Background: an optimization exercise with open tools, aiming at small area and a short achievable clock period. Do not read the settings as production practice.
Where RTL was checked, it was by simulation tests only, not by an equivalence proof against the original.
Some runs may be left out. An edit can pass the tests and still lose a function that they never use.
Only the layout flow was run in run 2; the RTL was not checked for function there.
Power and IR drop assume default switching activity.

Figure 1. Placed cells, one color a class (run 1).
Scale bar: 100 um.
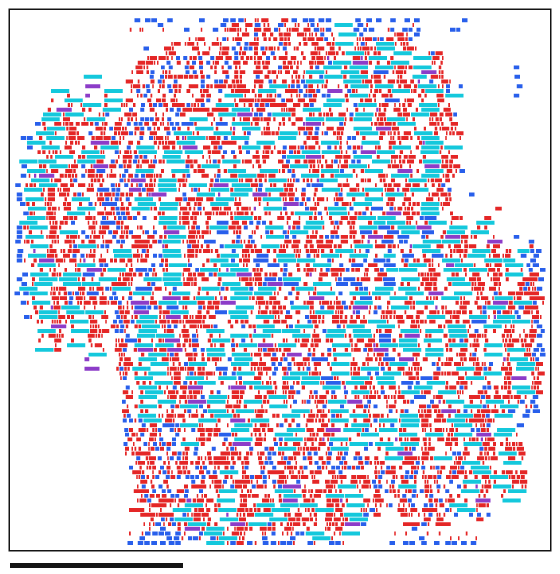
Figure 2. Placement view (run 1).
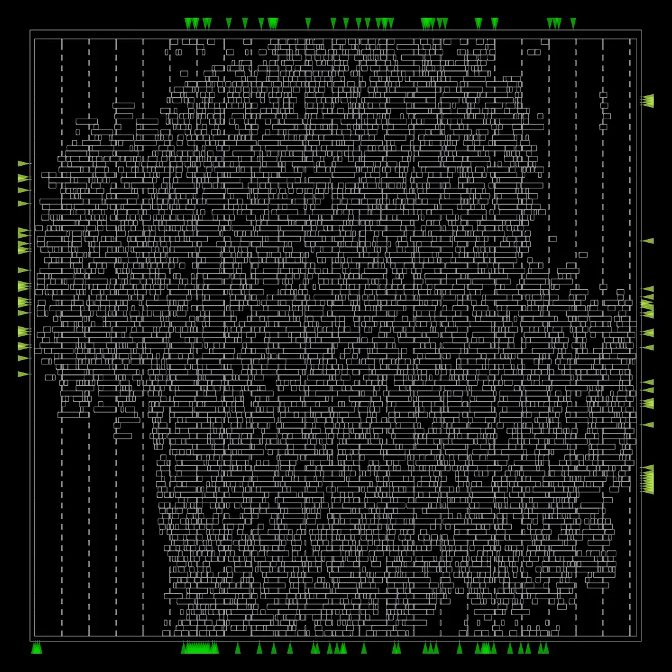
Figure 3. Port wiring (run 1).
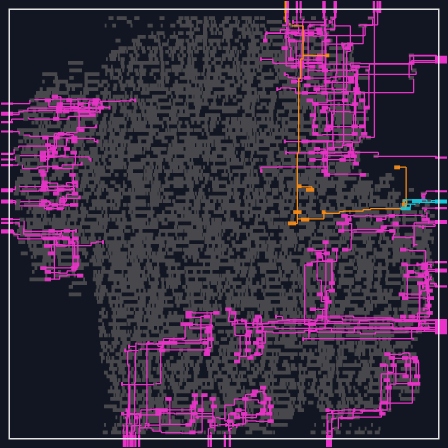
Figure 4. Routed metal, one color a layer (run 1).
Scale bar: 100 um.
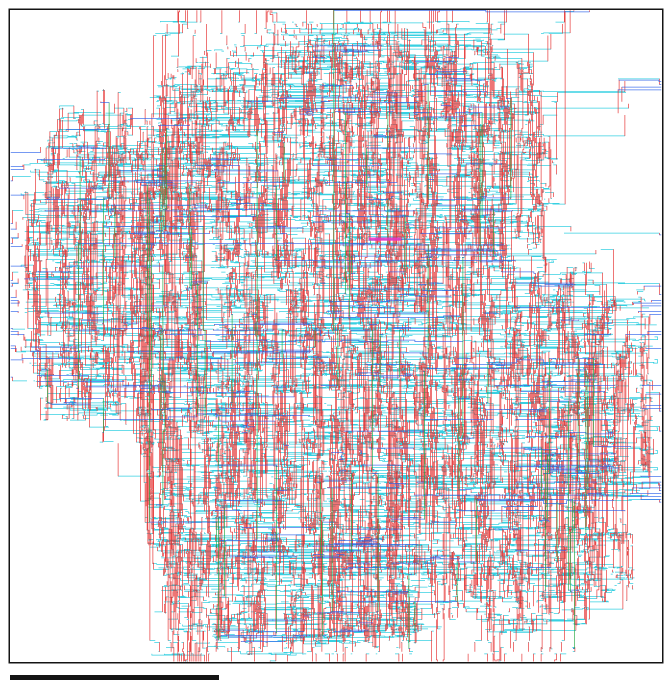
`design/flow/constraint.sdc`:
```
create_clock -name core_clock -period 7.5 [get_ports {clk}]
set_input_delay 1.5000 -clock core_clock [delete_from_list [all_inputs] [get_ports {clk}]]
set_output_delay 1.5000 -clock core_clock [all_outputs]
set_load 0.01 [all_outputs]
```
`design/flow/design.v`:
```
`timescale 1ns / 1ps
module adress_checker(
    input clk,
    input rst,
    input [63:0] address,          
    input [63:0] size,             
    input valid,                   
    input [3:0] start,             
    input [3:0] complete,          
    output reg [1:0] dependency    
    );
reg [63:0] address_buffer [0:3];
reg [63:0] end_address_buffer [0:3];
reg [3:0] busy;
reg [3:0] clash;
reg full;
reg [1:0] free_slot;
wire [63:0] end_address;
assign end_address = address + size - 1'b1;
integer i;
always @(*) begin
    full = &busy;
    for (i = 0; i < 4; i = i + 1)
        clash[i] = busy[i] & (address <= end_address_buffer[i]) & (end_address >= address_buffer[i]);
    if (~busy[0])      free_slot = 2'd0;
    else if (~busy[1]) free_slot = 2'd1;
    else if (~busy[2]) free_slot = 2'd2;
    else               free_slot = 2'd3;
end
always @(posedge clk) begin
    if (~rst) begin
        for (i = 0; i < 4; i = i + 1) begin
            address_buffer[i] <= 0;
            end_address_buffer[i] <= 0;
        end
        busy <= 0;
        dependency <= 0;
    end
    else begin
        busy <= busy & ~complete;
        if (valid) begin
            if (full) begin
                dependency <= 2'b11;
            end
            else if (|clash) begin
                dependency <= 2'b01;
            end
            else begin
                dependency <= 2'b00;
                address_buffer[free_slot] <= address;
                end_address_buffer[free_slot] <= end_address;
                busy[free_slot] <= 1'b1;
            end
        end
    end
end
endmodule
```
`design/flow/config.mk`:
```
export PLATFORM = sky130hd
export DESIGN_NAME = adress_checker
export DESIGN_NICKNAME = adress_checker
export VERILOG_FILES = /design/flow/design.v
export SDC_FILE = /design/flow/constraint.sdc
export NUM_CORES = 4
export LEC_CHECK = 0
export CAP_MARGIN = 20
export CORE_MARGIN = 2
export CORE_UTILIZATION = 40
export SETUP_SLACK_MARGIN = 0.1
export SLEW_MARGIN = 20
```
`design/flow/run.sh`:
```
#!/bin/bash
# synth_recipe.tcl (not shown) runs the flow's synth.tcl, then flattens the netlist and writes it again
# the make line also repeats each setting of config.mk as NAME=value (left out here)
make -C /OpenROAD-flow-scripts/flow DESIGN_CONFIG=/design/flow/config.mk WORK_HOME=/design/flow/orfs CLKGATE_MAP_FILE= SYNTH_SCRIPT=/design/flow/synth_recipe.tcl finish
```
==> qor.yml, run 1 <==
yosys_register_bits: 518
yosysTopAreaCell: "edfxtp_1"
fin_worst_skew_ns: 0.0448
yosysWarnings: 1
clk_path_buf_depth: 3
layoutNonFillerInstCount: 5954
path_class: "in2reg"
cts_tree: "done"
hold_buffers: 0
clockRootBuffer: "clkbuf_16"
ant_nets: 0
cp_top_family: "compound AO/OA/AOI/OAI gates"
slew_viol_final: 0
cts_max_level: 2
setup-violations-final: 0
hold_viol_final: 0
worstSetupStartpointType: "input port"
crit_top_cell: "o21ai_4"
reg2reg_to: "end_address_buffer[0][27]$_SDFFCE_PN0P_"
worstPathMaxFanout: 8
finalPower_mw: 11.2
rsz0062_at_grt: "no"
drt_first_iter_violations: 2486
ir_drop_mv: 0.202
clkLatencyLatePin_ns: 0.66
outcome: "no timing/DRC/antenna violations"
cp-startpoint: "address[2]"
syn_inst: 3973
areaGrowthSynthToFinish_pct: 28.7
numCtsBuffers: 60
stdcell_area_sq_um: 48800
synth-edff-count: 512
path_depth: 30
cts_sinks: 518
max_slew.worst_pin.slew_ns: 1.17
grt_max_degree: 163
overflow: 0
fin_crit_sh_pct: 97.7
gp_congestion: 0.931
via_count: 32500
critical_path_buf_inv_count: 10
rows: 112
min_path_type: "reg2reg"
dieWidth_um: 312
drt_first_pass_iters: 6
io_buffers: 136
vias_per_cell: 5.46
timing.setup.tns_ns: 0
initial_core_util_pct: 40.5
async_flop_share_pct: 0
finalCriticalPeriod_ns: 7.33
whs_path_depth: 1
drt-total-wl_um: 121000
core_sq_um: 93600
drive_gt1_share_pct: 18.9
crit_slowest_cell: "clkdlybuf4s50_1"
ys_top_cells_by_area: "edfxtp_1, ha_1, inv_1, nor4_1, a21oi_1"
layout_setup_ws_ns: 0.173
crit_end: "end_address_buffer[0][27]$_SDFFCE_PN0P_"
cap_viol_max_count: 0
synth_fp_nets: 4750
yosys.cell_types.count: 73
required_ns: 7.85
placedInstanceArea_sq_um: 46100
grt_pass1_wl_um: 183000
dp_cells: 5817
whs_ns: 0.485
grt_pass1_vias: 31600
nNetsFinal: 5424
endpoint_kind: "flip-flop"
final_core_util_pct: 52.2
clkTransAtPathRegs_ns: 0.06
die_area_sq_um: 97300
worstRegToRegCells: 15
hpwl_um: 92200
regToRegSetupSlack_ns: 3.21
antenna_found_initial: 2
drc: 0
cp.arrival_ns: 7.68
maxSlewHeadroom_pct: 21.6
place_ws_ns: -0.747
synth_flop_cell: "edfxtp_1"
Back to the opening pictures, Figure 1:
| class | color | cells | share of their area |
|---|---|---|---|
| remaining logic cells | red | 3,275 | 48% |
| registers | cyan | 518 | 33% |
| clock drivers and dummy loads | purple | 113 | 4.1% |
| remaining buffers and delay cells | blue | 792 | 15% |

Back to the opening pictures, Figure 2:
Fill cells: 8,569
sequential share of cell area: 31.7%

Back to the opening pictures, Figure 3:
| port | color | direction | end cells | buffers | wire |
|---|---|---|---|---|---|
| `dependency` | cyan | output | 2 | 2 | 49.1 um |
| `rst` | orange | input | 10 | 2 | 330 um |
| `address` | magenta | input | 317 | 128 | 8,650 um |

Back to the opening pictures, Figure 4:
| layer | color | wire length |
|---|---|---|
| M5 | magenta | 13.8 um |
| M4 | green | 3,640 um |
| M3 | blue | 7,030 um |
| M1 | cyan | 52.4 mm |
| M2 | red | 57.7 mm |

[run 1: final cells by class]
class	instances	area, sq um	share of cell area [%]
clock buffer	82	1620	3.31
multi-input combinational	2429	19500	40.0
timing repair buffer	792	7060	14.5
clock inverter	31	317	0.648
tap	1254	1570	3.21
antenna	2	5.00	0.0103
sequential	518	15500	31.7
inverter	846	3210	6.57
[run 1: worst min-delay path by stage]
stage	from	endpoint	slack [ns]
6_report	dependency[0]$_SDFFE_PN0P_	dependency[0]$_SDFFE_PN0P_	0.49
5_1_grt	dependency[0]$_SDFFE_PN0P_	dependency[0]$_SDFFE_PN0P_	0.49
4_1_cts	dependency[0]$_SDFFE_PN0P_	dependency[0]$_SDFFE_PN0P_	0.49
3_5_place_dp	dependency[0]$_SDFFE_PN0P_	dependency[0]$_SDFFE_PN0P_	0.47
3_3_place_gp	dependency[0]$_SDFFE_PN0P_	dependency[0]$_SDFFE_PN0P_	0.47
2_1_floorplan	busy[3]$_SDFF_PN0_	busy[3]$_SDFF_PN0_	0.47
[run 1: state kept, by name, summed over array words and instances, names as in the netlist]
register and count:
address_buffer 256, busy 4, dependency 2, end_address_buffer 256
[run 1: layout by cell type (no fill, tap or decap), types with 18 or more instances in the layout]
master,synthesis,final
nand2b_1,19,18
a21oi_1,252,235
edfxtp_1,512,512
nor2_1,71,66
clkbuf_1,146,20
o211ai_1,22,22
nor3_1,166,162
and4_1,18,18
o21ai_0,119,102
buf_4,0,597
inv_1,846,823
a21o_1,88,87
o21a_1,19,19
clkdlybuf4s50_1,0,128
nand3_1,64,60
nand4_1,100,100
nand2_1,166,162
nor4_1,401,395
buf_12,0,46
xnor2_1,32,27
ha_4,0,22
xor2_1,25,22
clkbuf_16,0,69
ha_1,637,611
[run 1: Yosys cell counts, drive strengths merged, types with 17 or more instances]
library cell and count:
a21o 88, edfxtp 512, nand4 100, buf 33, nand3 64, nand2b 19, o21a 19, xnor2 32
nand2 166, nor2b 17, o21ai 121, clkbuf 147, o211ai 22, nor2 71, inv 846, nor4 401
and4 18, a211oi 20, a21oi 253, xor2 25, nor3 167, ha 637
[run 1: kinds of logic after synthesis]
| family | count (synthesis) | synth area share [%] |
|---|---|---|
| AO/OA/AOI/OAI | 659 | 10.9 |
| XOR/XNOR | 57 | 1.32 |
| adder cells (fa/ha/maj) | 638 | 21.1 |
| buffers and inverters | 1026 | 10.3 |
| flip-flops | 518 | 40.8 |
| multiplexers | 1 | 0.0264 |
| AND/OR/NAND/NOR | 1074 | 15.6 |
[run 1: power by group]
part | internal [mW] | switching [mW] | leakage, nW | total [mW]
Clock | 1.71 | 1.26 | 0.945 | 2.97
Sequential | 3.46 | 0.0699 | 5.42 | 3.53
Combinational | 2.10 | 2.62 | 15.2 | 4.71
[run 1: timing repair]
action	4_1_cts	5_1_grt
buffers inserted	3	10
endpoints found under the setup margin	1000	1027
cloned	0	9
gates resized for setup	12	88
pin swaps	5	34
endpoints found under the hold margin	0	0
[run 1: routing by layer]
| layer | share of wire [%] | routed length (um) | global-route usage (%) |
|---|---|---|---|
| met2 | 48 | 57700 | 41.1 |
| met3 | 5.8 | 7030 | 2.58 |
| met5 | 0.011 | 13 | 0 |
| met1 | 43 | 52400 | 32.4 |
| met4 | 3.0 | 3640 | 7.18 |
==> run 2: changes to the inputs <==
==> design/flow/design.v (replaced) <==
`timescale 1ns / 1ps
module adress_checker(
    input clk,
    input rst,
    input [63:0] address,          
    input [63:0] size,             
    input valid,                   
    input [3:0] start,             
    input [3:0] complete,          
    output reg [1:0] dependency    
    );
reg [63:0] address_buffer [0:3];
reg [63:0] end_address_buffer [0:3];
reg [3:0] busy;
reg [3:0] clash;
reg full;
reg [3:0] take;
wire [63:0] end_address = address + size - 1'b1;
integer i;
always @(*) begin
    full = &busy;
    for (i = 0; i < 4; i = i + 1)
        clash[i] = busy[i] & (address <= end_address_buffer[i]) & (end_address >= address_buffer[i]);
    take[0] = ~busy[0];
    take[1] = busy[0] & ~busy[1];
    take[2] = busy[0] & busy[1] & ~busy[2];
    take[3] = busy[0] & busy[1] & busy[2] & ~busy[3];
end
always @(posedge clk) begin
    for (i = 0; i < 4; i = i + 1)
        if (~busy[i]) begin
            address_buffer[i] <= address;
            end_address_buffer[i] <= end_address;
        end
end
always @(posedge clk) begin
    if (~rst) begin
        busy <= 0;
        dependency <= 0;
    end
    else begin
        if (valid)
            dependency <= full ? 2'b11 : (|clash) ? 2'b01 : 2'b00;
        busy <= (busy & ~complete) | (take & {4{valid & ~|clash}});
    end
end
endmodule
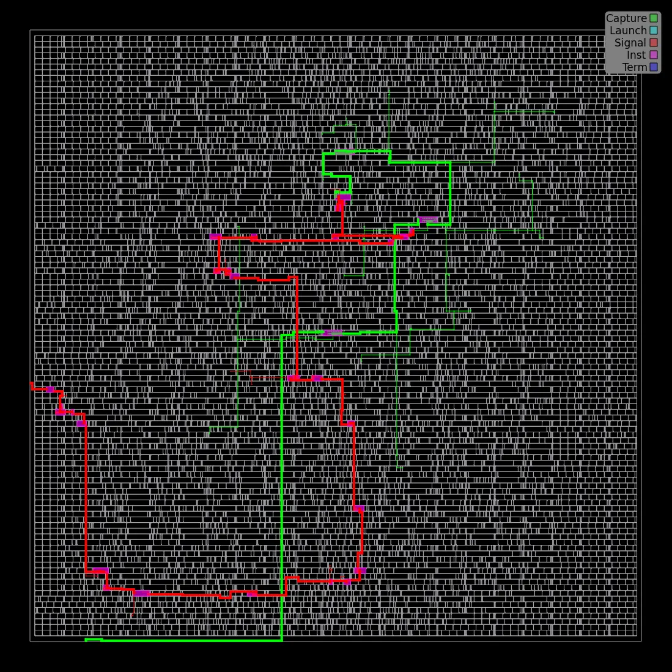
Figure 5: run 2, worst path highlighted.
worst setup slack after layout: 0.362 ns
Post-Layout Cell Count: 4,626
Final min period: 7.14 ns

==> qor.yml, run 2 <==
outcome: "no timing/DRC/antenna violations"  # unchanged
cap_viol_max_count: 0  # unchanged
yosysWarnings: 3  # was 1
timing.setup.tns_ns: 0  # unchanged
synth.most_common_cell: "inv_1"  # unchanged
clk_path_buf_depth: 3  # unchanged
synth-simple-area-share_pct: 6.48  # was 15.6%
yosys_register_bits: 518  # unchanged
clkLatencyLatePin_ns: 0.64  # was 0.66 ns
synth-xor-area-share_pct: 1.62  # was 1.32%
cp.arrival_ns: 7.69  # was 7.68 ns
synthMuxAreaShare_pct: 0.0298  # was 0.0264%
final_cell_mix: "inv_1, ha_1, edfxtp_1"  # was inv_1, ha_1, buf_4
worstPathMaxFanout: 4  # was 8
overflow: 0  # unchanged
hold_viol_final: 0  # unchanged
rows: 106  # was 112
drt-total-wl_um: 88300  # was 121,000 um
cts_max_level: 2  # unchanged
yosys.cell_types.count: 66  # was 73
synth_top_family_by_area: "adder cells"  # unchanged
grt_pass1_vias: 22700  # was 31,600
hpwl_um: 67200  # was 92,200 um
drive_gt1_share_pct: 9.84  # was 18.9%
fillCellCount: 7612  # was 8,569
final_core_util_pct: 47.9  # was 52.2%
clockRootBuffer: "clkbuf_16"  # unchanged
synth-edff-count: 512  # unchanged
drt_first_iter_violations: 1652  # was 2,486
synthTopCellsByCount: "inv_1, ha_1, edfxtp_1"  # unchanged
numCtsBuffers: 58  # was 60
cts_tree: "done"  # unchanged
synthAdderAreaFrac_pct: 23.8  # was 21.1%
crit_slowest_cell: "clkdlybuf4s50_1"  # unchanged
clkTransAtPathRegs_ns: 0.06  # about the same
async_flop_share_pct: 0  # unchanged
syn_inst: 3088  # was 3,973
vias_per_cell: 5.10  # was 5.46
core_sq_um: 83400  # was 93,600 sq um
required_ns: 8.05  # was 7.85 ns
min_path_type: "reg2reg"  # unchanged
synth_fp_nets: 3865  # was 4,750
cts_sinks: 518  # unchanged
nNetsFinal: 4279  # was 5,424
final_common_cell: "inv_1"  # unchanged
ant_nets: 0  # unchanged
max_slew.worst_pin.slew_ns: 1.05  # was 1.17 ns
drt_first_pass_iters: 7  # was 6
io_buffers: 136  # unchanged
slew_viol_final: 0  # unchanged
initial_core_util_pct: 40.3  # was 40.5%
reg_top3: "address_buffer: 256 flops, end_address_buffer: 256 flops, busy: 4 flops"  # unchanged
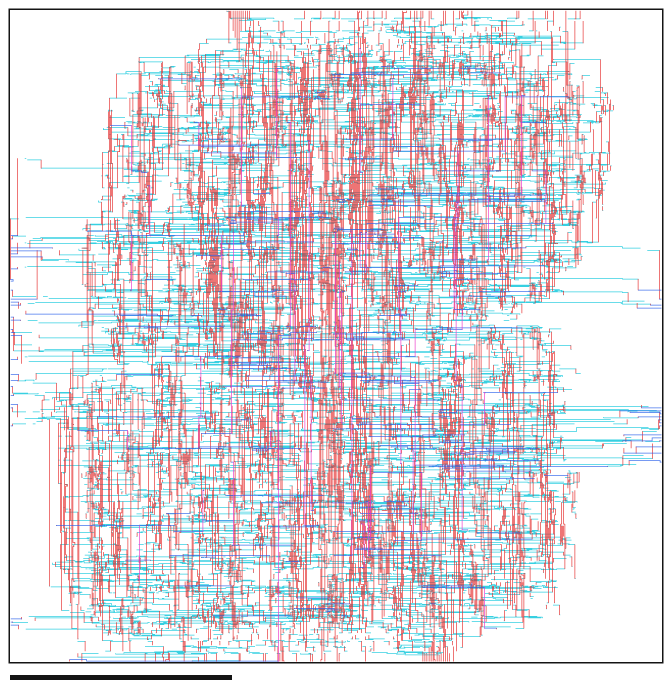
Figure 6: run 2, routed metal, one color a layer.
Scale bar: 100 um.
| layer | color | wire length |
|---|---|---|
| M3 | blue | 4,900 um |
| M2 | red | 39.1 mm |
| M1 | cyan | 42.3 mm |
| M4 | magenta | 2,130 um |

[run 2: cell count changes in the layout (fill, tap and decap cells not counted), moves of 26 or more]
cell / change
a21oi_1: -47
buf_12: -45
a21o_1: +150
nand3_1: -31
nor3_1: -138
inv_1: -47
o21ai_0: -26
ha_1: +26
nand2_1: -86
buf_4: -361
nor4_1: -383
[run 2: final cells by class]
cell class / count / area (sq um) / area share, %
Sequential cell: 518 / 15500 / 38.8
Multi-Input combinational cell: 1771 / 15200 / 38.1
Timing Repair Buffer: 373 / 3150 / 7.89
Inverter: 780 / 2950 / 7.37
Clock buffer: 70 / 1520 / 3.80
Tap cell: 1080 / 1350 / 3.38
Clock inverter: 34 / 272 / 0.679
[run 2: logic make-up after synthesis]
kind of cell / Yosys count
and+or+nand+nor: 413
buffers and inverters: 799
xor gates and xnor gates: 62
adders and majority gates: 638
muxes: 1
DFF: 518
AOI/OAI and AO/OA: 657
[run 2: critical path, delay by kind of cell]
kind	cells	cell delay (ns)
compound gates	17	3.76
simple gates	1	0.14
xor+xnor	1	0.14
buf+inv	5	0.94
fa+ha+maj	4	1.20
[run 2: where the power goes]
group / switching, mW / internal (mW) / total (mW)
Combinational: 2.76 / 2.01 / 4.77
Clock: 1.17 / 1.56 / 2.73
Sequential: 0.197 / 4.19 / 4.39
[run 2: final timing paths]
| path | startpoint | to | slack (ns) | cells past startpoint |
|---|---|---|---|---|
| max | address[1] | busy[2]$_SDFF_PN0_ | 0.36 | 28 |
| min | busy[2]$_SDFF_PN0_ | busy[3]$_SDFF_PN0_ | 0.61 | 2 |
| max reg2reg | end_address_buffer[0][41]$_DFFE_PN_ | busy[0]$_SDFF_PN0_ | 3.01 | 13 |
| min reg2reg | busy[2]$_SDFF_PN0_ | busy[3]$_SDFF_PN0_ | 0.61 | 2 |
[run 2: timing repair]
action                                 CTS  global route
hold buffers                             0             0
pin swaps                                0             6
setup endpoints to repair                5             5
endpoints found under the hold margin    0             0
resized for setup                        2            22
buffers inserted                         0             5
[run 2: per-stage QoR]
step           hold WS (ns)  setup WS [ns]  power (mW)  std cells  instance area [sq um]
2_1_floorplan         0.447           1.07        7.33       3088                  33600
3_3_place_gp          0.607         -0.779        9.03       4517                  38000
3_5_place_dp          0.608         -0.773        9.14       4517                  38000
4_1_cts               0.627          0.217        11.9       4621                  39800
5_1_grt               0.653         0.0813        12.8       4626                  40000
6_report              0.611          0.362        11.9       4626                  40000
[run 2: layer usage]
metal	vias up	part of all wire [%]	global-route usage, %
met1	11200	48	30.1
met2	556	44	32.6
li1	11800	-	-
met4	0	2.4	5.16
met3	106	5.5	2.21
met5	-	0	0
Figure 7. Pin map (run 2).
Scale bar: 100 um. Pins as bars across the die edge, other pins in gray.
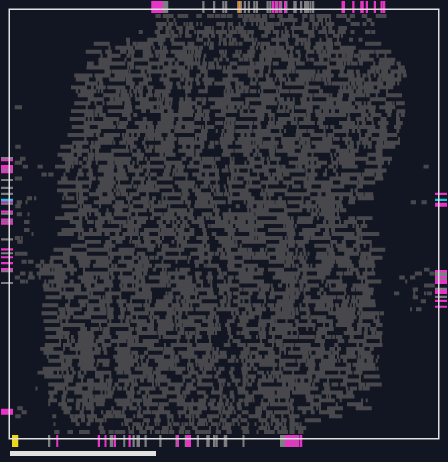

==> run 3: changes to the inputs <==
==> design/flow/design.v (replaced) <==
`timescale 1ns / 1ps
module adress_checker(
    input clk,
    input rst,
    input [63:0] address,          
    input [63:0] size,             
    input valid,                   
    input [3:0] start,             
    input [3:0] complete,          
    output reg [1:0] dependency    
    );
reg [63:0] address_buffer [0:3];
reg [63:0] end_address_buffer [0:3];
reg [3:0] busy;
reg [3:0] free;      
function le64;
    input [63:0] x;
    input [63:0] y;
    reg [63:0] g, p;
    integer k, w;
    begin
        g = y & ~x;
        p = y | ~x;
        g[0] = p[0];                       
        for (w = 32; w >= 1; w = w / 2)
            for (k = 0; k < w; k = k + 1) begin
                g[k] = g[2*k+1] | (p[2*k+1] & g[2*k]);
                p[k] = p[2*k+1] & p[2*k];
            end
        le64 = g[0];
    end
endfunction
function [63:0] addm1;
    input [63:0] x;
    input [63:0] y;
    reg [63:0] u, v, g, p;
    integer k, l, s;
    begin
        u = ~(x ^ y);
        v = {(x[62:0] | y[62:0]), 1'b0};
        g = u & v;
        p = u ^ v;
        for (l = 0; l < 6; l = l + 1) begin
            s = 1 << l;
            for (k = 63; k >= 0; k = k - 1)
                if ((k & s) != 0) begin
                    g[k] = g[k] | (p[k] & g[(k & ~(2*s-1)) + s - 1]);
                    p[k] = p[k] & p[(k & ~(2*s-1)) + s - 1];
                end
        end
        addm1 = (u ^ v) ^ {g[62:0], 1'b0};
    end
endfunction
wire [63:0] end_address = addm1(address, size);
reg [3:0] clash;
reg [3:0] take;
integer i;
always @(*) begin
    for (i = 0; i < 4; i = i + 1)
        clash[i] = busy[i] & le64(address, end_address_buffer[i]) & le64(address_buffer[i], end_address);
    take[0] = ~busy[0];
    take[1] = busy[0] & ~busy[1];
    take[2] = busy[0] & busy[1] & ~busy[2];
    take[3] = busy[0] & busy[1] & busy[2] & ~busy[3];
end
always @(posedge clk) begin
    for (i = 0; i < 4; i = i + 1) begin
        address_buffer[i] <= (address_buffer[i] & {64{busy[i]}}) | (address & {64{free[i]}});
        end_address_buffer[i] <= (end_address_buffer[i] & {64{busy[i]}}) | (end_address & {64{free[i]}});
    end
end
always @(posedge clk) begin
    if (~rst) begin
        busy <= 0;
        free <= 4'b1111;
        dependency <= 0;
    end
    else begin
        if (valid)
            dependency <= (&busy) ? 2'b11 : (|clash) ? 2'b01 : 2'b00;
        busy <= (busy & ~complete) | (take & {4{valid & ~|clash}});
        free <= ~((busy & ~complete) | (take & {4{valid & ~|clash}}));
    end
end
endmodule
--- a/design/flow/config.mk
+++ b/design/flow/config.mk
@@ -5,6 +5,7 @@
 export SDC_FILE = /design/flow/constraint.sdc
 export NUM_CORES = 4
 export LEC_CHECK = 0
+export ABC_AREA = 1
 export CAP_MARGIN = 20
 export CORE_MARGIN = 2
 export CORE_UTILIZATION = 40
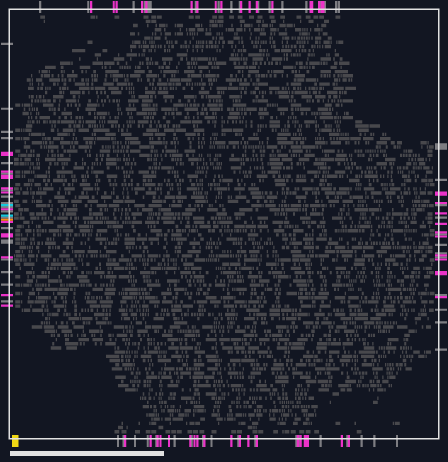
Figure 8: run 3, pin map.
Scale bar: 100 um. Pins as bars across the die edge, other pins in gray.
| port | color | pins | direction | edge |
|---|---|---|---|---|
| `address` | magenta | 64 | input | 20 south, 18 north, 14 west, 12 east |
| `dependency` | cyan | 2 | output | west |
| `rst` | orange | 1 | input | west |
| `start` | yellow | 4 | input | south |
all pins by edge: 42 south, 37 north, 36 west, 26 east

==> qor.yml, run 3 <==
crit_top_cell: "nand2_1"  # was ha_1
synthMuxAreaShare_pct: 0  # was 0.0298%
clkTransAtPathRegs_ns: 0.06  # about the same
finalPower_mw: 9.94  # was 11.9 mW
rows: 100  # was 106
worstSetupStartpointType: "input port"  # unchanged
drt_first_pass_iters: 6  # was 7
crit_slowest_cell: "clkdlybuf4s50_1"  # unchanged
drive_gt1_share_pct: 5.73  # was 9.84%
timing.setup.tns_ns: 0  # unchanged
cp.arrival_ns: 6.63  # was 7.69 ns
synthAdderAreaFrac_pct: 5.54  # was 23.8%
yosysWarnings: 3  # unchanged
setup-violations-final: 0  # unchanged
final_core_util_pct: 45.6  # was 47.9%
synthTopCellsByCount: "nand2_1, inv_1, dfxtp_1"  # was inv_1, ha_1, edfxtp_1
pwr-share-clk_pct: 29.3  # was 23.0%
grt_pass1_vias: 27300  # was 22,700
clockRootBuffer: "clkbuf_16"  # unchanged
die_area_sq_um: 77300  # was 86,300 sq um
worstPathMaxFanout: 11  # was 4
synth_fp_nets: 4810  # was 3,865
clk_path_buf_depth: 3  # unchanged
initial_core_util_pct: 40.3  # about the same
antenna_found_initial: 1  # was 3
dieWidth_um: 278  # was 294 um
core_sq_um: 74400  # was 83,400 sq um
async_flop_share_pct: 0  # unchanged
vias_per_cell: 5.28  # was 5.10
cts_setup_buffers: 0  # unchanged
cts_sinks: 522  # was 518
ant_nets: 0  # unchanged
outcome: "no timing/DRC/antenna violations"  # unchanged
ir_drop_mv: 0.165  # was 0.194 mV
via_count: 29500  # was 23,600
cts_resized: 0  # was 2
p_int_mw: 6.18  # was 7.77 mW
hold_buffers: 0  # unchanged
cts_max_level: 2  # unchanged
min_path_type: "reg2reg"  # unchanged
swShare_pct: 37.9  # was 34.7%
path_class: "in2reg"  # unchanged
nNetsFinal: 4840  # was 4,279
ys_top_cells_by_area: "dfxtp_1, nand2_1, inv_1, o22ai_1, o21ai_0"  # was edfxtp_1, ha_1, inv_1, a21o_1, a21oi_1
fin_worst_skew_ns: 0.0303  # was 0.0252 ns
yosys_register_bits: 522  # was 518
synth-edff-count: 0  # was 512
whs_ns: 0.462  # was 0.611 ns
synth-xor-area-share_pct: 0.0875  # was 1.62%
grt_max_degree: 91  # was 85
diodes: 0  # unchanged
p_sw_mw: 3.76  # was 4.13 mW
cts_tree: "done"  # unchanged
areaGrowthSynthToFinish_pct: 12.9  # was 19.0%
drc: 0  # unchanged
hold_viol_final: 0  # unchanged
cap_viol_max_count: 0  # unchanged
synth-simple-area-share_pct: 25.7  # was 6.48%
hpwl_um: 65100  # was 67,200 um
fillCellCount: 7775  # was 7,612
yosys.cell_types.count: 56  # was 66
overflow: 0  # unchanged
numCtsBuffers: 58  # unchanged
finalCriticalPeriod_ns: 6.10  # was 7.14 ns
slew_viol_final: 0  # unchanged
io_buffers: 136  # unchanged
yosysTopAreaCell: "dfxtp_1"  # was edfxtp_1
clock.fmax_mhz: 164  # was 140 MHz
synth-compound-area-share_pct: 20.9  # was 13.0%
required_ns: 8.03  # was 8.05 ns
cp_top_family: "simple AND/OR/NAND/NOR gates"  # was compound AO/OA/AOI/OAI gates
critical_path_buf_inv_count: 9  # was 5
final_common_cell: "nand2_1"  # was inv_1
max_slew.worst_pin.slew_ns: 1.14  # was 1.05 ns
synth_top_family_by_area: "simple AND/OR/NAND/NOR gates"  # was adder cells
synth_flop_cell: "dfxtp_1"  # was edfxtp_1
syn_inst: 4541  # was 3,088
synth.most_common_cell: "nand2_1"  # was inv_1
fin_crit_sh_pct: 81.3  # was 95.2%
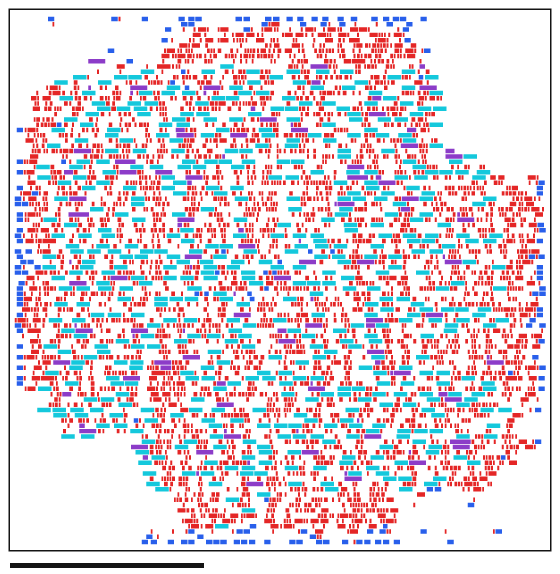
Figure 9: run 3, placed cells, one color a class.
Scale bar: 100 um.
| class | color | cells | share of their area |
|---|---|---|---|
| remaining buffers and delay cells | blue | 159 | 4.7% |
| registers | cyan | 522 | 32% |
| clock drivers and dummy loads | purple | 110 | 5.9% |
| remaining logic cells | red | 3,830 | 57% |

## run 3: changes by cell type after synthesis, sizes merged, moves of 136 or more
cell,before,now
dfxtp,6,522
o21ai,85,380
nor2,73,296
ha,637,125
o22ai,5,411
a21o,237,1
clkbuf,15,151
edfxtp,512,0
nand2,76,1103
nand3,30,323
## run 3: tightest hold or removal path, stage by stage, from the launching register on
cell	delay, ns
dfxtp_1	0.33
nand2_1	0.05
o21ai_0	0.05
## run 3: kinds of logic after synthesis
family,after synthesis
xor+xnor,3
flops,522
simple gates,1808
buf+inv,1009
compound gates,1069
fa+ha+maj,130
## run 3: final timing paths
kind	startpoint	end	slack, ns	depth (start not counted)
setup reg to reg	end_address_buffer[2][35]$_DFF_P_	dependency[0]$_SDFFE_PN0P_	4.76	18
setup / recovery	address[32]	dependency[0]$_SDFFE_PN0P_	1.40	30
hold reg to reg	end_address_buffer[2][0]$_DFF_P_	end_address_buffer[2][0]$_DFF_P_	0.46	2
hold / removal	end_address_buffer[2][0]$_DFF_P_	end_address_buffer[2][0]$_DFF_P_	0.46	2
## run 3: through the flow
| stage | setup WS [ns] | instances | cell area (sq um) |
|---|---|---|---|
| after floorplan | 2.29 | 4541 | 30000 |
| final | 1.40 | 5590 | 33900 |
| after CTS | 1.41 | 5590 | 33900 |
| after global placement | 0.810 | 5480 | 32000 |
| after detailed placement | 0.758 | 5480 | 32000 |
| after global routing | 0.800 | 5590 | 33900 |
## run 3: power by group through the flow
stage / Clock (mW) / Sequential [mW] / Combinational [mW]
after global placement: 0 / 3.69 / 3.31
final: 2.91 / 3.65 / 3.38
after floorplan: 0 / 3.63 / 2.46
after global routing: 3.06 / 3.72 / 3.83
after detailed placement: 0 / 3.70 / 3.35
after CTS: 2.94 / 3.64 / 3.37
## run 3: layout make-up
cell class / count / area (sq um) / area share [%]
clock inverters: 26 / 272 / 0.801
clock buffers: 84 / 1670 / 4.92
repair buffers: 159 / 1530 / 4.52
flip-flops and latches: 522 / 10500 / 30.8
well taps: 969 / 1210 / 3.58
inverters: 820 / 3100 / 9.13
multi-input cells: 3010 / 15700 / 46.2
## run 3: per-layer routing
metal	global-route usage, %	share of wire (%)
met5	0	0
met4	8.04	3.1
met3	2.64	4.7
met2	40.5	47
met1	31.0	45
==> run 4: changes to the inputs <==
--- a/design/flow/config.mk
+++ b/design/flow/config.mk
@@ -8,6 +8,6 @@
 export ABC_AREA = 1
 export CAP_MARGIN = 20
 export CORE_MARGIN = 2
-export CORE_UTILIZATION = 40
-export SETUP_SLACK_MARGIN = 0.1
+export CORE_UTILIZATION = 60
+export CTS_BUF_LIST = sky130_fd_sc_hd__clkbuf_4 sky130_fd_sc_hd__clkbuf_8
 export SLEW_MARGIN = 20
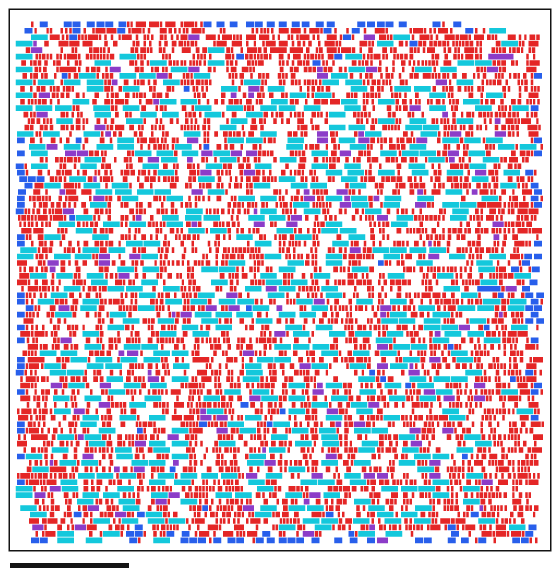
Figure 10: run 4, placed cells, one color a class.
Scale bar: 50 um.
| class | color | cells | share of their area |
|---|---|---|---|
| clock drivers and dummy loads | purple | 162 | 5.9% |
| remaining buffers and delay cells | blue | 158 | 4.7% |
| remaining logic cells | red | 3,830 | 57% |
| registers | cyan | 522 | 32% |

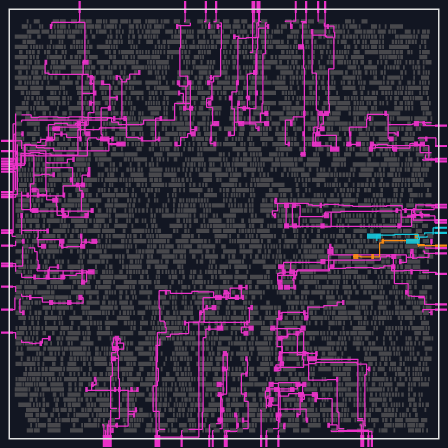
Figure 11: run 4, port wiring.
| port | color | direction | end cells | buffers | wire |
|---|---|---|---|---|---|
| `rst` | orange | input | 5 | 1 | 63.1 um |
| `address` | magenta | input | 272 | 64 | 5,200 um |
| `dependency` | cyan | output | 2 | 2 | 47.9 um |

==> qor.yml, run 4 <==
clkTransAtPathRegs_ns: 0.06  # about the same
via_count: 30300  # was 29,500
synth-edff-count: 0  # unchanged
cap_viol_max_count: 0  # unchanged
whs_ns: 0.459  # was 0.462 ns
drt_first_iter_violations: 2565  # was 1,918
yosys.cell_types.count: 56  # unchanged
die_area_sq_um: 51900  # was 77,300 sq um
cts_max_level: 3  # was 2
gp_congestion: 0.901  # was 0.869
vias_per_cell: 5.68  # was 5.28
fin_worst_skew_ns: 0.0168  # was 0.0303 ns
hold_viol_final: 0  # unchanged
areaGrowthSynthToFinish_pct: 11.7  # was 12.9%
clk_path_buf_depth: 3  # unchanged
whs_path_depth: 2  # unchanged
numCtsBuffers: 88  # was 58
rows: 81  # was 100
syn_inst: 4541  # unchanged
core_sq_um: 49200  # was 74,400 sq um
grt_max_degree: 92  # was 91
setup-violations-final: 0  # unchanged
clkLatencyLatePin_ns: 0.67  # was 0.64 ns
synth_fp_nets: 4810  # unchanged
yosys_register_bits: 522  # unchanged
nNetsFinal: 4869  # was 4,840
synthTopCellsByCount: "nand2_1, inv_1, dfxtp_1"  # unchanged
yosysWarnings: 3  # unchanged
cp.arrival_ns: 6.62  # was 6.63 ns
fin_crit_sh_pct: 80.6  # was 81.3%
synth_flop_cell: "dfxtp_1"  # unchanged
cts_sinks: 522  # unchanged
maxSlewHeadroom_pct: 30.7  # was 23.8%
crit_slowest_cell: "clkdlybuf4s50_1"  # unchanged
crit_top_cell: "nand2_1"  # unchanged
ys_top_cells_by_area: "dfxtp_1, nand2_1, inv_1, o22ai_1, o21ai_0"  # unchanged
final_common_cell: "nand2_1"  # unchanged
synth.most_common_cell: "nand2_1"  # unchanged
yosysTopAreaCell: "dfxtp_1"  # unchanged
drt_first_pass_iters: 6  # unchanged
async_flop_share_pct: 0  # unchanged
drc: 0  # unchanged
hold_buffers: 0  # unchanged
reg_top3: "address_buffer: 256 flops, end_address_buffer: 256 flops"  # unchanged
dieWidth_um: 228  # was 278 um
max_slew.worst_pin.slew_ns: 1.04  # was 1.14 ns
final_cell_mix: "nand2_1, inv_1, dfxtp_1"  # unchanged
outcome: "no timing/DRC/antenna violations"  # unchanged
drive_gt1_share_pct: 7.06  # was 5.73%
finalCriticalPeriod_ns: 6.05  # was 6.10 ns
clockRootBuffer: "clkbuf_8"  # was clkbuf_16
endpoint_kind: "flip-flop"  # unchanged
worstRegToRegCells: 10  # was 18
timing.setup.tns_ns: 0  # unchanged
clock.fmax_mhz: 165  # was 164 MHz
antenna_found_initial: 1  # unchanged
path_class: "in2reg"  # unchanged
cts_setup_buffers: 0  # unchanged
rsz0062_at_grt: "no"  # unchanged
cts_tree: "done"  # unchanged
min_path_type: "reg2reg"  # unchanged
ir_drop_mv: 0.179  # was 0.165 mV
grt_pass1_wl_um: 145000  # was 147,000 um
slew_viol_final: 0  # unchanged
overflow: 0  # unchanged
initial_core_util_pct: 61.1  # was 40.3%
ant_nets: 0  # unchanged
worstPathMaxFanout: 11  # unchanged
grt_pass1_vias: 27900  # was 27,300
-- run 4: worst paths after layout --
| path | startpoint | to | slack (ns) |
|---|---|---|---|
| setup / recovery | address[32] | dependency[0]$_SDFFE_PN0P_ | 1.45 |
| hold / removal | end_address_buffer[1][0]$_DFF_P_ | end_address_buffer[1][0]$_DFF_P_ | 0.46 |
| setup reg to reg | busy[3]$_SDFF_PN0_ | busy[0]$_SDFF_PN0_ | 4.47 |
| hold reg to reg | end_address_buffer[1][0]$_DFF_P_ | end_address_buffer[1][0]$_DFF_P_ | 0.46 |
-- run 4: kinds of logic after synthesis --
group,count (synthesis),synth area share [%]
flip-flops,522,34.8
buffers and inverters,1009,13.0
adder cells (fa/ha/maj),130,5.54
XOR/XNOR,3,0.0875
AND/OR/NAND/NOR,1808,25.7
AO/OA/AOI/OAI,1069,20.9
-- run 4: metrics by stage --
step                      setup WS [ns]  std cells  power, mW  cell area [sq um]  util, %
after CTS                          1.55       5335       9.76              33500     68.2
after floorplan                    2.29       4541       6.09              30000        -
final                              1.45       5337       9.82              33500     68.3
after detailed placement          0.843       5173       7.00              31600     64.2
after global routing               1.03       5337       10.4              33500     68.3
after global placement            0.844       5173       6.93              31600     64.2
-- run 4: cell type report --
| class | instances | area [sq um] |
|---|---|---|
| multi-input combinational | 3010 | 15700 |
| fill | 4548 | 15600 |
| sequential | 522 | 10500 |
| inverter | 820 | 3100 |
| clock buffer | 147 | 1840 |
| timing repair buffer | 158 | 1550 |
| tap | 664 | 831 |
| clock inverter | 15 | 108 |
| antenna | 1 | 2.50 |
-- run 4: layer usage --
metal | global-route usage [%] | wire length, um | vias up
met5 | 0 | 0 | -
met4 | 13.7 | 3380 | 0
met3 | 4.63 | 6380 | 198
met2 | 57.2 | 41800 | 1078
met1 | 44.6 | 39300 | 13900
li1 | - | - | 15100
-- run 4: power by group --
| part | internal (mW) | leakage, nW | switching [mW] | total, mW |
|---|---|---|---|---|
| registers | 3.36 | 4.40 | 0.299 | 3.66 |
| logic | 1.13 | 11.0 | 2.24 | 3.37 |
| clock network | 1.58 | 1.04 | 1.21 | 2.79 |
| total | 6.06 | 16.5 | 3.76 | 9.82 |
-- run 4: worst max-delay path: cells and delay by family --
| family | cells | cell delay (ns) |
|---|---|---|
| buffers and inverters | 9 | 1.75 |
| AO/OA/AOI/OAI | 3 | 0.53 |
| AND/OR/NAND/NOR | 16 | 2.11 |
| adder cells (fa/ha/maj) | 2 | 0.69 |
==> run 5: changes to the inputs <==
--- a/design/flow/config.mk
+++ b/design/flow/config.mk
@@ -9,5 +9,8 @@
 export CAP_MARGIN = 20
 export CORE_MARGIN = 2
 export CORE_UTILIZATION = 60
-export CTS_BUF_LIST = sky130_fd_sc_hd__clkbuf_4 sky130_fd_sc_hd__clkbuf_8
+export CTS_CLUSTER_DIAMETER = 100
+export CTS_CLUSTER_SIZE = 30
+export SETUP_SLACK_MARGIN = 1.5
 export SLEW_MARGIN = 20
+export TNS_END_PERCENT = 10
==> qor.yml, run 5 <==
final_cell_mix: "nand2_1, inv_1, dfxtp_1"  # unchanged
yosysSeqAreaShare_pct: 34.8  # unchanged
powerDensity_nw_per_um2: 261  # was 293 nW/um^2
maxSlewHeadroom_pct: 30.1  # was 30.7%
clockRootBuffer: "clkbuf_16"  # was clkbuf_8
drive_gt1_share_pct: 5.26  # was 7.06%
synth-simple-area-share_pct: 25.7  # unchanged
multi_input_area_sq_um: 15700  # about the same
reg_top3: "address_buffer: 256 flops, end_address_buffer: 256 flops"  # unchanged
outcome: "no timing/DRC/antenna violations"  # unchanged
timing.setup.tns_ns: 0  # unchanged
grt_pass1_vias: 27100  # was 27,900
max_slew.worst_pin.slew_ns: 1.05  # was 1.04 ns
pwr-share-clk_pct: 16.9  # was 28.4%
via_count: 29900  # was 30,300
drt_first_pass_iters: 6  # unchanged
cap_viol_max_count: 0  # unchanged
clkTransAtPathRegs_ns: 0.12  # was 0.06 ns
cts_max_level: 1  # was 3
synth_fp_nets: 4810  # unchanged
setup-violations-final: 0  # unchanged
dr_wl_met3_um: 6020  # was 6380 um
slew_viol_final: 0  # unchanged
ir_drop_mv: 0.199  # was 0.179 mV
synth_area_sq_um: 30000  # unchanged
fin_worst_skew_ns: 0.0194  # was 0.0168 ns
crit_top_cell: "nand2_1"  # unchanged
synth_flop_cell: "dfxtp_1"  # unchanged
cp.arrival_ns: 6.27  # was 6.62 ns
clk_path_buf_depth: 3  # unchanged
grt.total_usage_pct: 33.2  # was 34.2%
swShare_pct: 40.5  # was 38.3%
drc: 0  # unchanged
io_buffers: 136  # unchanged
yosys_register_bits: 522  # unchanged
crit_slowest_cell: "clkdlybuf4s50_1"  # unchanged
rsz0062_at_grt: "no"  # unchanged
ios: 141  # unchanged
numCtsBuffers: 21  # was 88
ff_latch_area_sq_um: 10500  # unchanged
chipHeight_um: 228  # unchanged
synth-compound-area-share_pct: 20.9  # unchanged
synth_area_per_cell_sq_um: 6.61  # unchanged
p_leak_nw: 16.0  # was 16.5 nW
cts_sinks: 522  # unchanged
grt_pass1_wl_um: 142000  # was 145,000 um
dieWidth_um: 228  # unchanged
hpwl_um: 62300  # unchanged
min_path_type: "reg2reg"  # unchanged
cts_tree: "done"  # unchanged
fin_crit_sh_pct: 77.1  # was 80.6%
whs_ns: 0.470  # was 0.459 ns
top_layer_used: "met4"  # unchanged
async_flop_share_pct: 0  # unchanged
yosysWarnings: 3  # unchanged
seqPwrFrac_pct: 42.9  # was 37.3%
p_sw_mw: 3.45  # was 3.76 mW
yosysTopAreaCellShare_pct: 34.8  # unchanged
synth.most_common_cell: "nand2_1"  # unchanged
nNetsFinal: 4830  # was 4,869
final_common_cell: "nand2_1"  # unchanged
worstSetupStartpointType: "input port"  # unchanged
vias_per_cell: 5.72  # was 5.68
ant_nets: 0  # unchanged
p_int_mw: 5.06  # was 6.06 mW
grt_max_degree: 92  # unchanged
max_stage_delay_ns: 0.62  # was 0.69 ns
initial_core_util_pct: 61.1  # unchanged
drt_first_iter_violations: 2547  # was 2,565
worstPathMaxFanout: 9  # was 11
ys_top_cells_by_area: "dfxtp_1, nand2_1, inv_1, o22ai_1, o21ai_0"  # unchanged
synth-xor-area-share_pct: 0.0875  # unchanged
wl_met1_um: 39200  # was 39,300 um
clkLatencyLatePin_ns: 0.58  # was 0.67 ns
synth_top_family_by_area: "simple AND/OR/NAND/NOR gates"  # unchanged
wl_met2_um: 41500  # was 41,800 um
synthMuxAreaShare_pct: 0  # unchanged
power_frac_comb_pct: 40.2  # was 34.3%
syn_inst: 4541  # unchanged
wl_per_cell_um: 17.2  # was 17.0 um
synth-edff-count: 0  # unchanged
endpoint_kind: "flip-flop"  # unchanged
hold_viol_final: 0  # unchanged
drt-total-wl_um: 90100  # was 90,900 um
clock.fmax_mhz: 173  # was 165 MHz
die_area_sq_um: 51900  # unchanged
yosysTopAreaCell: "dfxtp_1"  # unchanged
antenna_found_initial: 2  # was 1
overflow: 0  # unchanged
synthTopCellsByCount: "nand2_1, inv_1, dfxtp_1"  # unchanged
areaGrowthSynthToFinish_pct: 8.38  # was 11.7%
synthAdderAreaFrac_pct: 5.54  # unchanged
gp_congestion: 0.901  # unchanged
finalCriticalPeriod_ns: 5.78  # was 6.05 ns
required_ns: 7.99  # was 8.07 ns
path_class: "in2reg"  # unchanged
yosys.cell_types.count: 56  # unchanged
run 5: cells by family (layout without fill, tap and decap cells):
kind of cell    Yosys count  after routing
compound gates         1069           1069
flops                   522            522
xor+xnor                  3              3
buf+inv                1009           1029
simple gates           1808           1809
fa+ha+maj               130            130
other cells               0              2
run 5: layout make-up:
| class | count | share of cell area, % |
|---|---|---|
| Sequential cell | 522 | 32.1 |
| Timing Repair Buffer | 185 | 5.55 |
| Antenna cell | 2 | 0.0154 |
| Clock buffer | 22 | 1.63 |
| Tap cell | 664 | 2.55 |
| Multi-Input combinational cell | 3011 | 48.3 |
| Clock inverter | 2 | 0.142 |
| Inverter | 820 | 9.65 |
run 5: path summary, 6_finish.rpt:
| check | depth (start not counted) | slack (ns) | end | start |
|---|---|---|---|---|
| worst min register to register | 2 | 0.47 | address_buffer[1][0]$_DFF_P_ | address_buffer[1][0]$_DFF_P_ |
| worst min-delay path | 2 | 0.47 | address_buffer[1][0]$_DFF_P_ | address_buffer[1][0]$_DFF_P_ |
| worst max-delay path | 33 | 1.72 | busy[0]$_SDFF_PN0_ | address[21] |
| worst max register to register | 10 | 4.48 | busy[0]$_SDFF_PN0_ | busy[3]$_SDFF_PN0_ |
run 5: timing repair:
item                                   4_1_cts  5_1_grt
pin swaps                                    0        3
resized for setup                            3       39
hold buffers                                 0        0
gates cloned                                 0        1
setup endpoints to repair                    6        9
buffers inserted                             0       27
endpoints found under the hold margin        0        0
run 5: stage by stage:
stage	power [mW]	setup slack (ns)	cells	cell area, sq um	util [%]
after floorplan	6.09	2.29	4541	30000	-
after global placement	6.93	0.844	5173	31600	64.2
after detailed placement	7.00	0.843	5173	31600	64.2
after CTS	8.41	1.50	5197	32200	65.4
after global routing	9.09	1.48	5228	32500	66.2
final	8.51	1.72	5228	32500	66.2
run 5: power groups by stage:
stage	registers, mW	clock network (mW)	logic (mW)
2_1_floorplan	3.63	0	2.46
3_3_place_gp	3.69	0	3.25
3_5_place_dp	3.70	0	3.30
4_1_cts	3.64	1.46	3.31
5_1_grt	3.72	1.54	3.83
6_report	3.65	1.44	3.42
run 5: per-layer routing:
layer  GRT usage, %  vias up
met5              0        -
met4           11.2        0
met3           2.63      167
met2           56.5     1060
met1           44.5    13700
li1               -    15000
run 5: worst max-delay path, delay by kind of cell:
kind / cells / cell delay [ns]
buffers and inverters: 7 / 1.30
adders and majority gates: 2 / 0.65
and+or+nand+nor: 22 / 2.42
AOI/OAI and AO/OA: 2 / 0.39
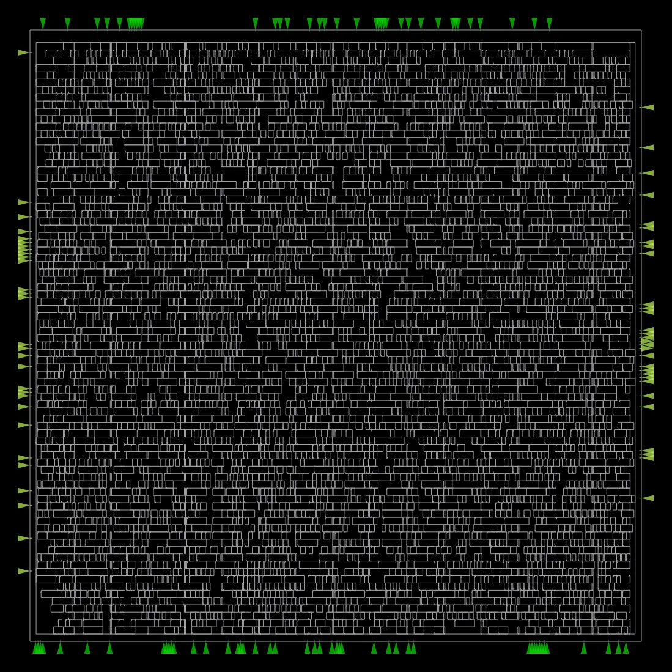
Figure 12: run 5, placement view.
Taps Inserted: 664
FP Rows: 81
Fill cells: 4,634
sequential share of cell area: 32.1%
core area: 49,200 sq um

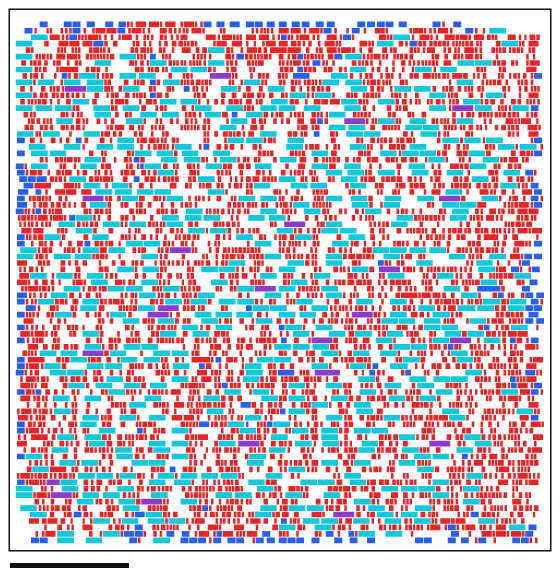
Figure 13: run 5, placed cells, one color a class.
Scale bar: 50 um.
| class | color | cells | share of their area |
|---|---|---|---|
| clock drivers and dummy loads | purple | 24 | 1.8% |
| registers | cyan | 522 | 33% |
| remaining buffers and delay cells | blue | 185 | 5.7% |
| remaining logic cells | red | 3,831 | 60% |

==> run 6: changes to the inputs <==
--- a/design/flow/config.mk
+++ b/design/flow/config.mk
@@ -11,6 +11,6 @@
 export CORE_UTILIZATION = 60
 export CTS_CLUSTER_DIAMETER = 100
 export CTS_CLUSTER_SIZE = 30
-export SETUP_SLACK_MARGIN = 1.5
+export SETUP_SLACK_MARGIN = 3.0
 export SLEW_MARGIN = 20
 export TNS_END_PERCENT = 10
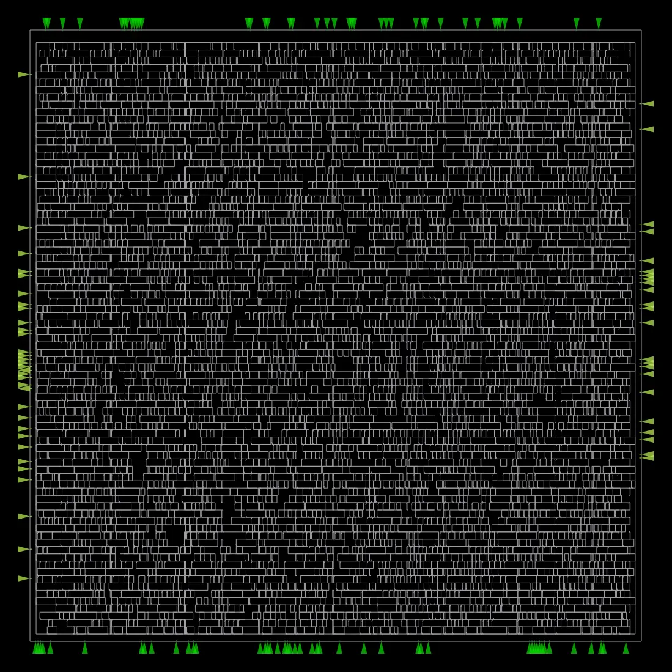
Figure 14: run 6, placement view.
Finished Core Util: 73.9%
sequential share of cell area: 28.8%
Fill cells: 4,041

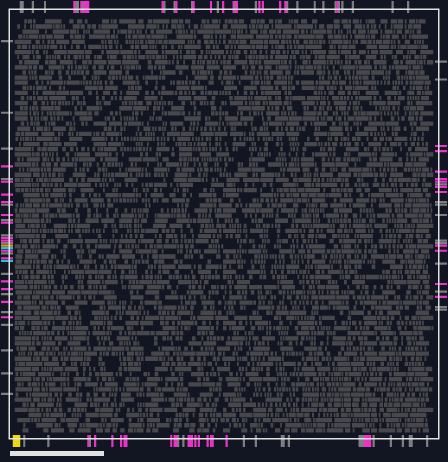
Figure 15: run 6, pin map.
Scale bar: 50 um. Pins as bars across the die edge, other pins in gray.
| port | color | pins | direction | edge |
|---|---|---|---|---|
| `rst` | orange | 1 | input | west |
| `address` | magenta | 64 | input | 22 south, 17 north, 14 west, 11 east |
| `dependency` | cyan | 2 | output | west |
| `start` | yellow | 4 | input | south |
all pins by edge: 45 south, 40 north, 33 west, 23 east

==> qor.yml, run 6 <==
outcome: "no timing/DRC/antenna violations"  # unchanged
worstSetupStartpointType: "input port"  # unchanged
cp-startpoint: "address[58]"  # was address[21]
crit_slowest_cell: "clkdlybuf4s50_1"  # unchanged
required_ns: 8.00  # was 7.99 ns
drt-total-wl_um: 98300  # was 90,100 um
wl_per_cell_um: 18.3  # was 17.2 um
core_sq_um: 49200  # unchanged
antenna_found_initial: 5  # was 2
synth-compound-area-share_pct: 20.9  # unchanged
cts_max_level: 1  # unchanged
io_buffers: 136  # unchanged
hold_buffers: 0  # unchanged
timing.setup.tns_ns: 0  # unchanged
gp_congestion: 0.903  # was 0.901
clock.fmax_mhz: 212  # was 173 MHz
hpwl_um: 61300  # was 62,300 um
via_count: 31600  # was 29,900
cap_viol_max_count: 0  # unchanged
clkTransAtPathRegs_ns: 0.11  # was 0.12 ns
synth_top_family_by_area: "simple AND/OR/NAND/NOR gates"  # unchanged
cts_sinks: 522  # unchanged
areaGrowthSynthToFinish_pct: 20.9  # was 8.38%
yosys_register_bits: 522  # unchanged
synth_area_per_cell_sq_um: 6.61  # unchanged
synth_area_sq_um: 30000  # unchanged
yosys.cell_types.count: 56  # unchanged
whs_path_depth: 2  # unchanged
path_class: "in2reg"  # unchanged
grt_max_degree: 97  # was 92
power_frac_comb_pct: 44.7  # was 40.2%
synthMuxAreaShare_pct: 0  # unchanged
synth-edff-count: 0  # unchanged
worstPathMaxFanout: 13  # was 9
syn_inst: 4541  # unchanged
seqPwrFrac_pct: 39.5  # was 42.9%
min-delay-start: "end_address_buffer[0][0]$_DFF_P_"  # was address_buffer[1][0]$_DFF_P_
fin_worst_skew_ns: 0.0264  # was 0.0194 ns
synthTopCellsByCount: "nand2_1, inv_1, dfxtp_1"  # unchanged
synth.most_common_cell: "nand2_1"  # unchanged
grt.total_usage_pct: 36.0  # was 33.2%
p_leak_nw: 17.1  # was 16.0 nW
yosysTopAreaCell: "dfxtp_1"  # unchanged
yosysSeqAreaShare_pct: 34.8  # unchanged
rsz0062_at_grt: "yes"  # was no
drt_first_iter_violations: 3204  # was 2,547
async_flop_share_pct: 0  # unchanged
min_path_type: "reg2reg"  # unchanged
die_area_sq_um: 51900  # unchanged
cp.arrival_ns: 5.22  # was 6.27 ns
overflow: 0  # unchanged
swShare_pct: 41.3  # was 40.5%
powerDensity_nw_per_um2: 255  # was 261 nW/um^2
yosysWarnings: 3  # unchanged
fin_crit_sh_pct: 62.9  # was 77.1%
vias_per_cell: 5.87  # was 5.72
r2r-start: "busy[2]$_SDFF_PN0_"  # was busy[3]$_SDFF_PN0_
worstRegToRegCells: 6  # was 10
crit_top_cell: "nand2_2"  # was nand2_1
ys_top_cells_by_area: "dfxtp_1, nand2_1, inv_1, o22ai_1, o21ai_0"  # unchanged
ios: 141  # unchanged
final_common_cell: "nand2_1"  # unchanged
cts_tree: "done"  # unchanged
dp_cells: 5174  # was 5,173
ir_drop_mv: 0.176  # was 0.199 mV
numCtsBuffers: 21  # unchanged
setup-violations-final: 0  # unchanged
clkLatencyLatePin_ns: 0.59  # was 0.58 ns
synth_fp_nets: 4810  # unchanged
synth-xor-area-share_pct: 0.0875  # unchanged
synth-simple-area-share_pct: 25.7  # unchanged
drc: 0  # unchanged
clockRootBuffer: "clkbuf_16"  # unchanged
slew_viol_final: 0  # unchanged
drive_gt1_share_pct: 19.5  # was 5.26%
chipHeight_um: 228  # unchanged
rows: 81  # unchanged
finalCriticalPeriod_ns: 4.72  # was 5.78 ns
nNetsFinal: 4981  # was 4,830
holdPathEnd: "end_address_buffer[0][0]$_DFF_P_"  # was address_buffer[1][0]$_DFF_P_
final_cell_mix: "nand2_1, inv_1, dfxtp_1"  # unchanged
max_slew.worst_pin.slew_ns: 1.11  # was 1.05 ns
pwr-share-clk_pct: 15.8  # was 16.9%
grt_pass1_vias: 29200  # was 27,100
ant_nets: 0  # unchanged
grt_pass1_wl_um: 153000  # was 142,000 um
endpoint_kind: "flip-flop"  # unchanged
maxSlewHeadroom_pct: 25.7  # was 30.1%
hold_viol_final: 0  # unchanged
p_sw_mw: 3.82  # was 3.45 mW
==> run 6: cell counts after synthesis <==
No cell type changed its count.
==> run 6: critical path, delay by kind of cell <==
family	cells	cell delay, ns
adder cells (fa/ha/maj)	2	0.57
buffers and inverters	8	1.04
AND/OR/NAND/NOR	20	2.08
==> run 6: stage by stage <==
| step | utilization, % | hold WS, ns | power, mW | instance area, sq um | setup WS [ns] |
|---|---|---|---|---|---|
| 2_1_floorplan | - | 0.426 | 6.16 | 30800 | 2.63 |
| 3_3_place_gp | 65.4 | 0.437 | 6.98 | 32200 | 1.05 |
| 3_5_place_dp | 65.4 | 0.443 | 7.05 | 32200 | 1.03 |
| 4_1_cts | 72.4 | 0.469 | 8.98 | 35600 | 2.94 |
| 5_1_grt | 73.9 | 0.488 | 9.82 | 36300 | 2.62 |
| 6_report | 73.9 | 0.466 | 9.25 | 36300 | 2.78 |
==> run 6: timing repair <==
action,in CTS,in global routing
endpoints found under the setup margin,26,9
resized for setup,788,168
cloned,6,0
pin swaps,217,103
buffers inserted,136,37
==> run 6: cell type report <==
cell class              instances  area [sq um]  area share, %
inverters                     820          3310           9.12
repair buffers                331          2830           7.78
flip-flops and latches        522         10500           28.8
clock buffers                  21           526           1.45
well taps                     664           831           2.29
clock inverters                 4          57.6          0.159
multi-input cells            3016         18300           50.4
diodes                          2          5.00         0.0138
==> run 6: power groups by stage <==
stage / sequential, mW / clock [mW] / combinational, mW
floorplan: 3.63 / 0 / 2.52
global placement: 3.68 / 0 / 3.29
detailed placement: 3.70 / 0 / 3.35
CTS: 3.64 / 1.47 / 3.88
global route: 3.71 / 1.55 / 4.55
finish: 3.65 / 1.46 / 4.14
==> run 6: routing by layer <==
metal	vias up	wire (um)	track usage, %
li1	15300	-	-
met1	14700	40700	46.4
met2	1281	46100	60.5
met3	254	6790	4.01
met4	6	4710	16.5
met5	-	35	0
==> run 6: cell families (layout without fill, tap and decap cells) <==
kind of cell / count (synthesis) / count (layout)
AO/OA/AOI/OAI: 1069 / 1069
XOR/XNOR: 3 / 3
adder cells (fa/ha/maj): 130 / 130
buffers and inverters: 1009 / 1176
flip-flops: 522 / 522
other: 0 / 2
AND/OR/NAND/NOR: 1808 / 1814
==> run 6: worst max-delay path by stage <==
stage                            endpoint  depth (start not counted)
2_1_floorplan  dependency[0]$_SDFFE_PN0P_                         36
3_3_place_gp   dependency[0]$_SDFFE_PN0P_                         28
3_5_place_dp   dependency[0]$_SDFFE_PN0P_                         28
4_1_cts        dependency[0]$_SDFFE_PN0P_                         33
5_1_grt        dependency[0]$_SDFFE_PN0P_                         29
6_report               busy[0]$_SDFF_PN0_                         30
==> run 7: changes to the inputs <==
==> design/flow/flow/run.sh (new file) <==
#!/bin/bash
# Standard ORFS layout (standard.sh) with two changes:
# - the half/full adder cells are don't-use, so Yosys leaves adder and
#   comparator logic to ABC instead of extracting ha/fa cells;
# - the port buffers that buffer_ports inserts are buf_2 cells.
set -e
cat >> config.mk <<'EOF'
export DONT_USE_CELLS += sky130_fd_sc_hd__ha_1 sky130_fd_sc_hd__ha_2 sky130_fd_sc_hd__ha_4 sky130_fd_sc_hd__fa_1 sky130_fd_sc_hd__fa_2 sky130_fd_sc_hd__fa_4 sky130_fd_sc_hd__fah_1 sky130_fd_sc_hd__fahcin_1 sky130_fd_sc_hd__fahcon_1
export BUFFER_PORTS_ARGS = -buffer_cell sky130_fd_sc_hd__buf_2
EOF
bash standard.sh > standard.log 2>&1
==> design/flow/standard.sh (new file) <==
#!/bin/bash
# synth_recipe.tcl (not shown) runs the flow's synth.tcl, then flattens the netlist and writes it again
# the make line also repeats each setting of config.mk as NAME=value (left out here)
make -C /OpenROAD-flow-scripts/flow DESIGN_CONFIG=/design/flow/config.mk WORK_HOME=/design/flow/orfs CLKGATE_MAP_FILE= SYNTH_SCRIPT=/design/flow/synth_recipe.tcl "${@:-finish}"
--- a/design/flow/config.mk
+++ b/design/flow/config.mk
@@ -14,3 +14,5 @@
 export SETUP_SLACK_MARGIN = 3.0
 export SLEW_MARGIN = 20
 export TNS_END_PERCENT = 10
+export DONT_USE_CELLS += sky130_fd_sc_hd__ha_1 sky130_fd_sc_hd__ha_2 sky130_fd_sc_hd__ha_4 sky130_fd_sc_hd__fa_1 sky130_fd_sc_hd__fa_2 sky130_fd_sc_hd__fa_4 sky130_fd_sc_hd__fah_1 sky130_fd_sc_hd__fahcin_1 sky130_fd_sc_hd__fahcon_1
+export BUFFER_PORTS_ARGS = -buffer_cell sky130_fd_sc_hd__buf_2
removed: design/flow/run.sh
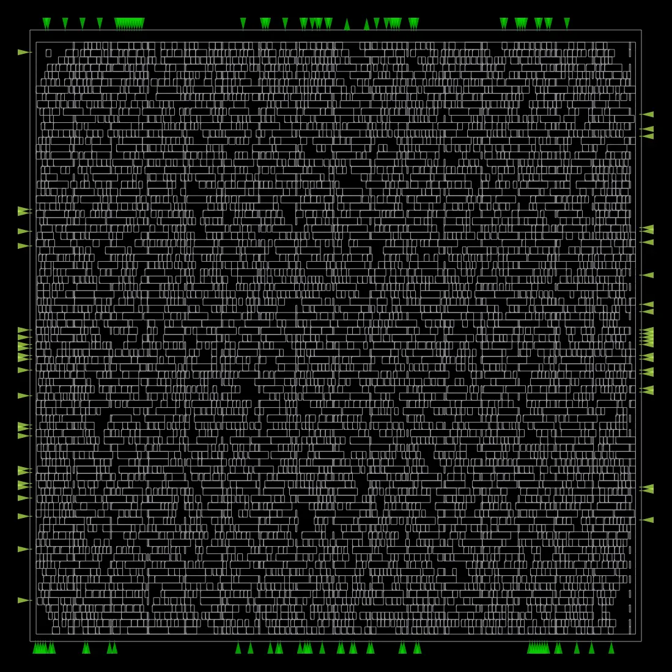
Figure 16: run 7, placement view.
sequential share of cell area: 31.2%
Finished Core Util: 68.2%
Fill cells: 4,604
Seq cells: 522
Post-Layout Cell Count: 5,509

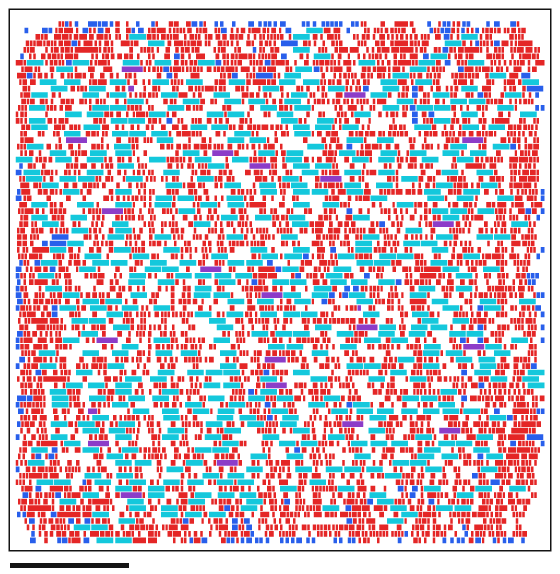
Figure 17: run 7, placed cells, one color a class.
Scale bar: 50 um.
| class | color | cells | share of their area |
|---|---|---|---|
| remaining buffers and delay cells | blue | 244 | 5.0% |
| clock drivers and dummy loads | purple | 24 | 1.7% |
| registers | cyan | 522 | 32% |
| remaining logic cells | red | 4,055 | 61% |

==> qor.yml, run 7 <==
path_class: "in2reg"  # unchanged
reg_top3: "address_buffer: 256 flops, end_address_buffer: 256 flops"  # unchanged
drt_first_pass_iters: 5  # was 6
areaGrowthSynthToFinish_pct: 11.8  # was 20.9%
timing.setup.tns_ns: 0  # unchanged
clkLatencyLatePin_ns: 0.57  # was 0.59 ns
synth_area_sq_um: 30000  # about the same
numCtsBuffers: 21  # unchanged
outcome: "no timing/DRC/antenna violations"  # unchanged
fin_crit_sh_pct: 58.6  # was 62.9%
clock.fmax_mhz: 227  # was 212 MHz
io_buffers: 136  # unchanged
worstPathMaxFanout: 12  # was 13
synthTopCellsByCount: "nand2_1, inv_1, dfxtp_1"  # unchanged
required_ns: 7.96  # was 8.00 ns
cts_tree: "done"  # unchanged
ios: 141  # unchanged
drc: 0  # unchanged
grt_pass1_wl_um: 142000  # was 153,000 um
synth_area_per_cell_sq_um: 6.30  # was 6.61 sq um
rows: 81  # unchanged
yosys_register_bits: 522  # unchanged
clkTransAtPathRegs_ns: 0.11  # about the same
synth-edff-count: 0  # unchanged
p_leak_nw: 16.2  # was 17.1 nW
yosys.cell_types.count: 61  # was 56
chipHeight_um: 228  # about the same
vias_per_cell: 5.76  # was 5.87
powerDensity_nw_per_um2: 237  # was 255 nW/um^2
die_area_sq_um: 51800  # was 51,900 sq um
setup-violations-final: 0  # unchanged
fin_worst_skew_ns: 0.0141  # was 0.0264 ns
cts_sinks: 522  # unchanged
drt_first_iter_violations: 2653  # was 3,204
grt_max_degree: 91  # was 97
antenna_found_initial: 0  # was 5
syn_inst: 4760  # was 4,541
hpwl_um: 62000  # was 61,300 um
wl_per_cell_um: 17.0  # was 18.3 um
synth.most_common_cell: "nand2_1"  # unchanged
maxSlewHeadroom_pct: 17.5  # was 25.7%
ir_drop_mv: 0.134  # was 0.176 mV
clk_path_buf_depth: 3  # unchanged
hold_buffers: 0  # unchanged
yosysWarnings: 3  # unchanged
dp_cells: 5383  # was 5,174
grt.total_usage_pct: 34.5  # was 36.0%
yosysSeqAreaShare_pct: 34.8  # about the same
slew_viol_final: 0  # unchanged
yosysTopAreaCellShare_pct: 34.8  # about the same
layout_setup_ws_ns: 3.10  # was 2.78 ns
yosysTopAreaCell: "dfxtp_1"  # unchanged
diodes: 0  # was 2
run 7: where the power goes:
part           internal [mW]  switching [mW]  total (mW)
clock network          0.517           0.895        1.41
logic                   1.03            2.00        3.03
registers               3.25           0.252        3.50
run 7: final timing paths:
kind / depth (start not counted) / endpoint / start / slack, ns
worst max-delay path: 28 / free[3]$_SDFF_PN1_ / address[45] / 3.10
worst min-delay path: 2 / end_address_buffer[3][0]$_DFF_P_ / end_address_buffer[3][0]$_DFF_P_ / 0.47
worst max register to register: 15 / busy[0]$_SDFF_PN0_ / end_address_buffer[1][31]$_DFF_P_ / 4.41
worst min register to register: 2 / end_address_buffer[3][0]$_DFF_P_ / end_address_buffer[3][0]$_DFF_P_ / 0.47
run 7: through the flow:
stage          util (%)  hold WS [ns]  instance area, sq um
6_report           68.2         0.468                 33500
4_1_cts            64.5         0.471                 31700
2_1_floorplan         -         0.426                 30000
3_3_place_gp       62.5         0.441                 30700
3_5_place_dp       62.5         0.445                 30700
5_1_grt            68.2         0.501                 33500
run 7: critical path, stage by stage:
cell and delay (ns):
buf_2 0.18, inv_4 0.16, nand2_1 0.11, nand2_1 0.09, nor2_1 0.05, nor2_1 0.26, nand2_2 0.14, nor3_4 0.20
buf_4 0.17, nand2_8 0.09, nand2_8 0.15, a21oi_1 0.11, nand2_1 0.08, nand2_1 0.16, nand2_4 0.16, nand2_1 0.11
nand3_1 0.11, nand2_2 0.08, nand2_1 0.07, nand2_1 0.10, a21oi_2 0.15, nand3_2 0.09, nand2_2 0.09, nand2_2 0.07
nor2_4 0.15, nand3_2 0.10, nand2_1 0.07, nand2_1 0.05
run 7: layout make-up:
| cell class | instances | area (sq um) |
|---|---|---|
| fillers | 4604 | 15600 |
| inverters | 657 | 2660 |
| multi-input cells | 3398 | 17400 |
| clock inverters | 3 | 23.8 |
| flip-flops and latches | 522 | 10500 |
| clock buffers | 21 | 526 |
| repair buffers | 244 | 1650 |
| well taps | 664 | 831 |
run 7: layer usage:
metal	vias up	wire length, um	track usage, %
met4	0	3500	12.1
met5	-	0	0
met2	1012	44600	59.3
met1	14700	39800	45.4
met3	186	5970	2.89
li1	15900	-	-
run 7: cells by family after synthesis:
group,after synthesis,share of synthesized area (%)
AO/OA/AOI/OAI,1070,20.8
AND/OR/NAND/NOR,2313,32.8
XOR/XNOR,8,0.259
buffers and inverters,847,11.3
flip-flops,522,34.8
run 7: timing repair:
action,CTS,global route
gates cloned,4,3
endpoints found under the setup margin,9,9
resized for setup,67,347
setup buffers,15,80
pin swaps,14,84
==> run 8: changes to the inputs <==
--- a/design/flow/config.mk
+++ b/design/flow/config.mk
@@ -10,7 +10,7 @@
 export CORE_MARGIN = 2
 export CORE_UTILIZATION = 60
 export CTS_CLUSTER_DIAMETER = 100
-export CTS_CLUSTER_SIZE = 30
+export CTS_CLUSTER_SIZE = 25
 export SETUP_SLACK_MARGIN = 3.0
 export SLEW_MARGIN = 20
 export TNS_END_PERCENT = 10
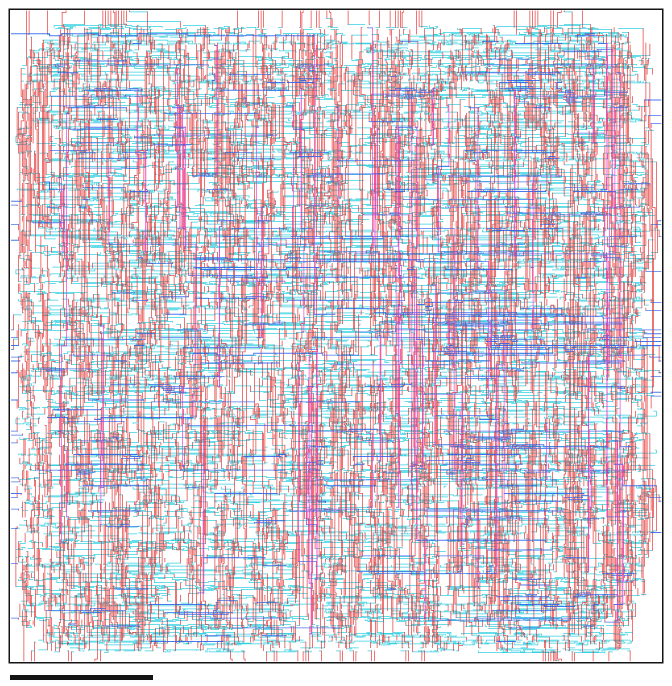
Figure 18: run 8, routed metal, one color a layer.
Scale bar: 50 um.
| layer | color | wire length |
|---|---|---|
| M4 | magenta | 3,710 um |
| M1 | cyan | 39.4 mm |
| M2 | red | 43.7 mm |
| M3 | blue | 6,180 um |

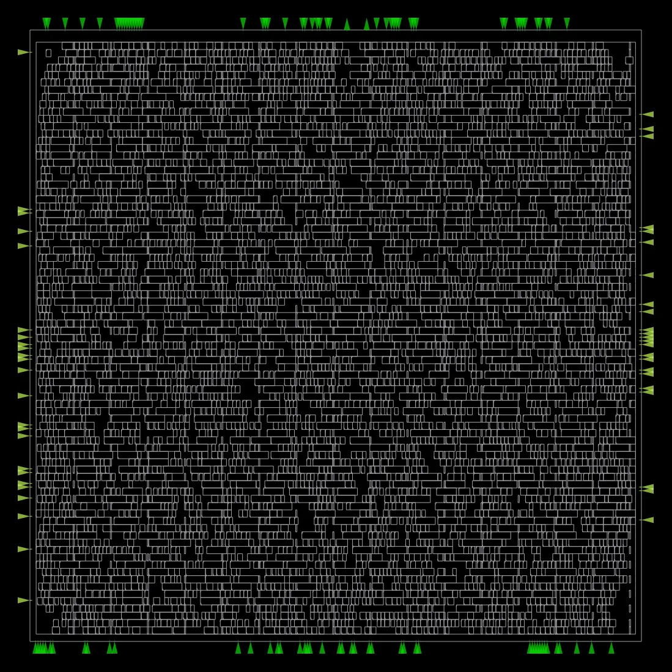
Figure 19: run 8, placement view.
Fill cells: 4,626
Finished Core Util: 68.0%

==> qor.yml, run 8 <==
outcome: "no timing/DRC/antenna violations"  # unchanged
async_flop_share_pct: 0  # unchanged
clkTransAtPathRegs_ns: 0.10  # was 0.11 ns
diodes: 0  # unchanged
drt-total-wl_um: 93000  # was 93,900 um
p_leak_nw: 16.1  # was 16.2 nW
timing.setup.tns_ns: 0  # unchanged
whs_ns: 0.463  # was 0.468 ns
grt_pass1_vias: 27300  # was 27,400
drc: 0  # unchanged
max_slew.worst_pin.slew_ns: 1.22  # was 1.21 ns
fin_worst_skew_ns: 0.0243  # was 0.0141 ns
fin_crit_sh_pct: 57.9  # was 58.6%
worstPathMaxFanout: 10  # was 12
clockRootBuffer: "clkbuf_16"  # unchanged
crit_top_cell: "nand2_2"  # was nand2_1
crit_slowest_cell: "nand2_8"  # was nor2_1
clkLatencyLatePin_ns: 0.60  # was 0.57 ns
yosysSeqAreaShare_pct: 34.8  # unchanged
cts_sinks: 522  # unchanged
syn_inst: 4760  # unchanged
rsz0062_at_grt: "no"  # was yes
synth_area_sq_um: 30000  # unchanged
slew_viol_final: 0  # unchanged
synth_flop_cell: "dfxtp_1"  # unchanged
synth_fp_nets: 4899  # unchanged
final_common_cell: "nand2_1"  # unchanged
final_cell_mix: "nand2_1, inv_1, dfxtp_1"  # unchanged
grt_pass1_wl_um: 142000  # about the same
grt.total_usage_pct: 34.3  # was 34.5%
setup-violations-final: 0  # unchanged
overflow: 0  # unchanged
die_area_sq_um: 51800  # unchanged
cts_tree: "done"  # unchanged
yosysTopAreaCellShare_pct: 34.8  # unchanged
ios: 141  # unchanged
clock.fmax_mhz: 230  # was 227 MHz
cp_top_family: "simple AND/OR/NAND/NOR gates"  # unchanged
vias_per_cell: 5.71  # was 5.76
gp_congestion: 0.903  # unchanged
grt_max_degree: 91  # unchanged
ys_top_cells_by_area: "dfxtp_1, nand2_1, o22ai_1, inv_1, o21ai_0"  # unchanged
yosysTopAreaCell: "dfxtp_1"  # unchanged
initial_core_util_pct: 61.0  # unchanged
critical_path_buf_inv_count: 2  # was 3
ant_nets: 0  # unchanged
reg_top3: "address_buffer: 256 flops, end_address_buffer: 256 flops"  # unchanged
nNetsFinal: 4976  # was 4,983
hold_buffers: 0  # unchanged
clk_path_buf_depth: 3  # unchanged
io_buffers: 136  # unchanged
cp.arrival_ns: 4.83  # was 4.86 ns
wl_per_cell_um: 16.9  # was 17.0 um
hpwl_um: 62000  # unchanged
synth_area_per_cell_sq_um: 6.30  # unchanged
rows: 81  # unchanged
synth.most_common_cell: "nand2_1"  # unchanged
antenna_found_initial: 0  # unchanged
yosys_register_bits: 522  # unchanged
[run 8: changes by cell type in the layout (fill, tap and decap cells not counted), moves of 4 or more]
cell,change
clkbuf_4,+7
buf_4,-13
nand3_2,-5
nand2_4,-7
inv_8,-4
nand3_1,+7
nand2_1,+7
[run 8: worst paths after layout]
kind	start	endpoint	slack [ns]	cells past startpoint
worst max-delay path	address[2]	free[3]$_SDFF_PN1_	3.15	31
worst min-delay path	end_address_buffer[3][0]$_DFF_P_	end_address_buffer[3][0]$_DFF_P_	0.46	2
worst max register to register	end_address_buffer[1][31]$_DFF_P_	busy[0]$_SDFF_PN0_	4.41	15
worst min register to register	end_address_buffer[3][0]$_DFF_P_	end_address_buffer[3][0]$_DFF_P_	0.46	2
[run 8: cell type report]
type	instances	area (sq um)
Clock buffer	26	618
Clock inverter	1	16.3
Fill cell	4626	15700
Inverter	657	2660
Multi-Input combinational cell	3395	17200
Sequential cell	522	10500
Tap cell	664	831
Timing Repair Buffer	237	1610
[run 8: metrics by stage]
step / util, % / std cells / setup slack (ns)
finish: 68.0 / 5502 / 3.15
global route: 68.0 / 5502 / 2.92
CTS: 64.5 / 5420 / 3.01
detailed placement: 62.5 / 5383 / 1.84
global placement: 62.5 / 5383 / 1.90
floorplan: - / 4760 / 3.33
[run 8: cells by family after synthesis]
family                 Yosys count  share of synthesized area, %
XOR/XNOR                         8                         0.259
flip-flops                     522                          34.8
AND/OR/NAND/NOR               2313                          32.8
buffers and inverters          847                          11.3
AO/OA/AOI/OAI                 1070                          20.8
[run 8: per-layer routing]
layer | vias up | track usage, % | wire (um)
met4 | 0 | 11.9 | 3710
met2 | 998 | 58.8 | 43700
met5 | - | 0 | 0
li1 | 15800 | - | -
met1 | 14400 | 45.2 | 39400
met3 | 177 | 3.15 | 6180
[run 8: worst register-to-register path, delay by kind of cell (launching register included)]
kind,cells,cell delay (ns)
AOI/OAI and AO/OA,5,1.59
buffers and inverters,3,0.20
DFF,1,0.35
and+or+nand+nor,7,0.88
[run 8: timing repair]
| action | CTS | global route |
|---|---|---|
| setup endpoints to repair | 9 | 9 |
| cloned | 2 | 2 |
| endpoints found under the hold margin | 0 | 0 |
| pin swaps | 9 | 79 |
| buffers inserted | 8 | 80 |
| gates resized for setup | 58 | 313 |
[run 8: report_power, final]
group	switching, mW	leakage, nW	internal (mW)	total, mW
logic	1.98	11.4	1.02	3.00
clock network	0.912	0.311	0.593	1.50
registers	0.251	4.40	3.25	3.50
total	3.14	16.1	4.86	8.00
==> run 9: changes to the inputs <==
--- a/design/flow/config.mk
+++ b/design/flow/config.mk
@@ -11,7 +11,7 @@
 export CORE_UTILIZATION = 60
 export CTS_CLUSTER_DIAMETER = 100
 export CTS_CLUSTER_SIZE = 25
-export SETUP_SLACK_MARGIN = 3.0
+export SETUP_SLACK_MARGIN = 3.4
 export SLEW_MARGIN = 20
 export TNS_END_PERCENT = 10
 export DONT_USE_CELLS += sky130_fd_sc_hd__ha_1 sky130_fd_sc_hd__ha_2 sky130_fd_sc_hd__ha_4 sky130_fd_sc_hd__fa_1 sky130_fd_sc_hd__fa_2 sky130_fd_sc_hd__fa_4 sky130_fd_sc_hd__fah_1 sky130_fd_sc_hd__fahcin_1 sky130_fd_sc_hd__fahcon_1
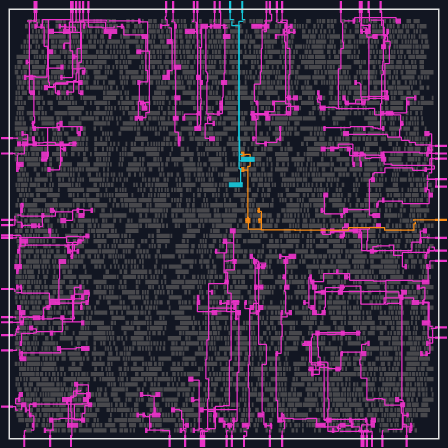
Figure 20: run 9, port wiring.
| port | color | direction | end cells | buffers | wire |
|---|---|---|---|---|---|
| `dependency` | cyan | output | 2 | 2 | 191 um |
| `address` | magenta | input | 371 | 64 | 5,490 um |
| `rst` | orange | input | 6 | 1 | 172 um |

==> qor.yml, run 9 <==
clock.fmax_mhz: 232  # was 230 MHz
drt_first_pass_iters: 6  # unchanged
grt_pass1_vias: 28000  # was 27,300
hold_viol_final: 0  # unchanged
ys_top_cells_by_area: "dfxtp_1, nand2_1, o22ai_1, inv_1, o21ai_0"  # unchanged
path_class: "in2reg"  # unchanged
drc: 0  # unchanged
core_sq_um: 49200  # unchanged
gp_congestion: 0.907  # was 0.903
finalCriticalPeriod_ns: 4.31  # was 4.35 ns
drive_gt1_share_pct: 18.5  # was 14.6%
nNetsFinal: 5023  # was 4,976
grt.total_usage_pct: 34.7  # was 34.3%
synth_fp_nets: 4899  # unchanged
cts_sinks: 522  # unchanged
yosysTopAreaCellShare_pct: 34.8  # unchanged
chipHeight_um: 228  # unchanged
final_cell_mix: "nand2_1, inv_1, dfxtp_1"  # unchanged
p_sw_mw: 3.24  # was 3.14 mW
vias_per_cell: 5.79  # was 5.71
final_common_cell: "nand2_1"  # unchanged
p_leak_nw: 16.6  # was 16.1 nW
rsz0062_at_grt: "yes"  # was no
required_ns: 7.98  # about the same
setup-violations-final: 0  # unchanged
cap_viol_max_count: 0  # unchanged
async_flop_share_pct: 0  # unchanged
wl_per_cell_um: 17.3  # was 16.9 um
ios: 141  # unchanged
die_area_sq_um: 51800  # unchanged
synth_area_per_cell_sq_um: 6.30  # unchanged
clkLatencyLatePin_ns: 0.59  # was 0.60 ns
areaGrowthSynthToFinish_pct: 15.8  # was 11.4%
max_slew.worst_pin.slew_ns: 0.996  # was 1.22 ns
hpwl_um: 62600  # was 62,000 um
clk_path_buf_depth: 3  # unchanged
clockRootBuffer: "clkbuf_16"  # unchanged
crit_slowest_cell: "nand2_8"  # unchanged
cp.arrival_ns: 4.79  # was 4.83 ns
stdcell_area_sq_um: 34800  # was 33,400 sq um
ff_latch_area_sq_um: 10500  # about the same
dr_wl_met3_um: 6010  # was 6180 um
rows: 81  # unchanged
dieWidth_um: 228  # unchanged
grt_pass1_wl_um: 144000  # was 142,000 um
initial_core_util_pct: 61.0  # unchanged
yosys_register_bits: 522  # unchanged
cts_tree: "done"  # unchanged
grt_max_degree: 93  # was 91
synth_flop_cell: "dfxtp_1"  # unchanged
drt_first_iter_violations: 2630  # was 2,520
multi_input_area_sq_um: 18100  # was 17,200 sq um
endpoint_kind: "flip-flop"  # unchanged
p_int_mw: 4.95  # was 4.86 mW
fin_worst_skew_ns: 0.0179  # was 0.0243 ns
fin_crit_sh_pct: 57.5  # was 57.9%
syn_inst: 4760  # unchanged
synth_area_sq_um: 30000  # unchanged
maxSlewHeadroom_pct: 33.6  # was 16.5%
yosysTopAreaCell: "dfxtp_1"  # unchanged
via_count: 32100  # was 31,400
overflow: 0  # unchanged
top_layer_used: "met4"  # unchanged
clkTransAtPathRegs_ns: 0.10  # about the same
numCtsBuffers: 24  # unchanged
worstSetupStartpointType: "input port"  # unchanged
swShare_pct: 39.5  # was 39.2%
synthTopCellsByCount: "nand2_1, inv_1, dfxtp_1"  # unchanged
wl_met1_um: 40300  # was 39,400 um
powerDensity_nw_per_um2: 235  # was 240 nW/um^2
max_stage_delay_ns: 0.23  # about the same
ant_nets: 0  # unchanged
antenna_found_initial: 0  # unchanged
min_path_type: "reg2reg"  # unchanged
seqPwrFrac_pct: 42.9  # was 43.7%
yosysSeqAreaShare_pct: 34.8  # unchanged
outcome: "no timing/DRC/antenna violations"  # unchanged
reg_top3: "address_buffer: 256 flops, end_address_buffer: 256 flops"  # unchanged
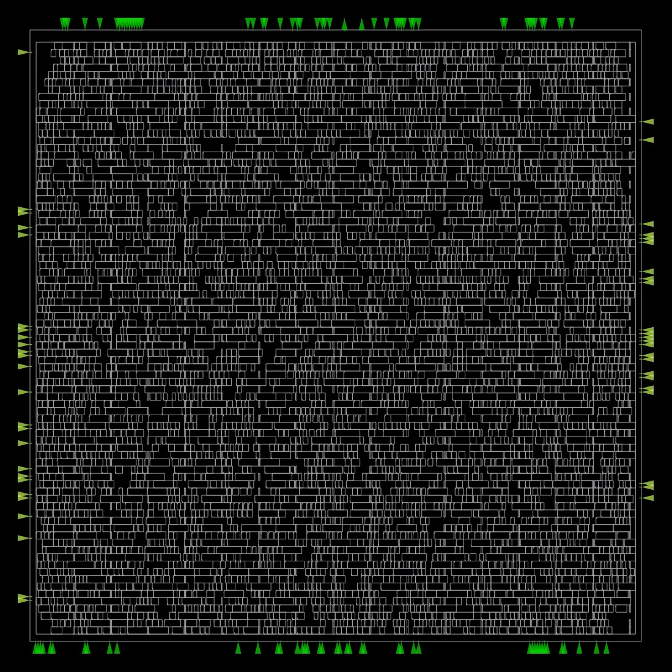
Figure 21: run 9, placement view.
Finished Core Util: 70.7%
sequential share of cell area: 30.1%
Fill cells: 4,375

## run 9: cell counts after synthesis
No cell type changed its count.
## run 9: area by class of cell
class,count,share of cell area [%]
Clock inverter,1,0.0144
Clock buffer,26,1.81
Multi-Input combinational cell,3400,52.1
Sequential cell,522,30.1
Tap cell,664,2.39
Timing Repair Buffer,279,5.76
Inverter,657,7.82
## run 9: cell families after synthesis
kind of cell,count (synthesis),share of synthesized area [%]
xor gates and xnor gates,8,0.259
buffers and inverters,847,11.3
DFF,522,34.8
AOI/OAI and AO/OA,1070,20.8
and+or+nand+nor,2313,32.8
## run 9: what timing repair did
item,in CTS,in global routing
endpoints found under the setup margin,9,9
gates resized for setup,159,491
hold buffers,0,0
buffers inserted,38,91
pin swaps,43,137
gates cloned,4,5
## run 9: critical path, delay by kind of cell
family,cells,cell delay [ns]
compound gates,2,0.37
buf+inv,3,0.33
simple gates,25,2.58
## run 9: power by group through the flow
stage | sequential, mW | clock (mW) | combinational, mW
2_1_floorplan | 3.50 | 0 | 2.00
3_3_place_gp | 3.55 | 0 | 2.59
3_5_place_dp | 3.56 | 0 | 2.63
4_1_cts | 3.50 | 1.51 | 2.79
5_1_grt | 3.57 | 1.60 | 3.49
6_report | 3.51 | 1.50 | 3.18
## run 9: worst paths after layout
check / startpoint / end / cells after the start
setup / recovery: address[25] / free[3]$_SDFF_PN1_ / 30
hold reg to reg: address_buffer[1][9]$_DFF_P_ / address_buffer[1][9]$_DFF_P_ / 2
hold / removal: address_buffer[1][9]$_DFF_P_ / address_buffer[1][9]$_DFF_P_ / 2
setup reg to reg: end_address_buffer[1][63]$_DFF_P_ / busy[0]$_SDFF_PN0_ / 15
## run 9: layer usage
layer / global-route usage [%] / up-vias
li1: - / 16000
met1: 45.5 / 14800
met2: 59.0 / 1107
met3: 2.65 / 241
met4: 14.6 / 0
met5: 0 / -
## run 9: through the flow
step	instances	hold slack, ns	power (mW)	setup WS (ns)	utilization [%]
2_1_floorplan	4760	0.426	5.49	3.34	-
3_3_place_gp	5384	0.444	6.14	1.74	62.5
3_5_place_dp	5384	0.449	6.20	1.75	62.5
4_1_cts	5453	0.471	7.80	3.21	65.7
5_1_grt	5549	0.488	8.66	3.01	70.7
6_report	5549	0.472	8.18	3.19	70.7
==> run 10: changes to the inputs <==
--- a/design/flow/config.mk
+++ b/design/flow/config.mk
@@ -8,10 +8,11 @@
 export ABC_AREA = 1
 export CAP_MARGIN = 20
 export CORE_MARGIN = 2
-export CORE_UTILIZATION = 60
+export CORE_UTILIZATION = 70
 export CTS_CLUSTER_DIAMETER = 100
 export CTS_CLUSTER_SIZE = 25
-export SETUP_SLACK_MARGIN = 3.4
+export GPL_TIMING_DRIVEN = 1
+export SETUP_SLACK_MARGIN = 3.5
 export SLEW_MARGIN = 20
 export TNS_END_PERCENT = 10
 export DONT_USE_CELLS += sky130_fd_sc_hd__ha_1 sky130_fd_sc_hd__ha_2 sky130_fd_sc_hd__ha_4 sky130_fd_sc_hd__fa_1 sky130_fd_sc_hd__fa_2 sky130_fd_sc_hd__fa_4 sky130_fd_sc_hd__fah_1 sky130_fd_sc_hd__fahcin_1 sky130_fd_sc_hd__fahcon_1
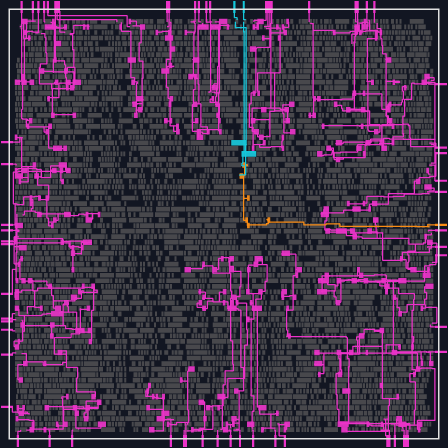
Figure 22: run 10, port wiring.
| port | color | direction | end cells | buffers | wire |
|---|---|---|---|---|---|
| `rst` | orange | input | 6 | 1 | 139 um |
| `dependency` | cyan | output | 2 | 2 | 176 um |
| `address` | magenta | input | 371 | 64 | 5,680 um |

==> qor.yml, run 10 <==
outcome: "no timing/DRC/antenna violations"  # unchanged
worstPathMaxFanout: 8  # unchanged
syn_inst: 4760  # unchanged
cts_sinks: 522  # unchanged
clock.fmax_mhz: 228  # was 232 MHz
cts_max_level: 1  # unchanged
final_core_util_pct: 83.2  # was 70.7%
synth.most_common_cell: "nand2_1"  # unchanged
fin_worst_skew_ns: 0.0183  # was 0.0179 ns
antenna_found_initial: 2  # was 0
core_sq_um: 42100  # was 49,200 sq um
finalCriticalPeriod_ns: 4.39  # was 4.31 ns
rsz0062_at_grt: "yes"  # unchanged
critical_path_buf_inv_count: 4  # was 3
r2r-start: "end_address_buffer[0][3]$_DFF_P_"  # was end_address_buffer[1][63]$_DFF_P_
cp.arrival_ns: 4.87  # was 4.79 ns
async_flop_share_pct: 0  # unchanged
power_frac_comb_pct: 39.7  # was 38.8%
gp_congestion: 0.919  # was 0.907
cts_tree: "done"  # unchanged
layoutNonFillerInstCount: 5446  # was 5,549
hold_viol_final: 0  # unchanged
clkLatencyLatePin_ns: 0.59  # about the same
grt_pass1_wl_um: 148000  # was 144,000 um
ir_drop_mv: 0.207  # was 0.143 mV
cap_viol_max_count: 0  # unchanged
drt_first_iter_violations: 4087  # was 2,630
swShare_pct: 40.2  # was 39.5%
via_count: 34300  # was 32,100
seqPwrFrac_pct: 42.3  # was 42.9%
setup-violations-final: 0  # unchanged
cp_top_family: "simple AND/OR/NAND/NOR gates"  # unchanged
grt.total_usage_pct: 40.8  # was 34.7%
required_ns: 7.98  # about the same
yosys_register_bits: 522  # unchanged
pwr-share-clk_pct: 18.1  # was 18.3%
placedInstanceArea_sq_um: 30600  # was 30,700 sq um
clk_path_buf_depth: 3  # unchanged
p_int_mw: 4.97  # was 4.95 mW
yosysSeqAreaShare_pct: 34.8  # unchanged
clkTransAtPathRegs_ns: 0.10  # about the same
max_slew.worst_pin.slew_ns: 0.999  # was 0.996 ns
synth-edff-count: 0  # unchanged
numCtsBuffers: 24  # unchanged
drc: 0  # unchanged
ant_nets: 0  # unchanged
synth_area_per_cell_sq_um: 6.30  # unchanged
die_area_sq_um: 44500  # was 51,800 sq um
diodes: 0  # unchanged
yosys.cell_types.count: 61  # unchanged
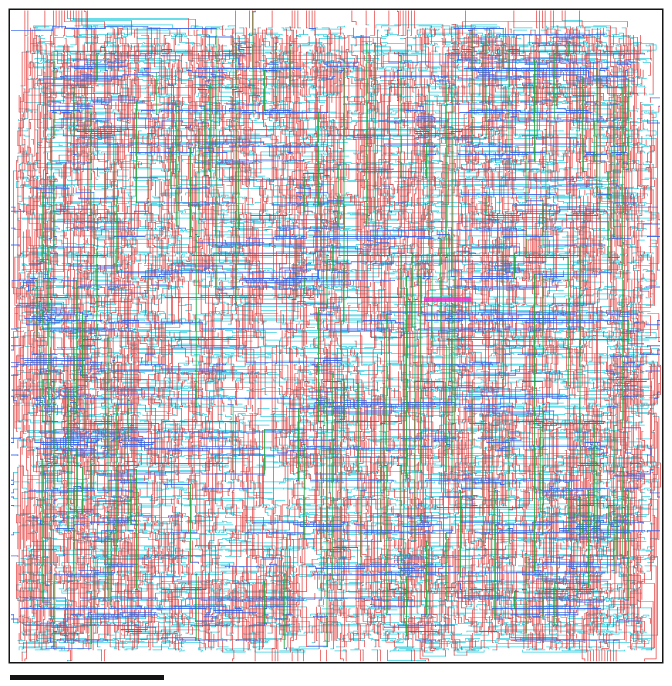
Figure 23: run 10, routed metal, one color a layer.
Scale bar: 50 um.
| layer | color | wire length |
|---|---|---|
| M4 | green | 6,890 um |
| M2 | red | 47.5 mm |
| M3 | blue | 10,400 um |
| M5 | magenta | 13.8 um |
| M1 | cyan | 37.9 mm |

-- run 10: changes by cell type in the layout (fill, tap and decap cells not counted), moves of 4 or more --
cell,previous run,this run
buf_4,148,165
inv_4,16,21
nand2_4,84,102
inv_2,42,50
inv_1,555,549
nand3_2,55,50
buf_8,1,5
nand2_1,1180,1154
nand2_2,186,195
clkbuf_4,13,8
buf_2,95,86
nor2_4,41,51
nor2_2,44,36
buf_6,14,28
-- run 10: per-stage QoR --
step                      setup slack [ns]  hold slack [ns]
after floorplan                       3.34            0.426
after global placement                1.87            0.445
after detailed placement              1.82            0.451
after CTS                             3.29            0.467
after global routing                  2.88            0.494
final                                 3.11            0.469
-- run 10: layer usage --
metal,GRT usage [%],vias up,part of all wire [%]
li1,-,16000,-
met1,50.1,15600,37
met2,69.5,2178,46
met3,5.75,543,10
met4,21.6,2,6.7
met5,0,-,0.013
-- run 10: worst max path at each step --
stage / from / end / slack [ns] / depth (start not counted)
final: size[10] / busy[0]$_SDFF_PN0_ / 3.11 / 31
after global routing: address[45] / busy[0]$_SDFF_PN0_ / 2.88 / 28
after CTS: address[2] / free[2]$_SDFF_PN1_ / 3.29 / 31
after detailed placement: address[31] / busy[0]$_SDFF_PN0_ / 1.82 / 29
after global placement: address[31] / busy[0]$_SDFF_PN0_ / 1.87 / 27
after floorplan: address[10] / busy[0]$_SDFF_PN0_ / 3.34 / 31
-- run 10: cell type report --
| cell class | count | area (sq um) |
|---|---|---|
| inverters | 657 | 2710 |
| repair inverters | 1 | 11.3 |
| repair buffers | 302 | 2300 |
| flip-flops and latches | 522 | 10500 |
| clock buffers | 25 | 626 |
| clock inverters | 1 | 5.00 |
| multi-input cells | 3399 | 18300 |
| well taps | 539 | 674 |
| fillers | 2848 | 7070 |
-- run 10: power by group through the flow --
stage	sequential [mW]	combinational (mW)	clock, mW
floorplan	3.50	2.00	0
global placement	3.54	2.55	0
detailed placement	3.55	2.61	0
CTS	3.49	2.87	1.47
global route	3.56	3.58	1.57
finish	3.52	3.30	1.50
-- run 10: cells by family (layout without fill, tap and decap cells) --
kind of cell              after synthesis  after routing  share of synthesized area, %
and+or+nand+nor                      2313           2321                          32.8
buffers and inverters                 847            986                          11.3
AOI/OAI and AO/OA                    1070           1070                          20.8
DFF                                   522            522                          34.8
xor gates and xnor gates                8              8                         0.259
-- run 10: what timing repair did --
item,CTS,global route
endpoints found under the setup margin,13,9
cloned,7,2
pin swaps,101,161
gates resized for setup,353,385
setup buffers,85,69
-- run 10: tightest hold or removal path, cell delays in order, from the launching register on --
cell and delay, ns:
dfxtp_1 0.34, nand2_1 0.04, o21ai_0 0.06
==> run 11: changes to the inputs <==
--- a/design/flow/config.mk
+++ b/design/flow/config.mk
@@ -8,11 +8,10 @@
 export ABC_AREA = 1
 export CAP_MARGIN = 20
 export CORE_MARGIN = 2
-export CORE_UTILIZATION = 70
+export CORE_UTILIZATION = 50
 export CTS_CLUSTER_DIAMETER = 100
 export CTS_CLUSTER_SIZE = 25
-export GPL_TIMING_DRIVEN = 1
-export SETUP_SLACK_MARGIN = 3.5
+export SETUP_SLACK_MARGIN = 3.0
 export SLEW_MARGIN = 20
 export TNS_END_PERCENT = 10
 export DONT_USE_CELLS += sky130_fd_sc_hd__ha_1 sky130_fd_sc_hd__ha_2 sky130_fd_sc_hd__ha_4 sky130_fd_sc_hd__fa_1 sky130_fd_sc_hd__fa_2 sky130_fd_sc_hd__fa_4 sky130_fd_sc_hd__fah_1 sky130_fd_sc_hd__fahcin_1 sky130_fd_sc_hd__fahcon_1
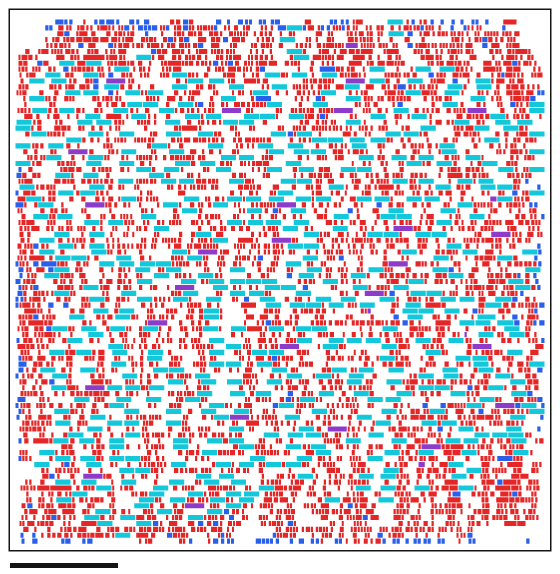
Figure 24: run 11, placed cells, one color a class.
Scale bar: 50 um.
| class | color | cells | share of their area |
|---|---|---|---|
| registers | cyan | 522 | 32% |
| remaining buffers and delay cells | blue | 234 | 4.7% |
| remaining logic cells | red | 4,055 | 62% |
| clock drivers and dummy loads | purple | 30 | 2.0% |

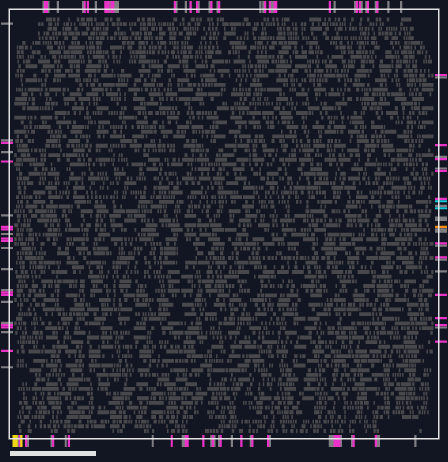
Figure 25: run 11, pin map.
Scale bar: 50 um. Pins as bars across the die edge, other pins in gray.
| port | color | pins | direction | edge |
|---|---|---|---|---|
| `dependency` | cyan | 2 | output | east |
| `start` | yellow | 4 | input | south |
| `rst` | orange | 1 | input | east |
| `address` | magenta | 64 | input | 23 north, 19 south, 11 west, 11 east |

==> qor.yml, run 11 <==
outcome: "no timing/DRC/antenna violations"  # unchanged
path_class: "in2reg"  # unchanged
ir_drop_mv: 0.169  # was 0.207 mV
worstSetupStartpointType: "input port"  # unchanged
diodes: 0  # unchanged
required_ns: 8.00  # was 7.98 ns
drive_gt1_share_pct: 16.1  # was 19.5%
overflow: 0  # unchanged
synth_fp_nets: 4899  # unchanged
cap_viol_max_count: 0  # unchanged
yosysTopAreaCellShare_pct: 34.8  # unchanged
yosysWarnings: 3  # unchanged
grt_pass1_wl_um: 150000  # was 148,000 um
crit_top_cell: "nand2_1"  # unchanged
finalCriticalPeriod_ns: 4.39  # about the same
clk_path_buf_depth: 3  # unchanged
synth_area_sq_um: 30000  # unchanged
grt_max_degree: 93  # was 84
dieWidth_um: 249  # was 211 um
grt_pass1_vias: 27400  # was 30,000
numCtsBuffers: 25  # was 24
maxSlewHeadroom_pct: 17.6  # was 33.4%
initial_core_util_pct: 50.7  # was 71.2%
whs_ns: 0.472  # was 0.469 ns
grt.total_usage_pct: 29.7  # was 40.8%
clkLatencyLatePin_ns: 0.60  # was 0.59 ns
synth_flop_cell: "dfxtp_1"  # unchanged
synth-edff-count: 0  # unchanged
clock.fmax_mhz: 228  # about the same
drc: 0  # unchanged
p_leak_nw: 16.2  # was 16.8 nW
drt-total-wl_um: 97600  # was 103,000 um
synth.most_common_cell: "nand2_1"  # unchanged
synthTopCellsByCount: "nand2_1, inv_1, dfxtp_1"  # unchanged
finalPower_mw: 8.14  # was 8.32 mW
syn_inst: 4760  # unchanged
layoutNonFillerInstCount: 5614  # was 5,446
ant_nets: 0  # unchanged
stdcell_area_sq_um: 34000  # was 35,100 sq um
gp_congestion: 0.877  # was 0.919
wl_per_cell_um: 17.4  # was 18.9 um
endpoint_kind: "flip-flop"  # unchanged
swShare_pct: 39.8  # was 40.2%
p_sw_mw: 3.24  # was 3.35 mW
rows: 89  # was 75
synth_area_per_cell_sq_um: 6.30  # unchanged
fin_worst_skew_ns: 0.0160  # was 0.0183 ns
clkTransAtPathRegs_ns: 0.10  # about the same
grt.met3_usage_pct: 2.10  # was 5.75%
worstPathMaxFanout: 8  # unchanged
yosysTopAreaCell: "dfxtp_1"  # unchanged
ys_top_cells_by_area: "dfxtp_1, nand2_1, o22ai_1, inv_1, o21ai_0"  # unchanged
grt.busiest_layer: "met2"  # unchanged
core_sq_um: 59100  # was 42,100 sq um
min_path_type: "reg2reg"  # unchanged
clockRootBuffer: "clkbuf_16"  # unchanged
yosysSeqAreaShare_pct: 34.8  # unchanged
setup-violations-final: 0  # unchanged
hold_viol_final: 0  # unchanged
drt_first_pass_iters: 6  # was 9
powerDensity_nw_per_um2: 239  # was 237 nW/um^2
drt_first_iter_violations: 2315  # was 4,087
vias_per_cell: 5.54  # was 6.30
dp_cells: 5494  # was 5,257
placedInstanceArea_sq_um: 30900  # was 30,600 sq um
use_met1_pct: 40.3  # was 50.1%
hold_buffers: 0  # unchanged
cp.arrival_ns: 4.88  # was 4.87 ns
via_count: 31100  # was 34,300
cts_max_level: 1  # unchanged
slew_viol_final: 0  # unchanged
yosys_register_bits: 522  # unchanged
async_flop_share_pct: 0  # unchanged
power_frac_comb_pct: 37.7  # was 39.7%
max_stage_delay_ns: 0.23  # was 0.27 ns
areaGrowthSynthToFinish_pct: 13.4  # was 16.9%
use_met2_pct: 51.9  # was 69.5%
final_common_cell: "nand2_1"  # unchanged
cts_sinks: 522  # unchanged
p_int_mw: 4.90  # was 4.97 mW
rsz0062_at_grt: "yes"  # unchanged
final_cell_mix: "nand2_1, inv_1, dfxtp_1"  # unchanged
max_slew.worst_pin.slew_ns: 1.21  # was 0.999 ns
cts_tree: "done"  # unchanged
reg_top3: "address_buffer: 256 flops, end_address_buffer: 256 flops"  # unchanged
fillCellCount: 6007  # was 2,848
yosys.cell_types.count: 61  # unchanged
die_area_sq_um: 62000  # was 44,500 sq um
timing.setup.tns_ns: 0  # unchanged
chipHeight_um: 249  # was 211 um
seqPwrFrac_pct: 43.1  # was 42.3%
ios: 141  # unchanged
antenna_found_initial: 0  # was 2
pwr-share-clk_pct: 19.2  # was 18.1%
fin_crit_sh_pct: 58.5  # about the same
nNetsFinal: 4977  # was 5,046
crit_slowest_cell: "a21oi_4"  # unchanged
hpwl_um: 65500  # was 60,400 um
io_buffers: 136  # unchanged
## run 11: final timing paths
check / startpoint / end / slack (ns) / depth (start not counted)
worst min-delay path: address_buffer[3][32]$_DFF_P_ / address_buffer[3][32]$_DFF_P_ / 0.47 / 2
worst max-delay path: address[15] / free[3]$_SDFF_PN1_ / 3.11 / 32
worst min register to register: address_buffer[3][32]$_DFF_P_ / address_buffer[3][32]$_DFF_P_ / 0.47 / 2
worst max register to register: end_address_buffer[1][31]$_DFF_P_ / busy[0]$_SDFF_PN0_ / 4.22 / 15
## run 11: cell families (layout without fill, tap and decap cells)
group	after synthesis	in the layout	synth area share, %
simple gates	2313	2320	32.8
compound gates	1070	1070	20.8
buf+inv	847	921	11.3
flops	522	522	34.8
xor+xnor	8	8	0.259
## run 11: worst max-delay path: cells and delay by family
kind,cells,cell delay [ns]
and+or+nand+nor,26,2.43
AOI/OAI and AO/OA,2,0.45
buffers and inverters,4,0.46
## run 11: power by group through the flow
stage	logic [mW]	clock network, mW	registers, mW
floorplan	2.00	0	3.50
global placement	2.65	0	3.55
detailed placement	2.67	0	3.56
CTS	2.81	1.59	3.50
global route	3.42	1.68	3.56
finish	3.07	1.56	3.50
## run 11: cell type report
type	instances	area [sq um]	share of cell area, %
Sequential cell	522	10500	30.7
Timing Repair Buffer	234	1560	4.59
Inverter	657	2680	7.87
Clock inverter	4	38.8	0.114
Multi-Input combinational cell	3398	17700	52.0
Clock buffer	26	629	1.85
Tap cell	773	967	2.84
## run 11: per-stage QoR
| step | setup slack, ns | utilization, % |
|---|---|---|
| after CTS | 3.00 | 54.6 |
| after floorplan | 3.33 | - |
| after global routing | 2.92 | 57.5 |
| after detailed placement | 1.74 | 52.2 |
| final | 3.11 | 57.5 |
| after global placement | 1.75 | 52.2 |
## run 11: routing by layer
metal	vias up	wire length, um
met5	-	0
met4	0	2020
met3	101	4560
met2	735	46900
met1	14400	44100
li1	15800	-
## run 11: what timing repair did
item	CTS	global route
gates resized for setup	128	371
gates cloned	4	3
pin swaps	17	103
setup endpoints to repair	9	9
setup buffers	20	63
==> run 12: changes to the inputs <==
--- a/design/flow/design.v
+++ b/design/flow/design.v
@@ -42,11 +42,17 @@
         p = u ^ v;
         for (l = 0; l < 6; l = l + 1) begin
             s = 1 << l;
-            for (k = 63; k >= 0; k = k - 1)
-                if ((k & s) != 0) begin
-                    g[k] = g[k] | (p[k] & g[(k & ~(2*s-1)) + s - 1]);
-                    p[k] = p[k] & p[(k & ~(2*s-1)) + s - 1];
-                end
+            for (k = 0; k < 64; k = k + 1) if (k % (2*s) == 2*s-1) begin
+                g[k] = g[k] | (p[k] & g[k-s]);
+                p[k] = p[k] & p[k-s];
+            end
+        end
+        for (l = 4; l >= 0; l = l - 1) begin
+            s = 1 << l;
+            for (k = 0; k < 64; k = k + 1) if (k >= 3*s-1 && k % (2*s) == s-1) begin
+                g[k] = g[k] | (p[k] & g[k-s]);
+                p[k] = p[k] & p[k-s];
+            end
         end
         addm1 = (u ^ v) ^ {g[62:0], 1'b0};
     end
--- a/design/flow/config.mk
+++ b/design/flow/config.mk
@@ -8,10 +8,10 @@
 export ABC_AREA = 1
 export CAP_MARGIN = 20
 export CORE_MARGIN = 2
-export CORE_UTILIZATION = 50
+export CORE_UTILIZATION = 60
 export CTS_CLUSTER_DIAMETER = 100
 export CTS_CLUSTER_SIZE = 25
-export SETUP_SLACK_MARGIN = 3.0
+export SETUP_SLACK_MARGIN = 2.2
 export SLEW_MARGIN = 20
 export TNS_END_PERCENT = 10
 export DONT_USE_CELLS += sky130_fd_sc_hd__ha_1 sky130_fd_sc_hd__ha_2 sky130_fd_sc_hd__ha_4 sky130_fd_sc_hd__fa_1 sky130_fd_sc_hd__fa_2 sky130_fd_sc_hd__fa_4 sky130_fd_sc_hd__fah_1 sky130_fd_sc_hd__fahcin_1 sky130_fd_sc_hd__fahcon_1
==> qor.yml, run 12 <==
final_common_cell: "nand2_1"  # unchanged
outcome: "no timing/DRC/antenna violations"  # unchanged
cp_top_family: "simple AND/OR/NAND/NOR gates"  # unchanged
synth_flop_cell: "dfxtp_1"  # unchanged
final_cell_mix: "nand2_1, inv_1, dfxtp_1"  # unchanged
drt_first_iter_violations: 2635  # was 2,315
ys_top_cells_by_area: "dfxtp_1, nand2_1, o22ai_1, inv_1, o21ai_0"  # unchanged
overflow: 0  # unchanged
yosys.cell_types.count: 52  # was 61
worstPathMaxFanout: 13  # was 8
max_stage_delay_ns: 0.20  # was 0.23 ns
endpoint_kind: "flip-flop"  # unchanged
required_ns: 8.03  # was 8.00 ns
clockRootBuffer: "clkbuf_16"  # unchanged
yosys_register_bits: 522  # unchanged
synth.most_common_cell: "nand2_1"  # unchanged
rows: 79  # was 89
via_count: 29200  # was 31,100
final_core_util_pct: 64.3  # was 57.5%
synth_area_sq_um: 28500  # was 30,000 sq um
clock.fmax_mhz: 198  # was 228 MHz
cap_viol_max_count: 0  # unchanged
numCtsBuffers: 24  # was 25
yosysWarnings: 3  # unchanged
clkTransAtPathRegs_ns: 0.10  # about the same
io_buffers: 136  # unchanged
clkLatencyLatePin_ns: 0.59  # was 0.60 ns
synth-edff-count: 0  # unchanged
max_slew.worst_pin.slew_ns: 1.00  # was 1.21 ns
core_sq_um: 46800  # was 59,100 sq um
ant_nets: 0  # unchanged
hold_viol_final: 0  # unchanged
hold_buffers: 0  # unchanged
crit_slowest_cell: "nor2_2"  # was a21oi_4
areaGrowthSynthToFinish_pct: 5.47  # was 13.4%
worstSetupStartpointType: "input port"  # unchanged
critical_path_buf_inv_count: 2  # was 4
hpwl_um: 58800  # was 65,500 um
drive_gt1_share_pct: 8.00  # was 16.1%
drc: 0  # unchanged
slew_viol_final: 0  # unchanged
drt_first_pass_iters: 6  # unchanged
wl_per_cell_um: 16.8  # was 17.4 um
drt-total-wl_um: 85200  # was 97,600 um
fillCellCount: 4653  # was 6,007
cts_max_level: 1  # unchanged
reg_top3: "address_buffer: 256 flops, end_address_buffer: 256 flops"  # unchanged
crit_top_cell: "nand2_1"  # unchanged
clk_path_buf_depth: 3  # unchanged
finalCriticalPeriod_ns: 5.05  # was 4.39 ns
cts_tree: "done"  # unchanged
cts_sinks: 522  # unchanged
die_area_sq_um: 49300  # was 62,000 sq um
powerDensity_nw_per_um2: 253  # was 239 nW/um^2
nNetsFinal: 4590  # was 4,977
chipHeight_um: 222  # was 249 um
grt_pass1_vias: 26000  # was 27,400
fin_worst_skew_ns: 0.0121  # was 0.0160 ns
ir_drop_mv: 0.172  # was 0.169 mV
syn_inst: 4456  # was 4,760
min_path_type: "reg2reg"  # unchanged
async_flop_share_pct: 0  # unchanged
path_class: "in2reg"  # unchanged
synthTopCellsByCount: "nand2_1, inv_1, dfxtp_1"  # unchanged
setup-violations-final: 0  # unchanged
synth_fp_nets: 4595  # was 4,899
timing.setup.tns_ns: 0  # unchanged
yosysTopAreaCell: "dfxtp_1"  # unchanged
cp.arrival_ns: 5.58  # was 4.88 ns
fin_crit_sh_pct: 67.3  # was 58.5%
grt_max_degree: 97  # was 93
initial_core_util_pct: 61.0  # was 50.7%
p_leak_nw: 14.8  # was 16.2 nW
yosysSeqAreaShare_pct: 36.7  # was 34.8%
rsz0062_at_grt: "yes"  # unchanged
vias_per_cell: 5.78  # was 5.54
yosysTopAreaCellShare_pct: 36.7  # was 34.8%
maxSlewHeadroom_pct: 32.4  # was 17.6%
grt_pass1_wl_um: 135000  # was 150,000 um
ios: 141  # unchanged
dieWidth_um: 222  # was 249 um
antenna_found_initial: 2  # was 0
gp_congestion: 0.897  # was 0.877
synth_area_per_cell_sq_um: 6.40  # was 6.30 sq um
grt.total_usage_pct: 33.6  # was 29.7%
whs_ns: 0.468  # was 0.472 ns
-- run 12: area by class of cell --
type,count,area [sq um],area share (%)
Antenna cell,1,2.50,0.00833
Clock buffer,25,626,2.08
Sequential cell,522,10500,34.8
Inverter,648,2470,8.22
Multi-Input combinational cell,3102,14900,49.7
Clock inverter,1,5.00,0.0167
Timing Repair Buffer,153,815,2.71
Tap cell,607,759,2.53
-- run 12: path summary, 6_finish.rpt --
check	startpoint	to	slack [ns]	cells past startpoint
hold / removal	end_address_buffer[3][0]$_DFF_P_	end_address_buffer[3][0]$_DFF_P_	0.47	2
setup / recovery	address[1]	busy[0]$_SDFF_PN0_	2.45	36
setup reg to reg	end_address_buffer[1][63]$_DFF_P_	busy[0]$_SDFF_PN0_	3.63	15
hold reg to reg	end_address_buffer[3][0]$_DFF_P_	end_address_buffer[3][0]$_DFF_P_	0.47	2
-- run 12: tightest hold or removal path: cells and delay by family, from the launching register on --
kind	cells	cell delay [ns]
DFF	1	0.34
AOI/OAI and AO/OA	1	0.06
and+or+nand+nor	1	0.04
-- run 12: timing repair --
item                                    CTS  global route
gates resized for setup                   3            33
endpoints found under the setup margin    8             9
setup buffers                             0             4
pin swaps                                 0             4
-- run 12: per-layer routing --
layer	global-route usage [%]	vias to the layer above	wire length [um]
met5	0	-	13
met4	7.72	2	1930
met3	3.82	114	6430
met2	55.5	962	38500
met1	47.1	13400	38300
li1	-	14800	-
-- run 12: power by group --
| group | internal, mW | switching, mW |
|---|---|---|
| clock network | 0.598 | 0.903 |
| registers | 3.25 | 0.251 |
| logic | 0.839 | 1.77 |
-- run 12: kinds of logic after synthesis --
logic type | share of synthesized area, %
AO/OA/AOI/OAI | 21.3
XOR/XNOR | 0.364
buffers and inverters | 11.4
flip-flops | 36.7
AND/OR/NAND/NOR | 30.3
-- run 12: per-stage QoR --
stage	area, sq um	power (mW)	setup WS [ns]	cells
6_report	30100	7.61	2.45	5059
5_1_grt	30100	8.06	2.17	5058
4_1_cts	29900	7.53	2.21	5054
3_5_place_dp	29300	6.07	1.53	5028
3_3_place_gp	29300	6.02	1.59	5028
2_1_floorplan	28500	5.38	3.19	4456
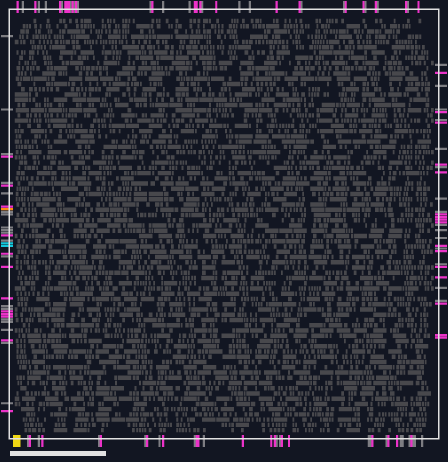
Figure 26: run 12, pin map.
Scale bar: 50 um. Pins as bars across the die edge, other pins in gray.
| port | color | pins | direction | edge |
|---|---|---|---|---|
| `rst` | orange | 1 | input | west |
| `dependency` | cyan | 2 | output | west |
| `address` | magenta | 64 | input | 20 north, 16 south, 16 east, 12 west |
| `start` | yellow | 4 | input | south |

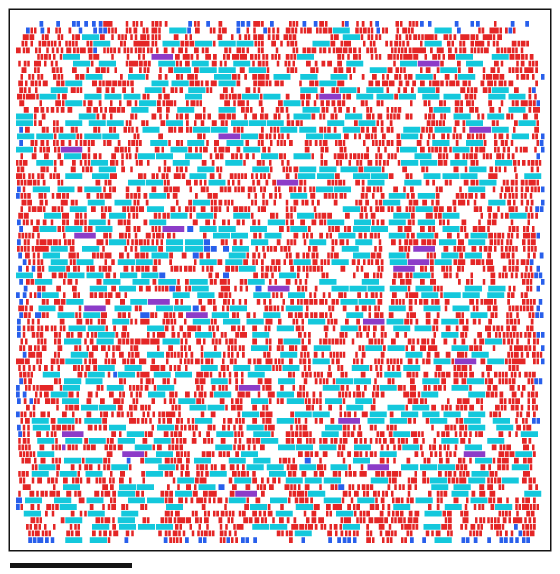
Figure 27: run 12, placed cells, one color a class.
Scale bar: 50 um.
| class | color | cells | share of their area |
|---|---|---|---|
| registers | cyan | 522 | 36% |
| remaining logic cells | red | 3,750 | 59% |
| remaining buffers and delay cells | blue | 153 | 2.8% |
| clock drivers and dummy loads | purple | 26 | 2.2% |

==> run 13: changes to the inputs <==
--- a/design/flow/config.mk
+++ b/design/flow/config.mk
@@ -11,7 +11,7 @@
 export CORE_UTILIZATION = 60
 export CTS_CLUSTER_DIAMETER = 100
 export CTS_CLUSTER_SIZE = 25
-export SETUP_SLACK_MARGIN = 2.2
+export SETUP_SLACK_MARGIN = 3.0
 export SLEW_MARGIN = 20
 export TNS_END_PERCENT = 10
 export DONT_USE_CELLS += sky130_fd_sc_hd__ha_1 sky130_fd_sc_hd__ha_2 sky130_fd_sc_hd__ha_4 sky130_fd_sc_hd__fa_1 sky130_fd_sc_hd__fa_2 sky130_fd_sc_hd__fa_4 sky130_fd_sc_hd__fah_1 sky130_fd_sc_hd__fahcin_1 sky130_fd_sc_hd__fahcon_1
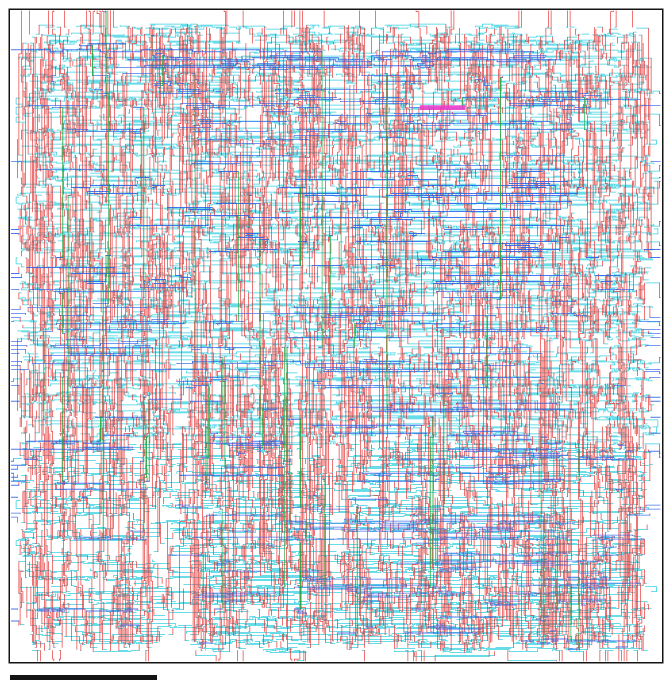
Figure 28: run 13, routed metal, one color a layer.
Scale bar: 50 um.
| layer | color | wire length |
|---|---|---|
| M5 | magenta | 13.8 um |
| M3 | blue | 7,440 um |
| M2 | red | 41.3 mm |
| M4 | green | 2,240 um |
| M1 | cyan | 38.4 mm |

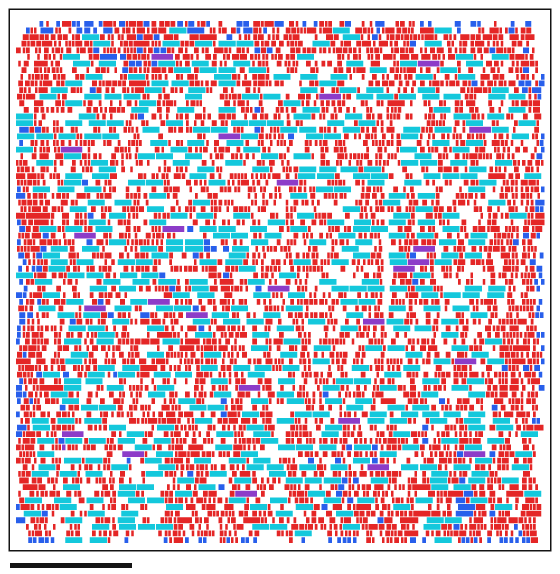
Figure 29: run 13, placed cells, one color a class.
Scale bar: 50 um.
| class | color | cells | share of their area |
|---|---|---|---|
| remaining logic cells | red | 3,752 | 60% |
| clock drivers and dummy loads | purple | 26 | 2.0% |
| remaining buffers and delay cells | blue | 236 | 5.1% |
| registers | cyan | 522 | 33% |

==> qor.yml, run 13 <==
fillCellCount: 4269  # was 4,653
required_ns: 8.01  # was 8.03 ns
endpoint_kind: "flip-flop"  # unchanged
ff_latch_area_sq_um: 10500  # unchanged
hpwl_um: 58800  # unchanged
drt-total-wl_um: 89400  # was 85,200 um
grt_pass1_vias: 26500  # was 26,000
p_sw_mw: 3.11  # was 2.92 mW
clock.fmax_mhz: 216  # was 198 MHz
grt_pass1_wl_um: 137000  # was 135,000 um
drt_first_iter_violations: 2621  # was 2,635
clk_path_buf_depth: 3  # unchanged
rsz0062_at_grt: "yes"  # unchanged
yosys.cell_types.count: 52  # unchanged
min-delay-start: "end_address_buffer[3][0]$_DFF_P_"  # unchanged
antenna_found_initial: 2  # unchanged
ios: 141  # unchanged
hold_viol_final: 0  # unchanged
rows: 79  # unchanged
worstRegToRegCells: 20  # was 15
maxSlewHeadroom_pct: 34.2  # was 32.4%
overflow: 0  # unchanged
dieWidth_um: 222  # unchanged
crit_top_cell: "nand2_1"  # unchanged
drt_first_pass_iters: 5  # was 6
yosys_register_bits: 522  # unchanged
fin_crit_sh_pct: 61.8  # was 67.3%
synth_area_per_cell_sq_um: 6.40  # unchanged
ant_nets: 0  # unchanged
timing.setup.tns_ns: 0  # unchanged
ir_drop_mv: 0.177  # was 0.172 mV
final_cell_mix: "nand2_1, inv_1, dfxtp_1"  # unchanged
cts_max_level: 1  # unchanged
setup-violations-final: 0  # unchanged
multi_input_area_sq_um: 16500  # was 14,900 sq um
p_leak_nw: 15.6  # was 14.8 nW
yosysTopAreaCell: "dfxtp_1"  # unchanged
io_buffers: 136  # unchanged
cp_top_family: "simple AND/OR/NAND/NOR gates"  # unchanged
power_frac_comb_pct: 37.1  # was 34.3%
vias_per_cell: 5.87  # was 5.78
synth_fp_nets: 4595  # unchanged
areaGrowthSynthToFinish_pct: 14.3  # was 5.47%
clkLatencyLatePin_ns: 0.59  # about the same
grt_max_degree: 97  # unchanged
yosysTopAreaCellShare_pct: 36.7  # unchanged
chipHeight_um: 222  # unchanged
fin_worst_skew_ns: 0.0138  # was 0.0121 ns
max_slew.worst_pin.slew_ns: 0.987  # was 1.00 ns
crit_slowest_cell: "a21boi_0"  # was nor2_2
whs_ns: 0.465  # was 0.468 ns
drc: 0  # unchanged
yosysWarnings: 3  # unchanged
whs_path_depth: 2  # unchanged
cp.arrival_ns: 5.15  # was 5.58 ns
regToRegSetupSlack_ns: 3.91  # was 3.63 ns
grt.total_usage_pct: 34.1  # was 33.6%
r2r-start: "end_address_buffer[0][1]$_DFF_P_"  # was end_address_buffer[1][63]$_DFF_P_
async_flop_share_pct: 0  # unchanged
numCtsBuffers: 24  # unchanged
ys_top_cells_by_area: "dfxtp_1, nand2_1, o22ai_1, inv_1, o21ai_0"  # unchanged
reg2reg_to: "busy[2]$_SDFF_PN0_"  # was busy[0]$_SDFF_PN0_
critical_path_buf_inv_count: 2  # unchanged
syn_inst: 4456  # unchanged
drive_gt1_share_pct: 16.7  # was 8.00%
outcome: "no timing/DRC/antenna violations"  # unchanged
clockRootBuffer: "clkbuf_16"  # unchanged
initial_core_util_pct: 61.0  # unchanged
die_area_sq_um: 49300  # unchanged
worstPathMaxFanout: 10  # was 13
max_stage_delay_ns: 0.30  # was 0.20 ns
swShare_pct: 39.0  # was 38.4%
min_path_type: "reg2reg"  # unchanged
synth_flop_cell: "dfxtp_1"  # unchanged
p_int_mw: 4.85  # was 4.68 mW
synth-edff-count: 0  # unchanged
worstSetupStartpointType: "input port"  # unchanged
synthTopCellsByCount: "nand2_1, inv_1, dfxtp_1"  # unchanged
clkTransAtPathRegs_ns: 0.10  # about the same
cts_tree: "done"  # unchanged
## run 13: cell counts after synthesis
Identical to the previous run, type by type.
## run 13: worst max-delay path by stage
stage / start / to / slack [ns] / cells past startpoint
after floorplan: address[15] / busy[0]$_SDFF_PN0_ / 3.19 / 36
after global placement: address[1] / busy[0]$_SDFF_PN0_ / 1.59 / 33
after detailed placement: address[1] / free[0]$_SDFF_PN1_ / 1.53 / 33
after CTS: size[18] / busy[0]$_SDFF_PN0_ / 3.00 / 34
after global routing: address[6] / free[3]$_SDFF_PN1_ / 2.72 / 31
final: address[9] / busy[2]$_SDFF_PN0_ / 2.86 / 32
## run 13: cells by family (layout without fill, tap and decap cells)
family | count (synthesis) | in the layout | synth area share (%)
flops | 522 | 522 | 36.7
xor+xnor | 11 | 11 | 0.364
other cells | 0 | 1 | 0
simple gates | 2065 | 2067 | 30.3
compound gates | 1026 | 1026 | 21.3
buf+inv | 832 | 910 | 11.4
## run 13: routing by layer
metal	track usage [%]	wire, um	vias up
met5	0	13	-
met4	8.22	2240	2
met3	3.92	7440	152
met2	56.4	41300	1157
met1	47.6	38400	14000
li1	-	-	14900
## run 13: cell type report
| cell class | instances | area share, % |
|---|---|---|
| multi-input cells | 3104 | 50.6 |
| clock buffers | 25 | 1.92 |
| diodes | 1 | 0.00768 |
| clock inverters | 1 | 0.0154 |
| flip-flops and latches | 522 | 32.1 |
| inverters | 648 | 8.03 |
| repair buffers | 236 | 5.02 |
| well taps | 607 | 2.33 |
## run 13: through the flow
step	setup slack, ns	cells	instance area [sq um]	power, mW
finish	2.86	5144	32600	7.96
global placement	1.59	5028	29300	6.02
global route	2.72	5143	32600	8.41
detailed placement	1.53	5028	29300	6.07
CTS	3.00	5089	30700	7.63
floorplan	3.19	4456	28500	5.38
## run 13: worst register-to-register path: stages (launching register included)
cell and delay [ns]:
dfxtp_1 0.34, o22ai_1 0.16, nand2_1 0.07, o21ai_0 0.20, a21oi_1 0.11, o22ai_1 0.22
a21boi_0 0.21, o22ai_1 0.11, nand2_1 0.11, a21oi_1 0.08, nor2_1 0.22, nor2_1 0.10
nor2_1 0.28, nor2_1 0.09, o21ai_1 0.40, a21oi_1 0.15, nand2_2 0.16, nand2_4 0.09
nor2_4 0.17, nand3_2 0.10, a21oi_1 0.15
## run 13: power groups by stage
stage | Sequential (mW) | Clock (mW) | Combinational (mW)
CTS | 3.49 | 1.50 | 2.63
global route | 3.56 | 1.59 | 3.27
floorplan | 3.50 | 0 | 1.88
finish | 3.50 | 1.50 | 2.96
detailed placement | 3.55 | 0 | 2.52
global placement | 3.54 | 0 | 2.48
## run 13: repair_timing
item / 4_1_cts / 5_1_grt
buffers inserted: 35 / 52
gates resized for setup: 173 / 417
cloned: 0 / 2
pin swaps: 46 / 158
setup endpoints to repair: 9 / 9

## separate check: timing with driven ports
The results above use ideal ports. As a check the final layouts listed here were re-extracted and re-timed, cells and wires unchanged. Step 1 assumes that a clkbuf_16 drives the clock port and a buf_2 every other input. Step 2 also shifts input and output timing later by t, the mid clock arrival at the registers, as if the neighbouring blocks saw the same clock. Slacks: ideal ports / drivers / drivers and shift; pairs: ideal ports / drivers.
run | t, ns | setup slack, ns | hold WS [ns] | worst setup path at the end | clock arrival spread, ns
run 1 | 0.709 | 0.173 / 0.214 / -0.495 | 0.485 / 0.485 / 0.485 | input to register | 0.044 / 0.045
run 2 | 0.686 | 0.362 / 0.396 / -0.290 | 0.611 / 0.611 / 0.611 | input to register | 0.026 / 0.026
run 3 | 0.688 | 1.400 / 1.442 / 0.754 | 0.462 / 0.462 / 0.462 | input to register | 0.033 / 0.033
run 4 | 0.724 | 1.453 / 1.485 / 0.761 | 0.459 / 0.459 / 0.459 | input to register | 0.030 / 0.030
run 5 | 0.633 | 1.720 / 1.739 / 1.106 | 0.470 / 0.470 / 0.470 | input to register | 0.026 / 0.027
run 6 | 0.641 | 2.780 / 2.755 / 2.114 | 0.466 / 0.466 / 0.466 | input to register | 0.033 / 0.032
run 7 | 0.628 | 3.102 / 3.130 / 2.502 | 0.468 / 0.468 / 0.468 | input to register | 0.022 / 0.022
run 8 | 0.649 | 3.155 / 3.195 / 2.546 | 0.463 / 0.463 / 0.463 | input to register | 0.030 / 0.031
run 9 | 0.648 | 3.189 / 3.214 / 2.566 | 0.472 / 0.472 / 0.472 | input to register | 0.022 / 0.022
run 10 | 0.638 | 3.110 / 3.145 / 2.507 | 0.469 / 0.469 / 0.469 | input to register | 0.021 / 0.022
run 11 | 0.656 | 3.115 / 3.154 / 2.498 | 0.472 / 0.472 / 0.472 | input to register | 0.022 / 0.022
run 12 | 0.647 | 2.451 / 2.494 / 1.848 | 0.468 / 0.468 / 0.468 | input to register | 0.013 / 0.013
run 13 | 0.647 | 2.865 / 2.906 / 2.258 | 0.465 / 0.465 / 0.465 | input to register | 0.014 / 0.013
With both steps, setup timing fails in run 1 and run 2, where it was met with ideal ports. The setup slack of run 4, which loses most, moves by +0.032 ns with the drivers and by -0.692 ns with both steps.
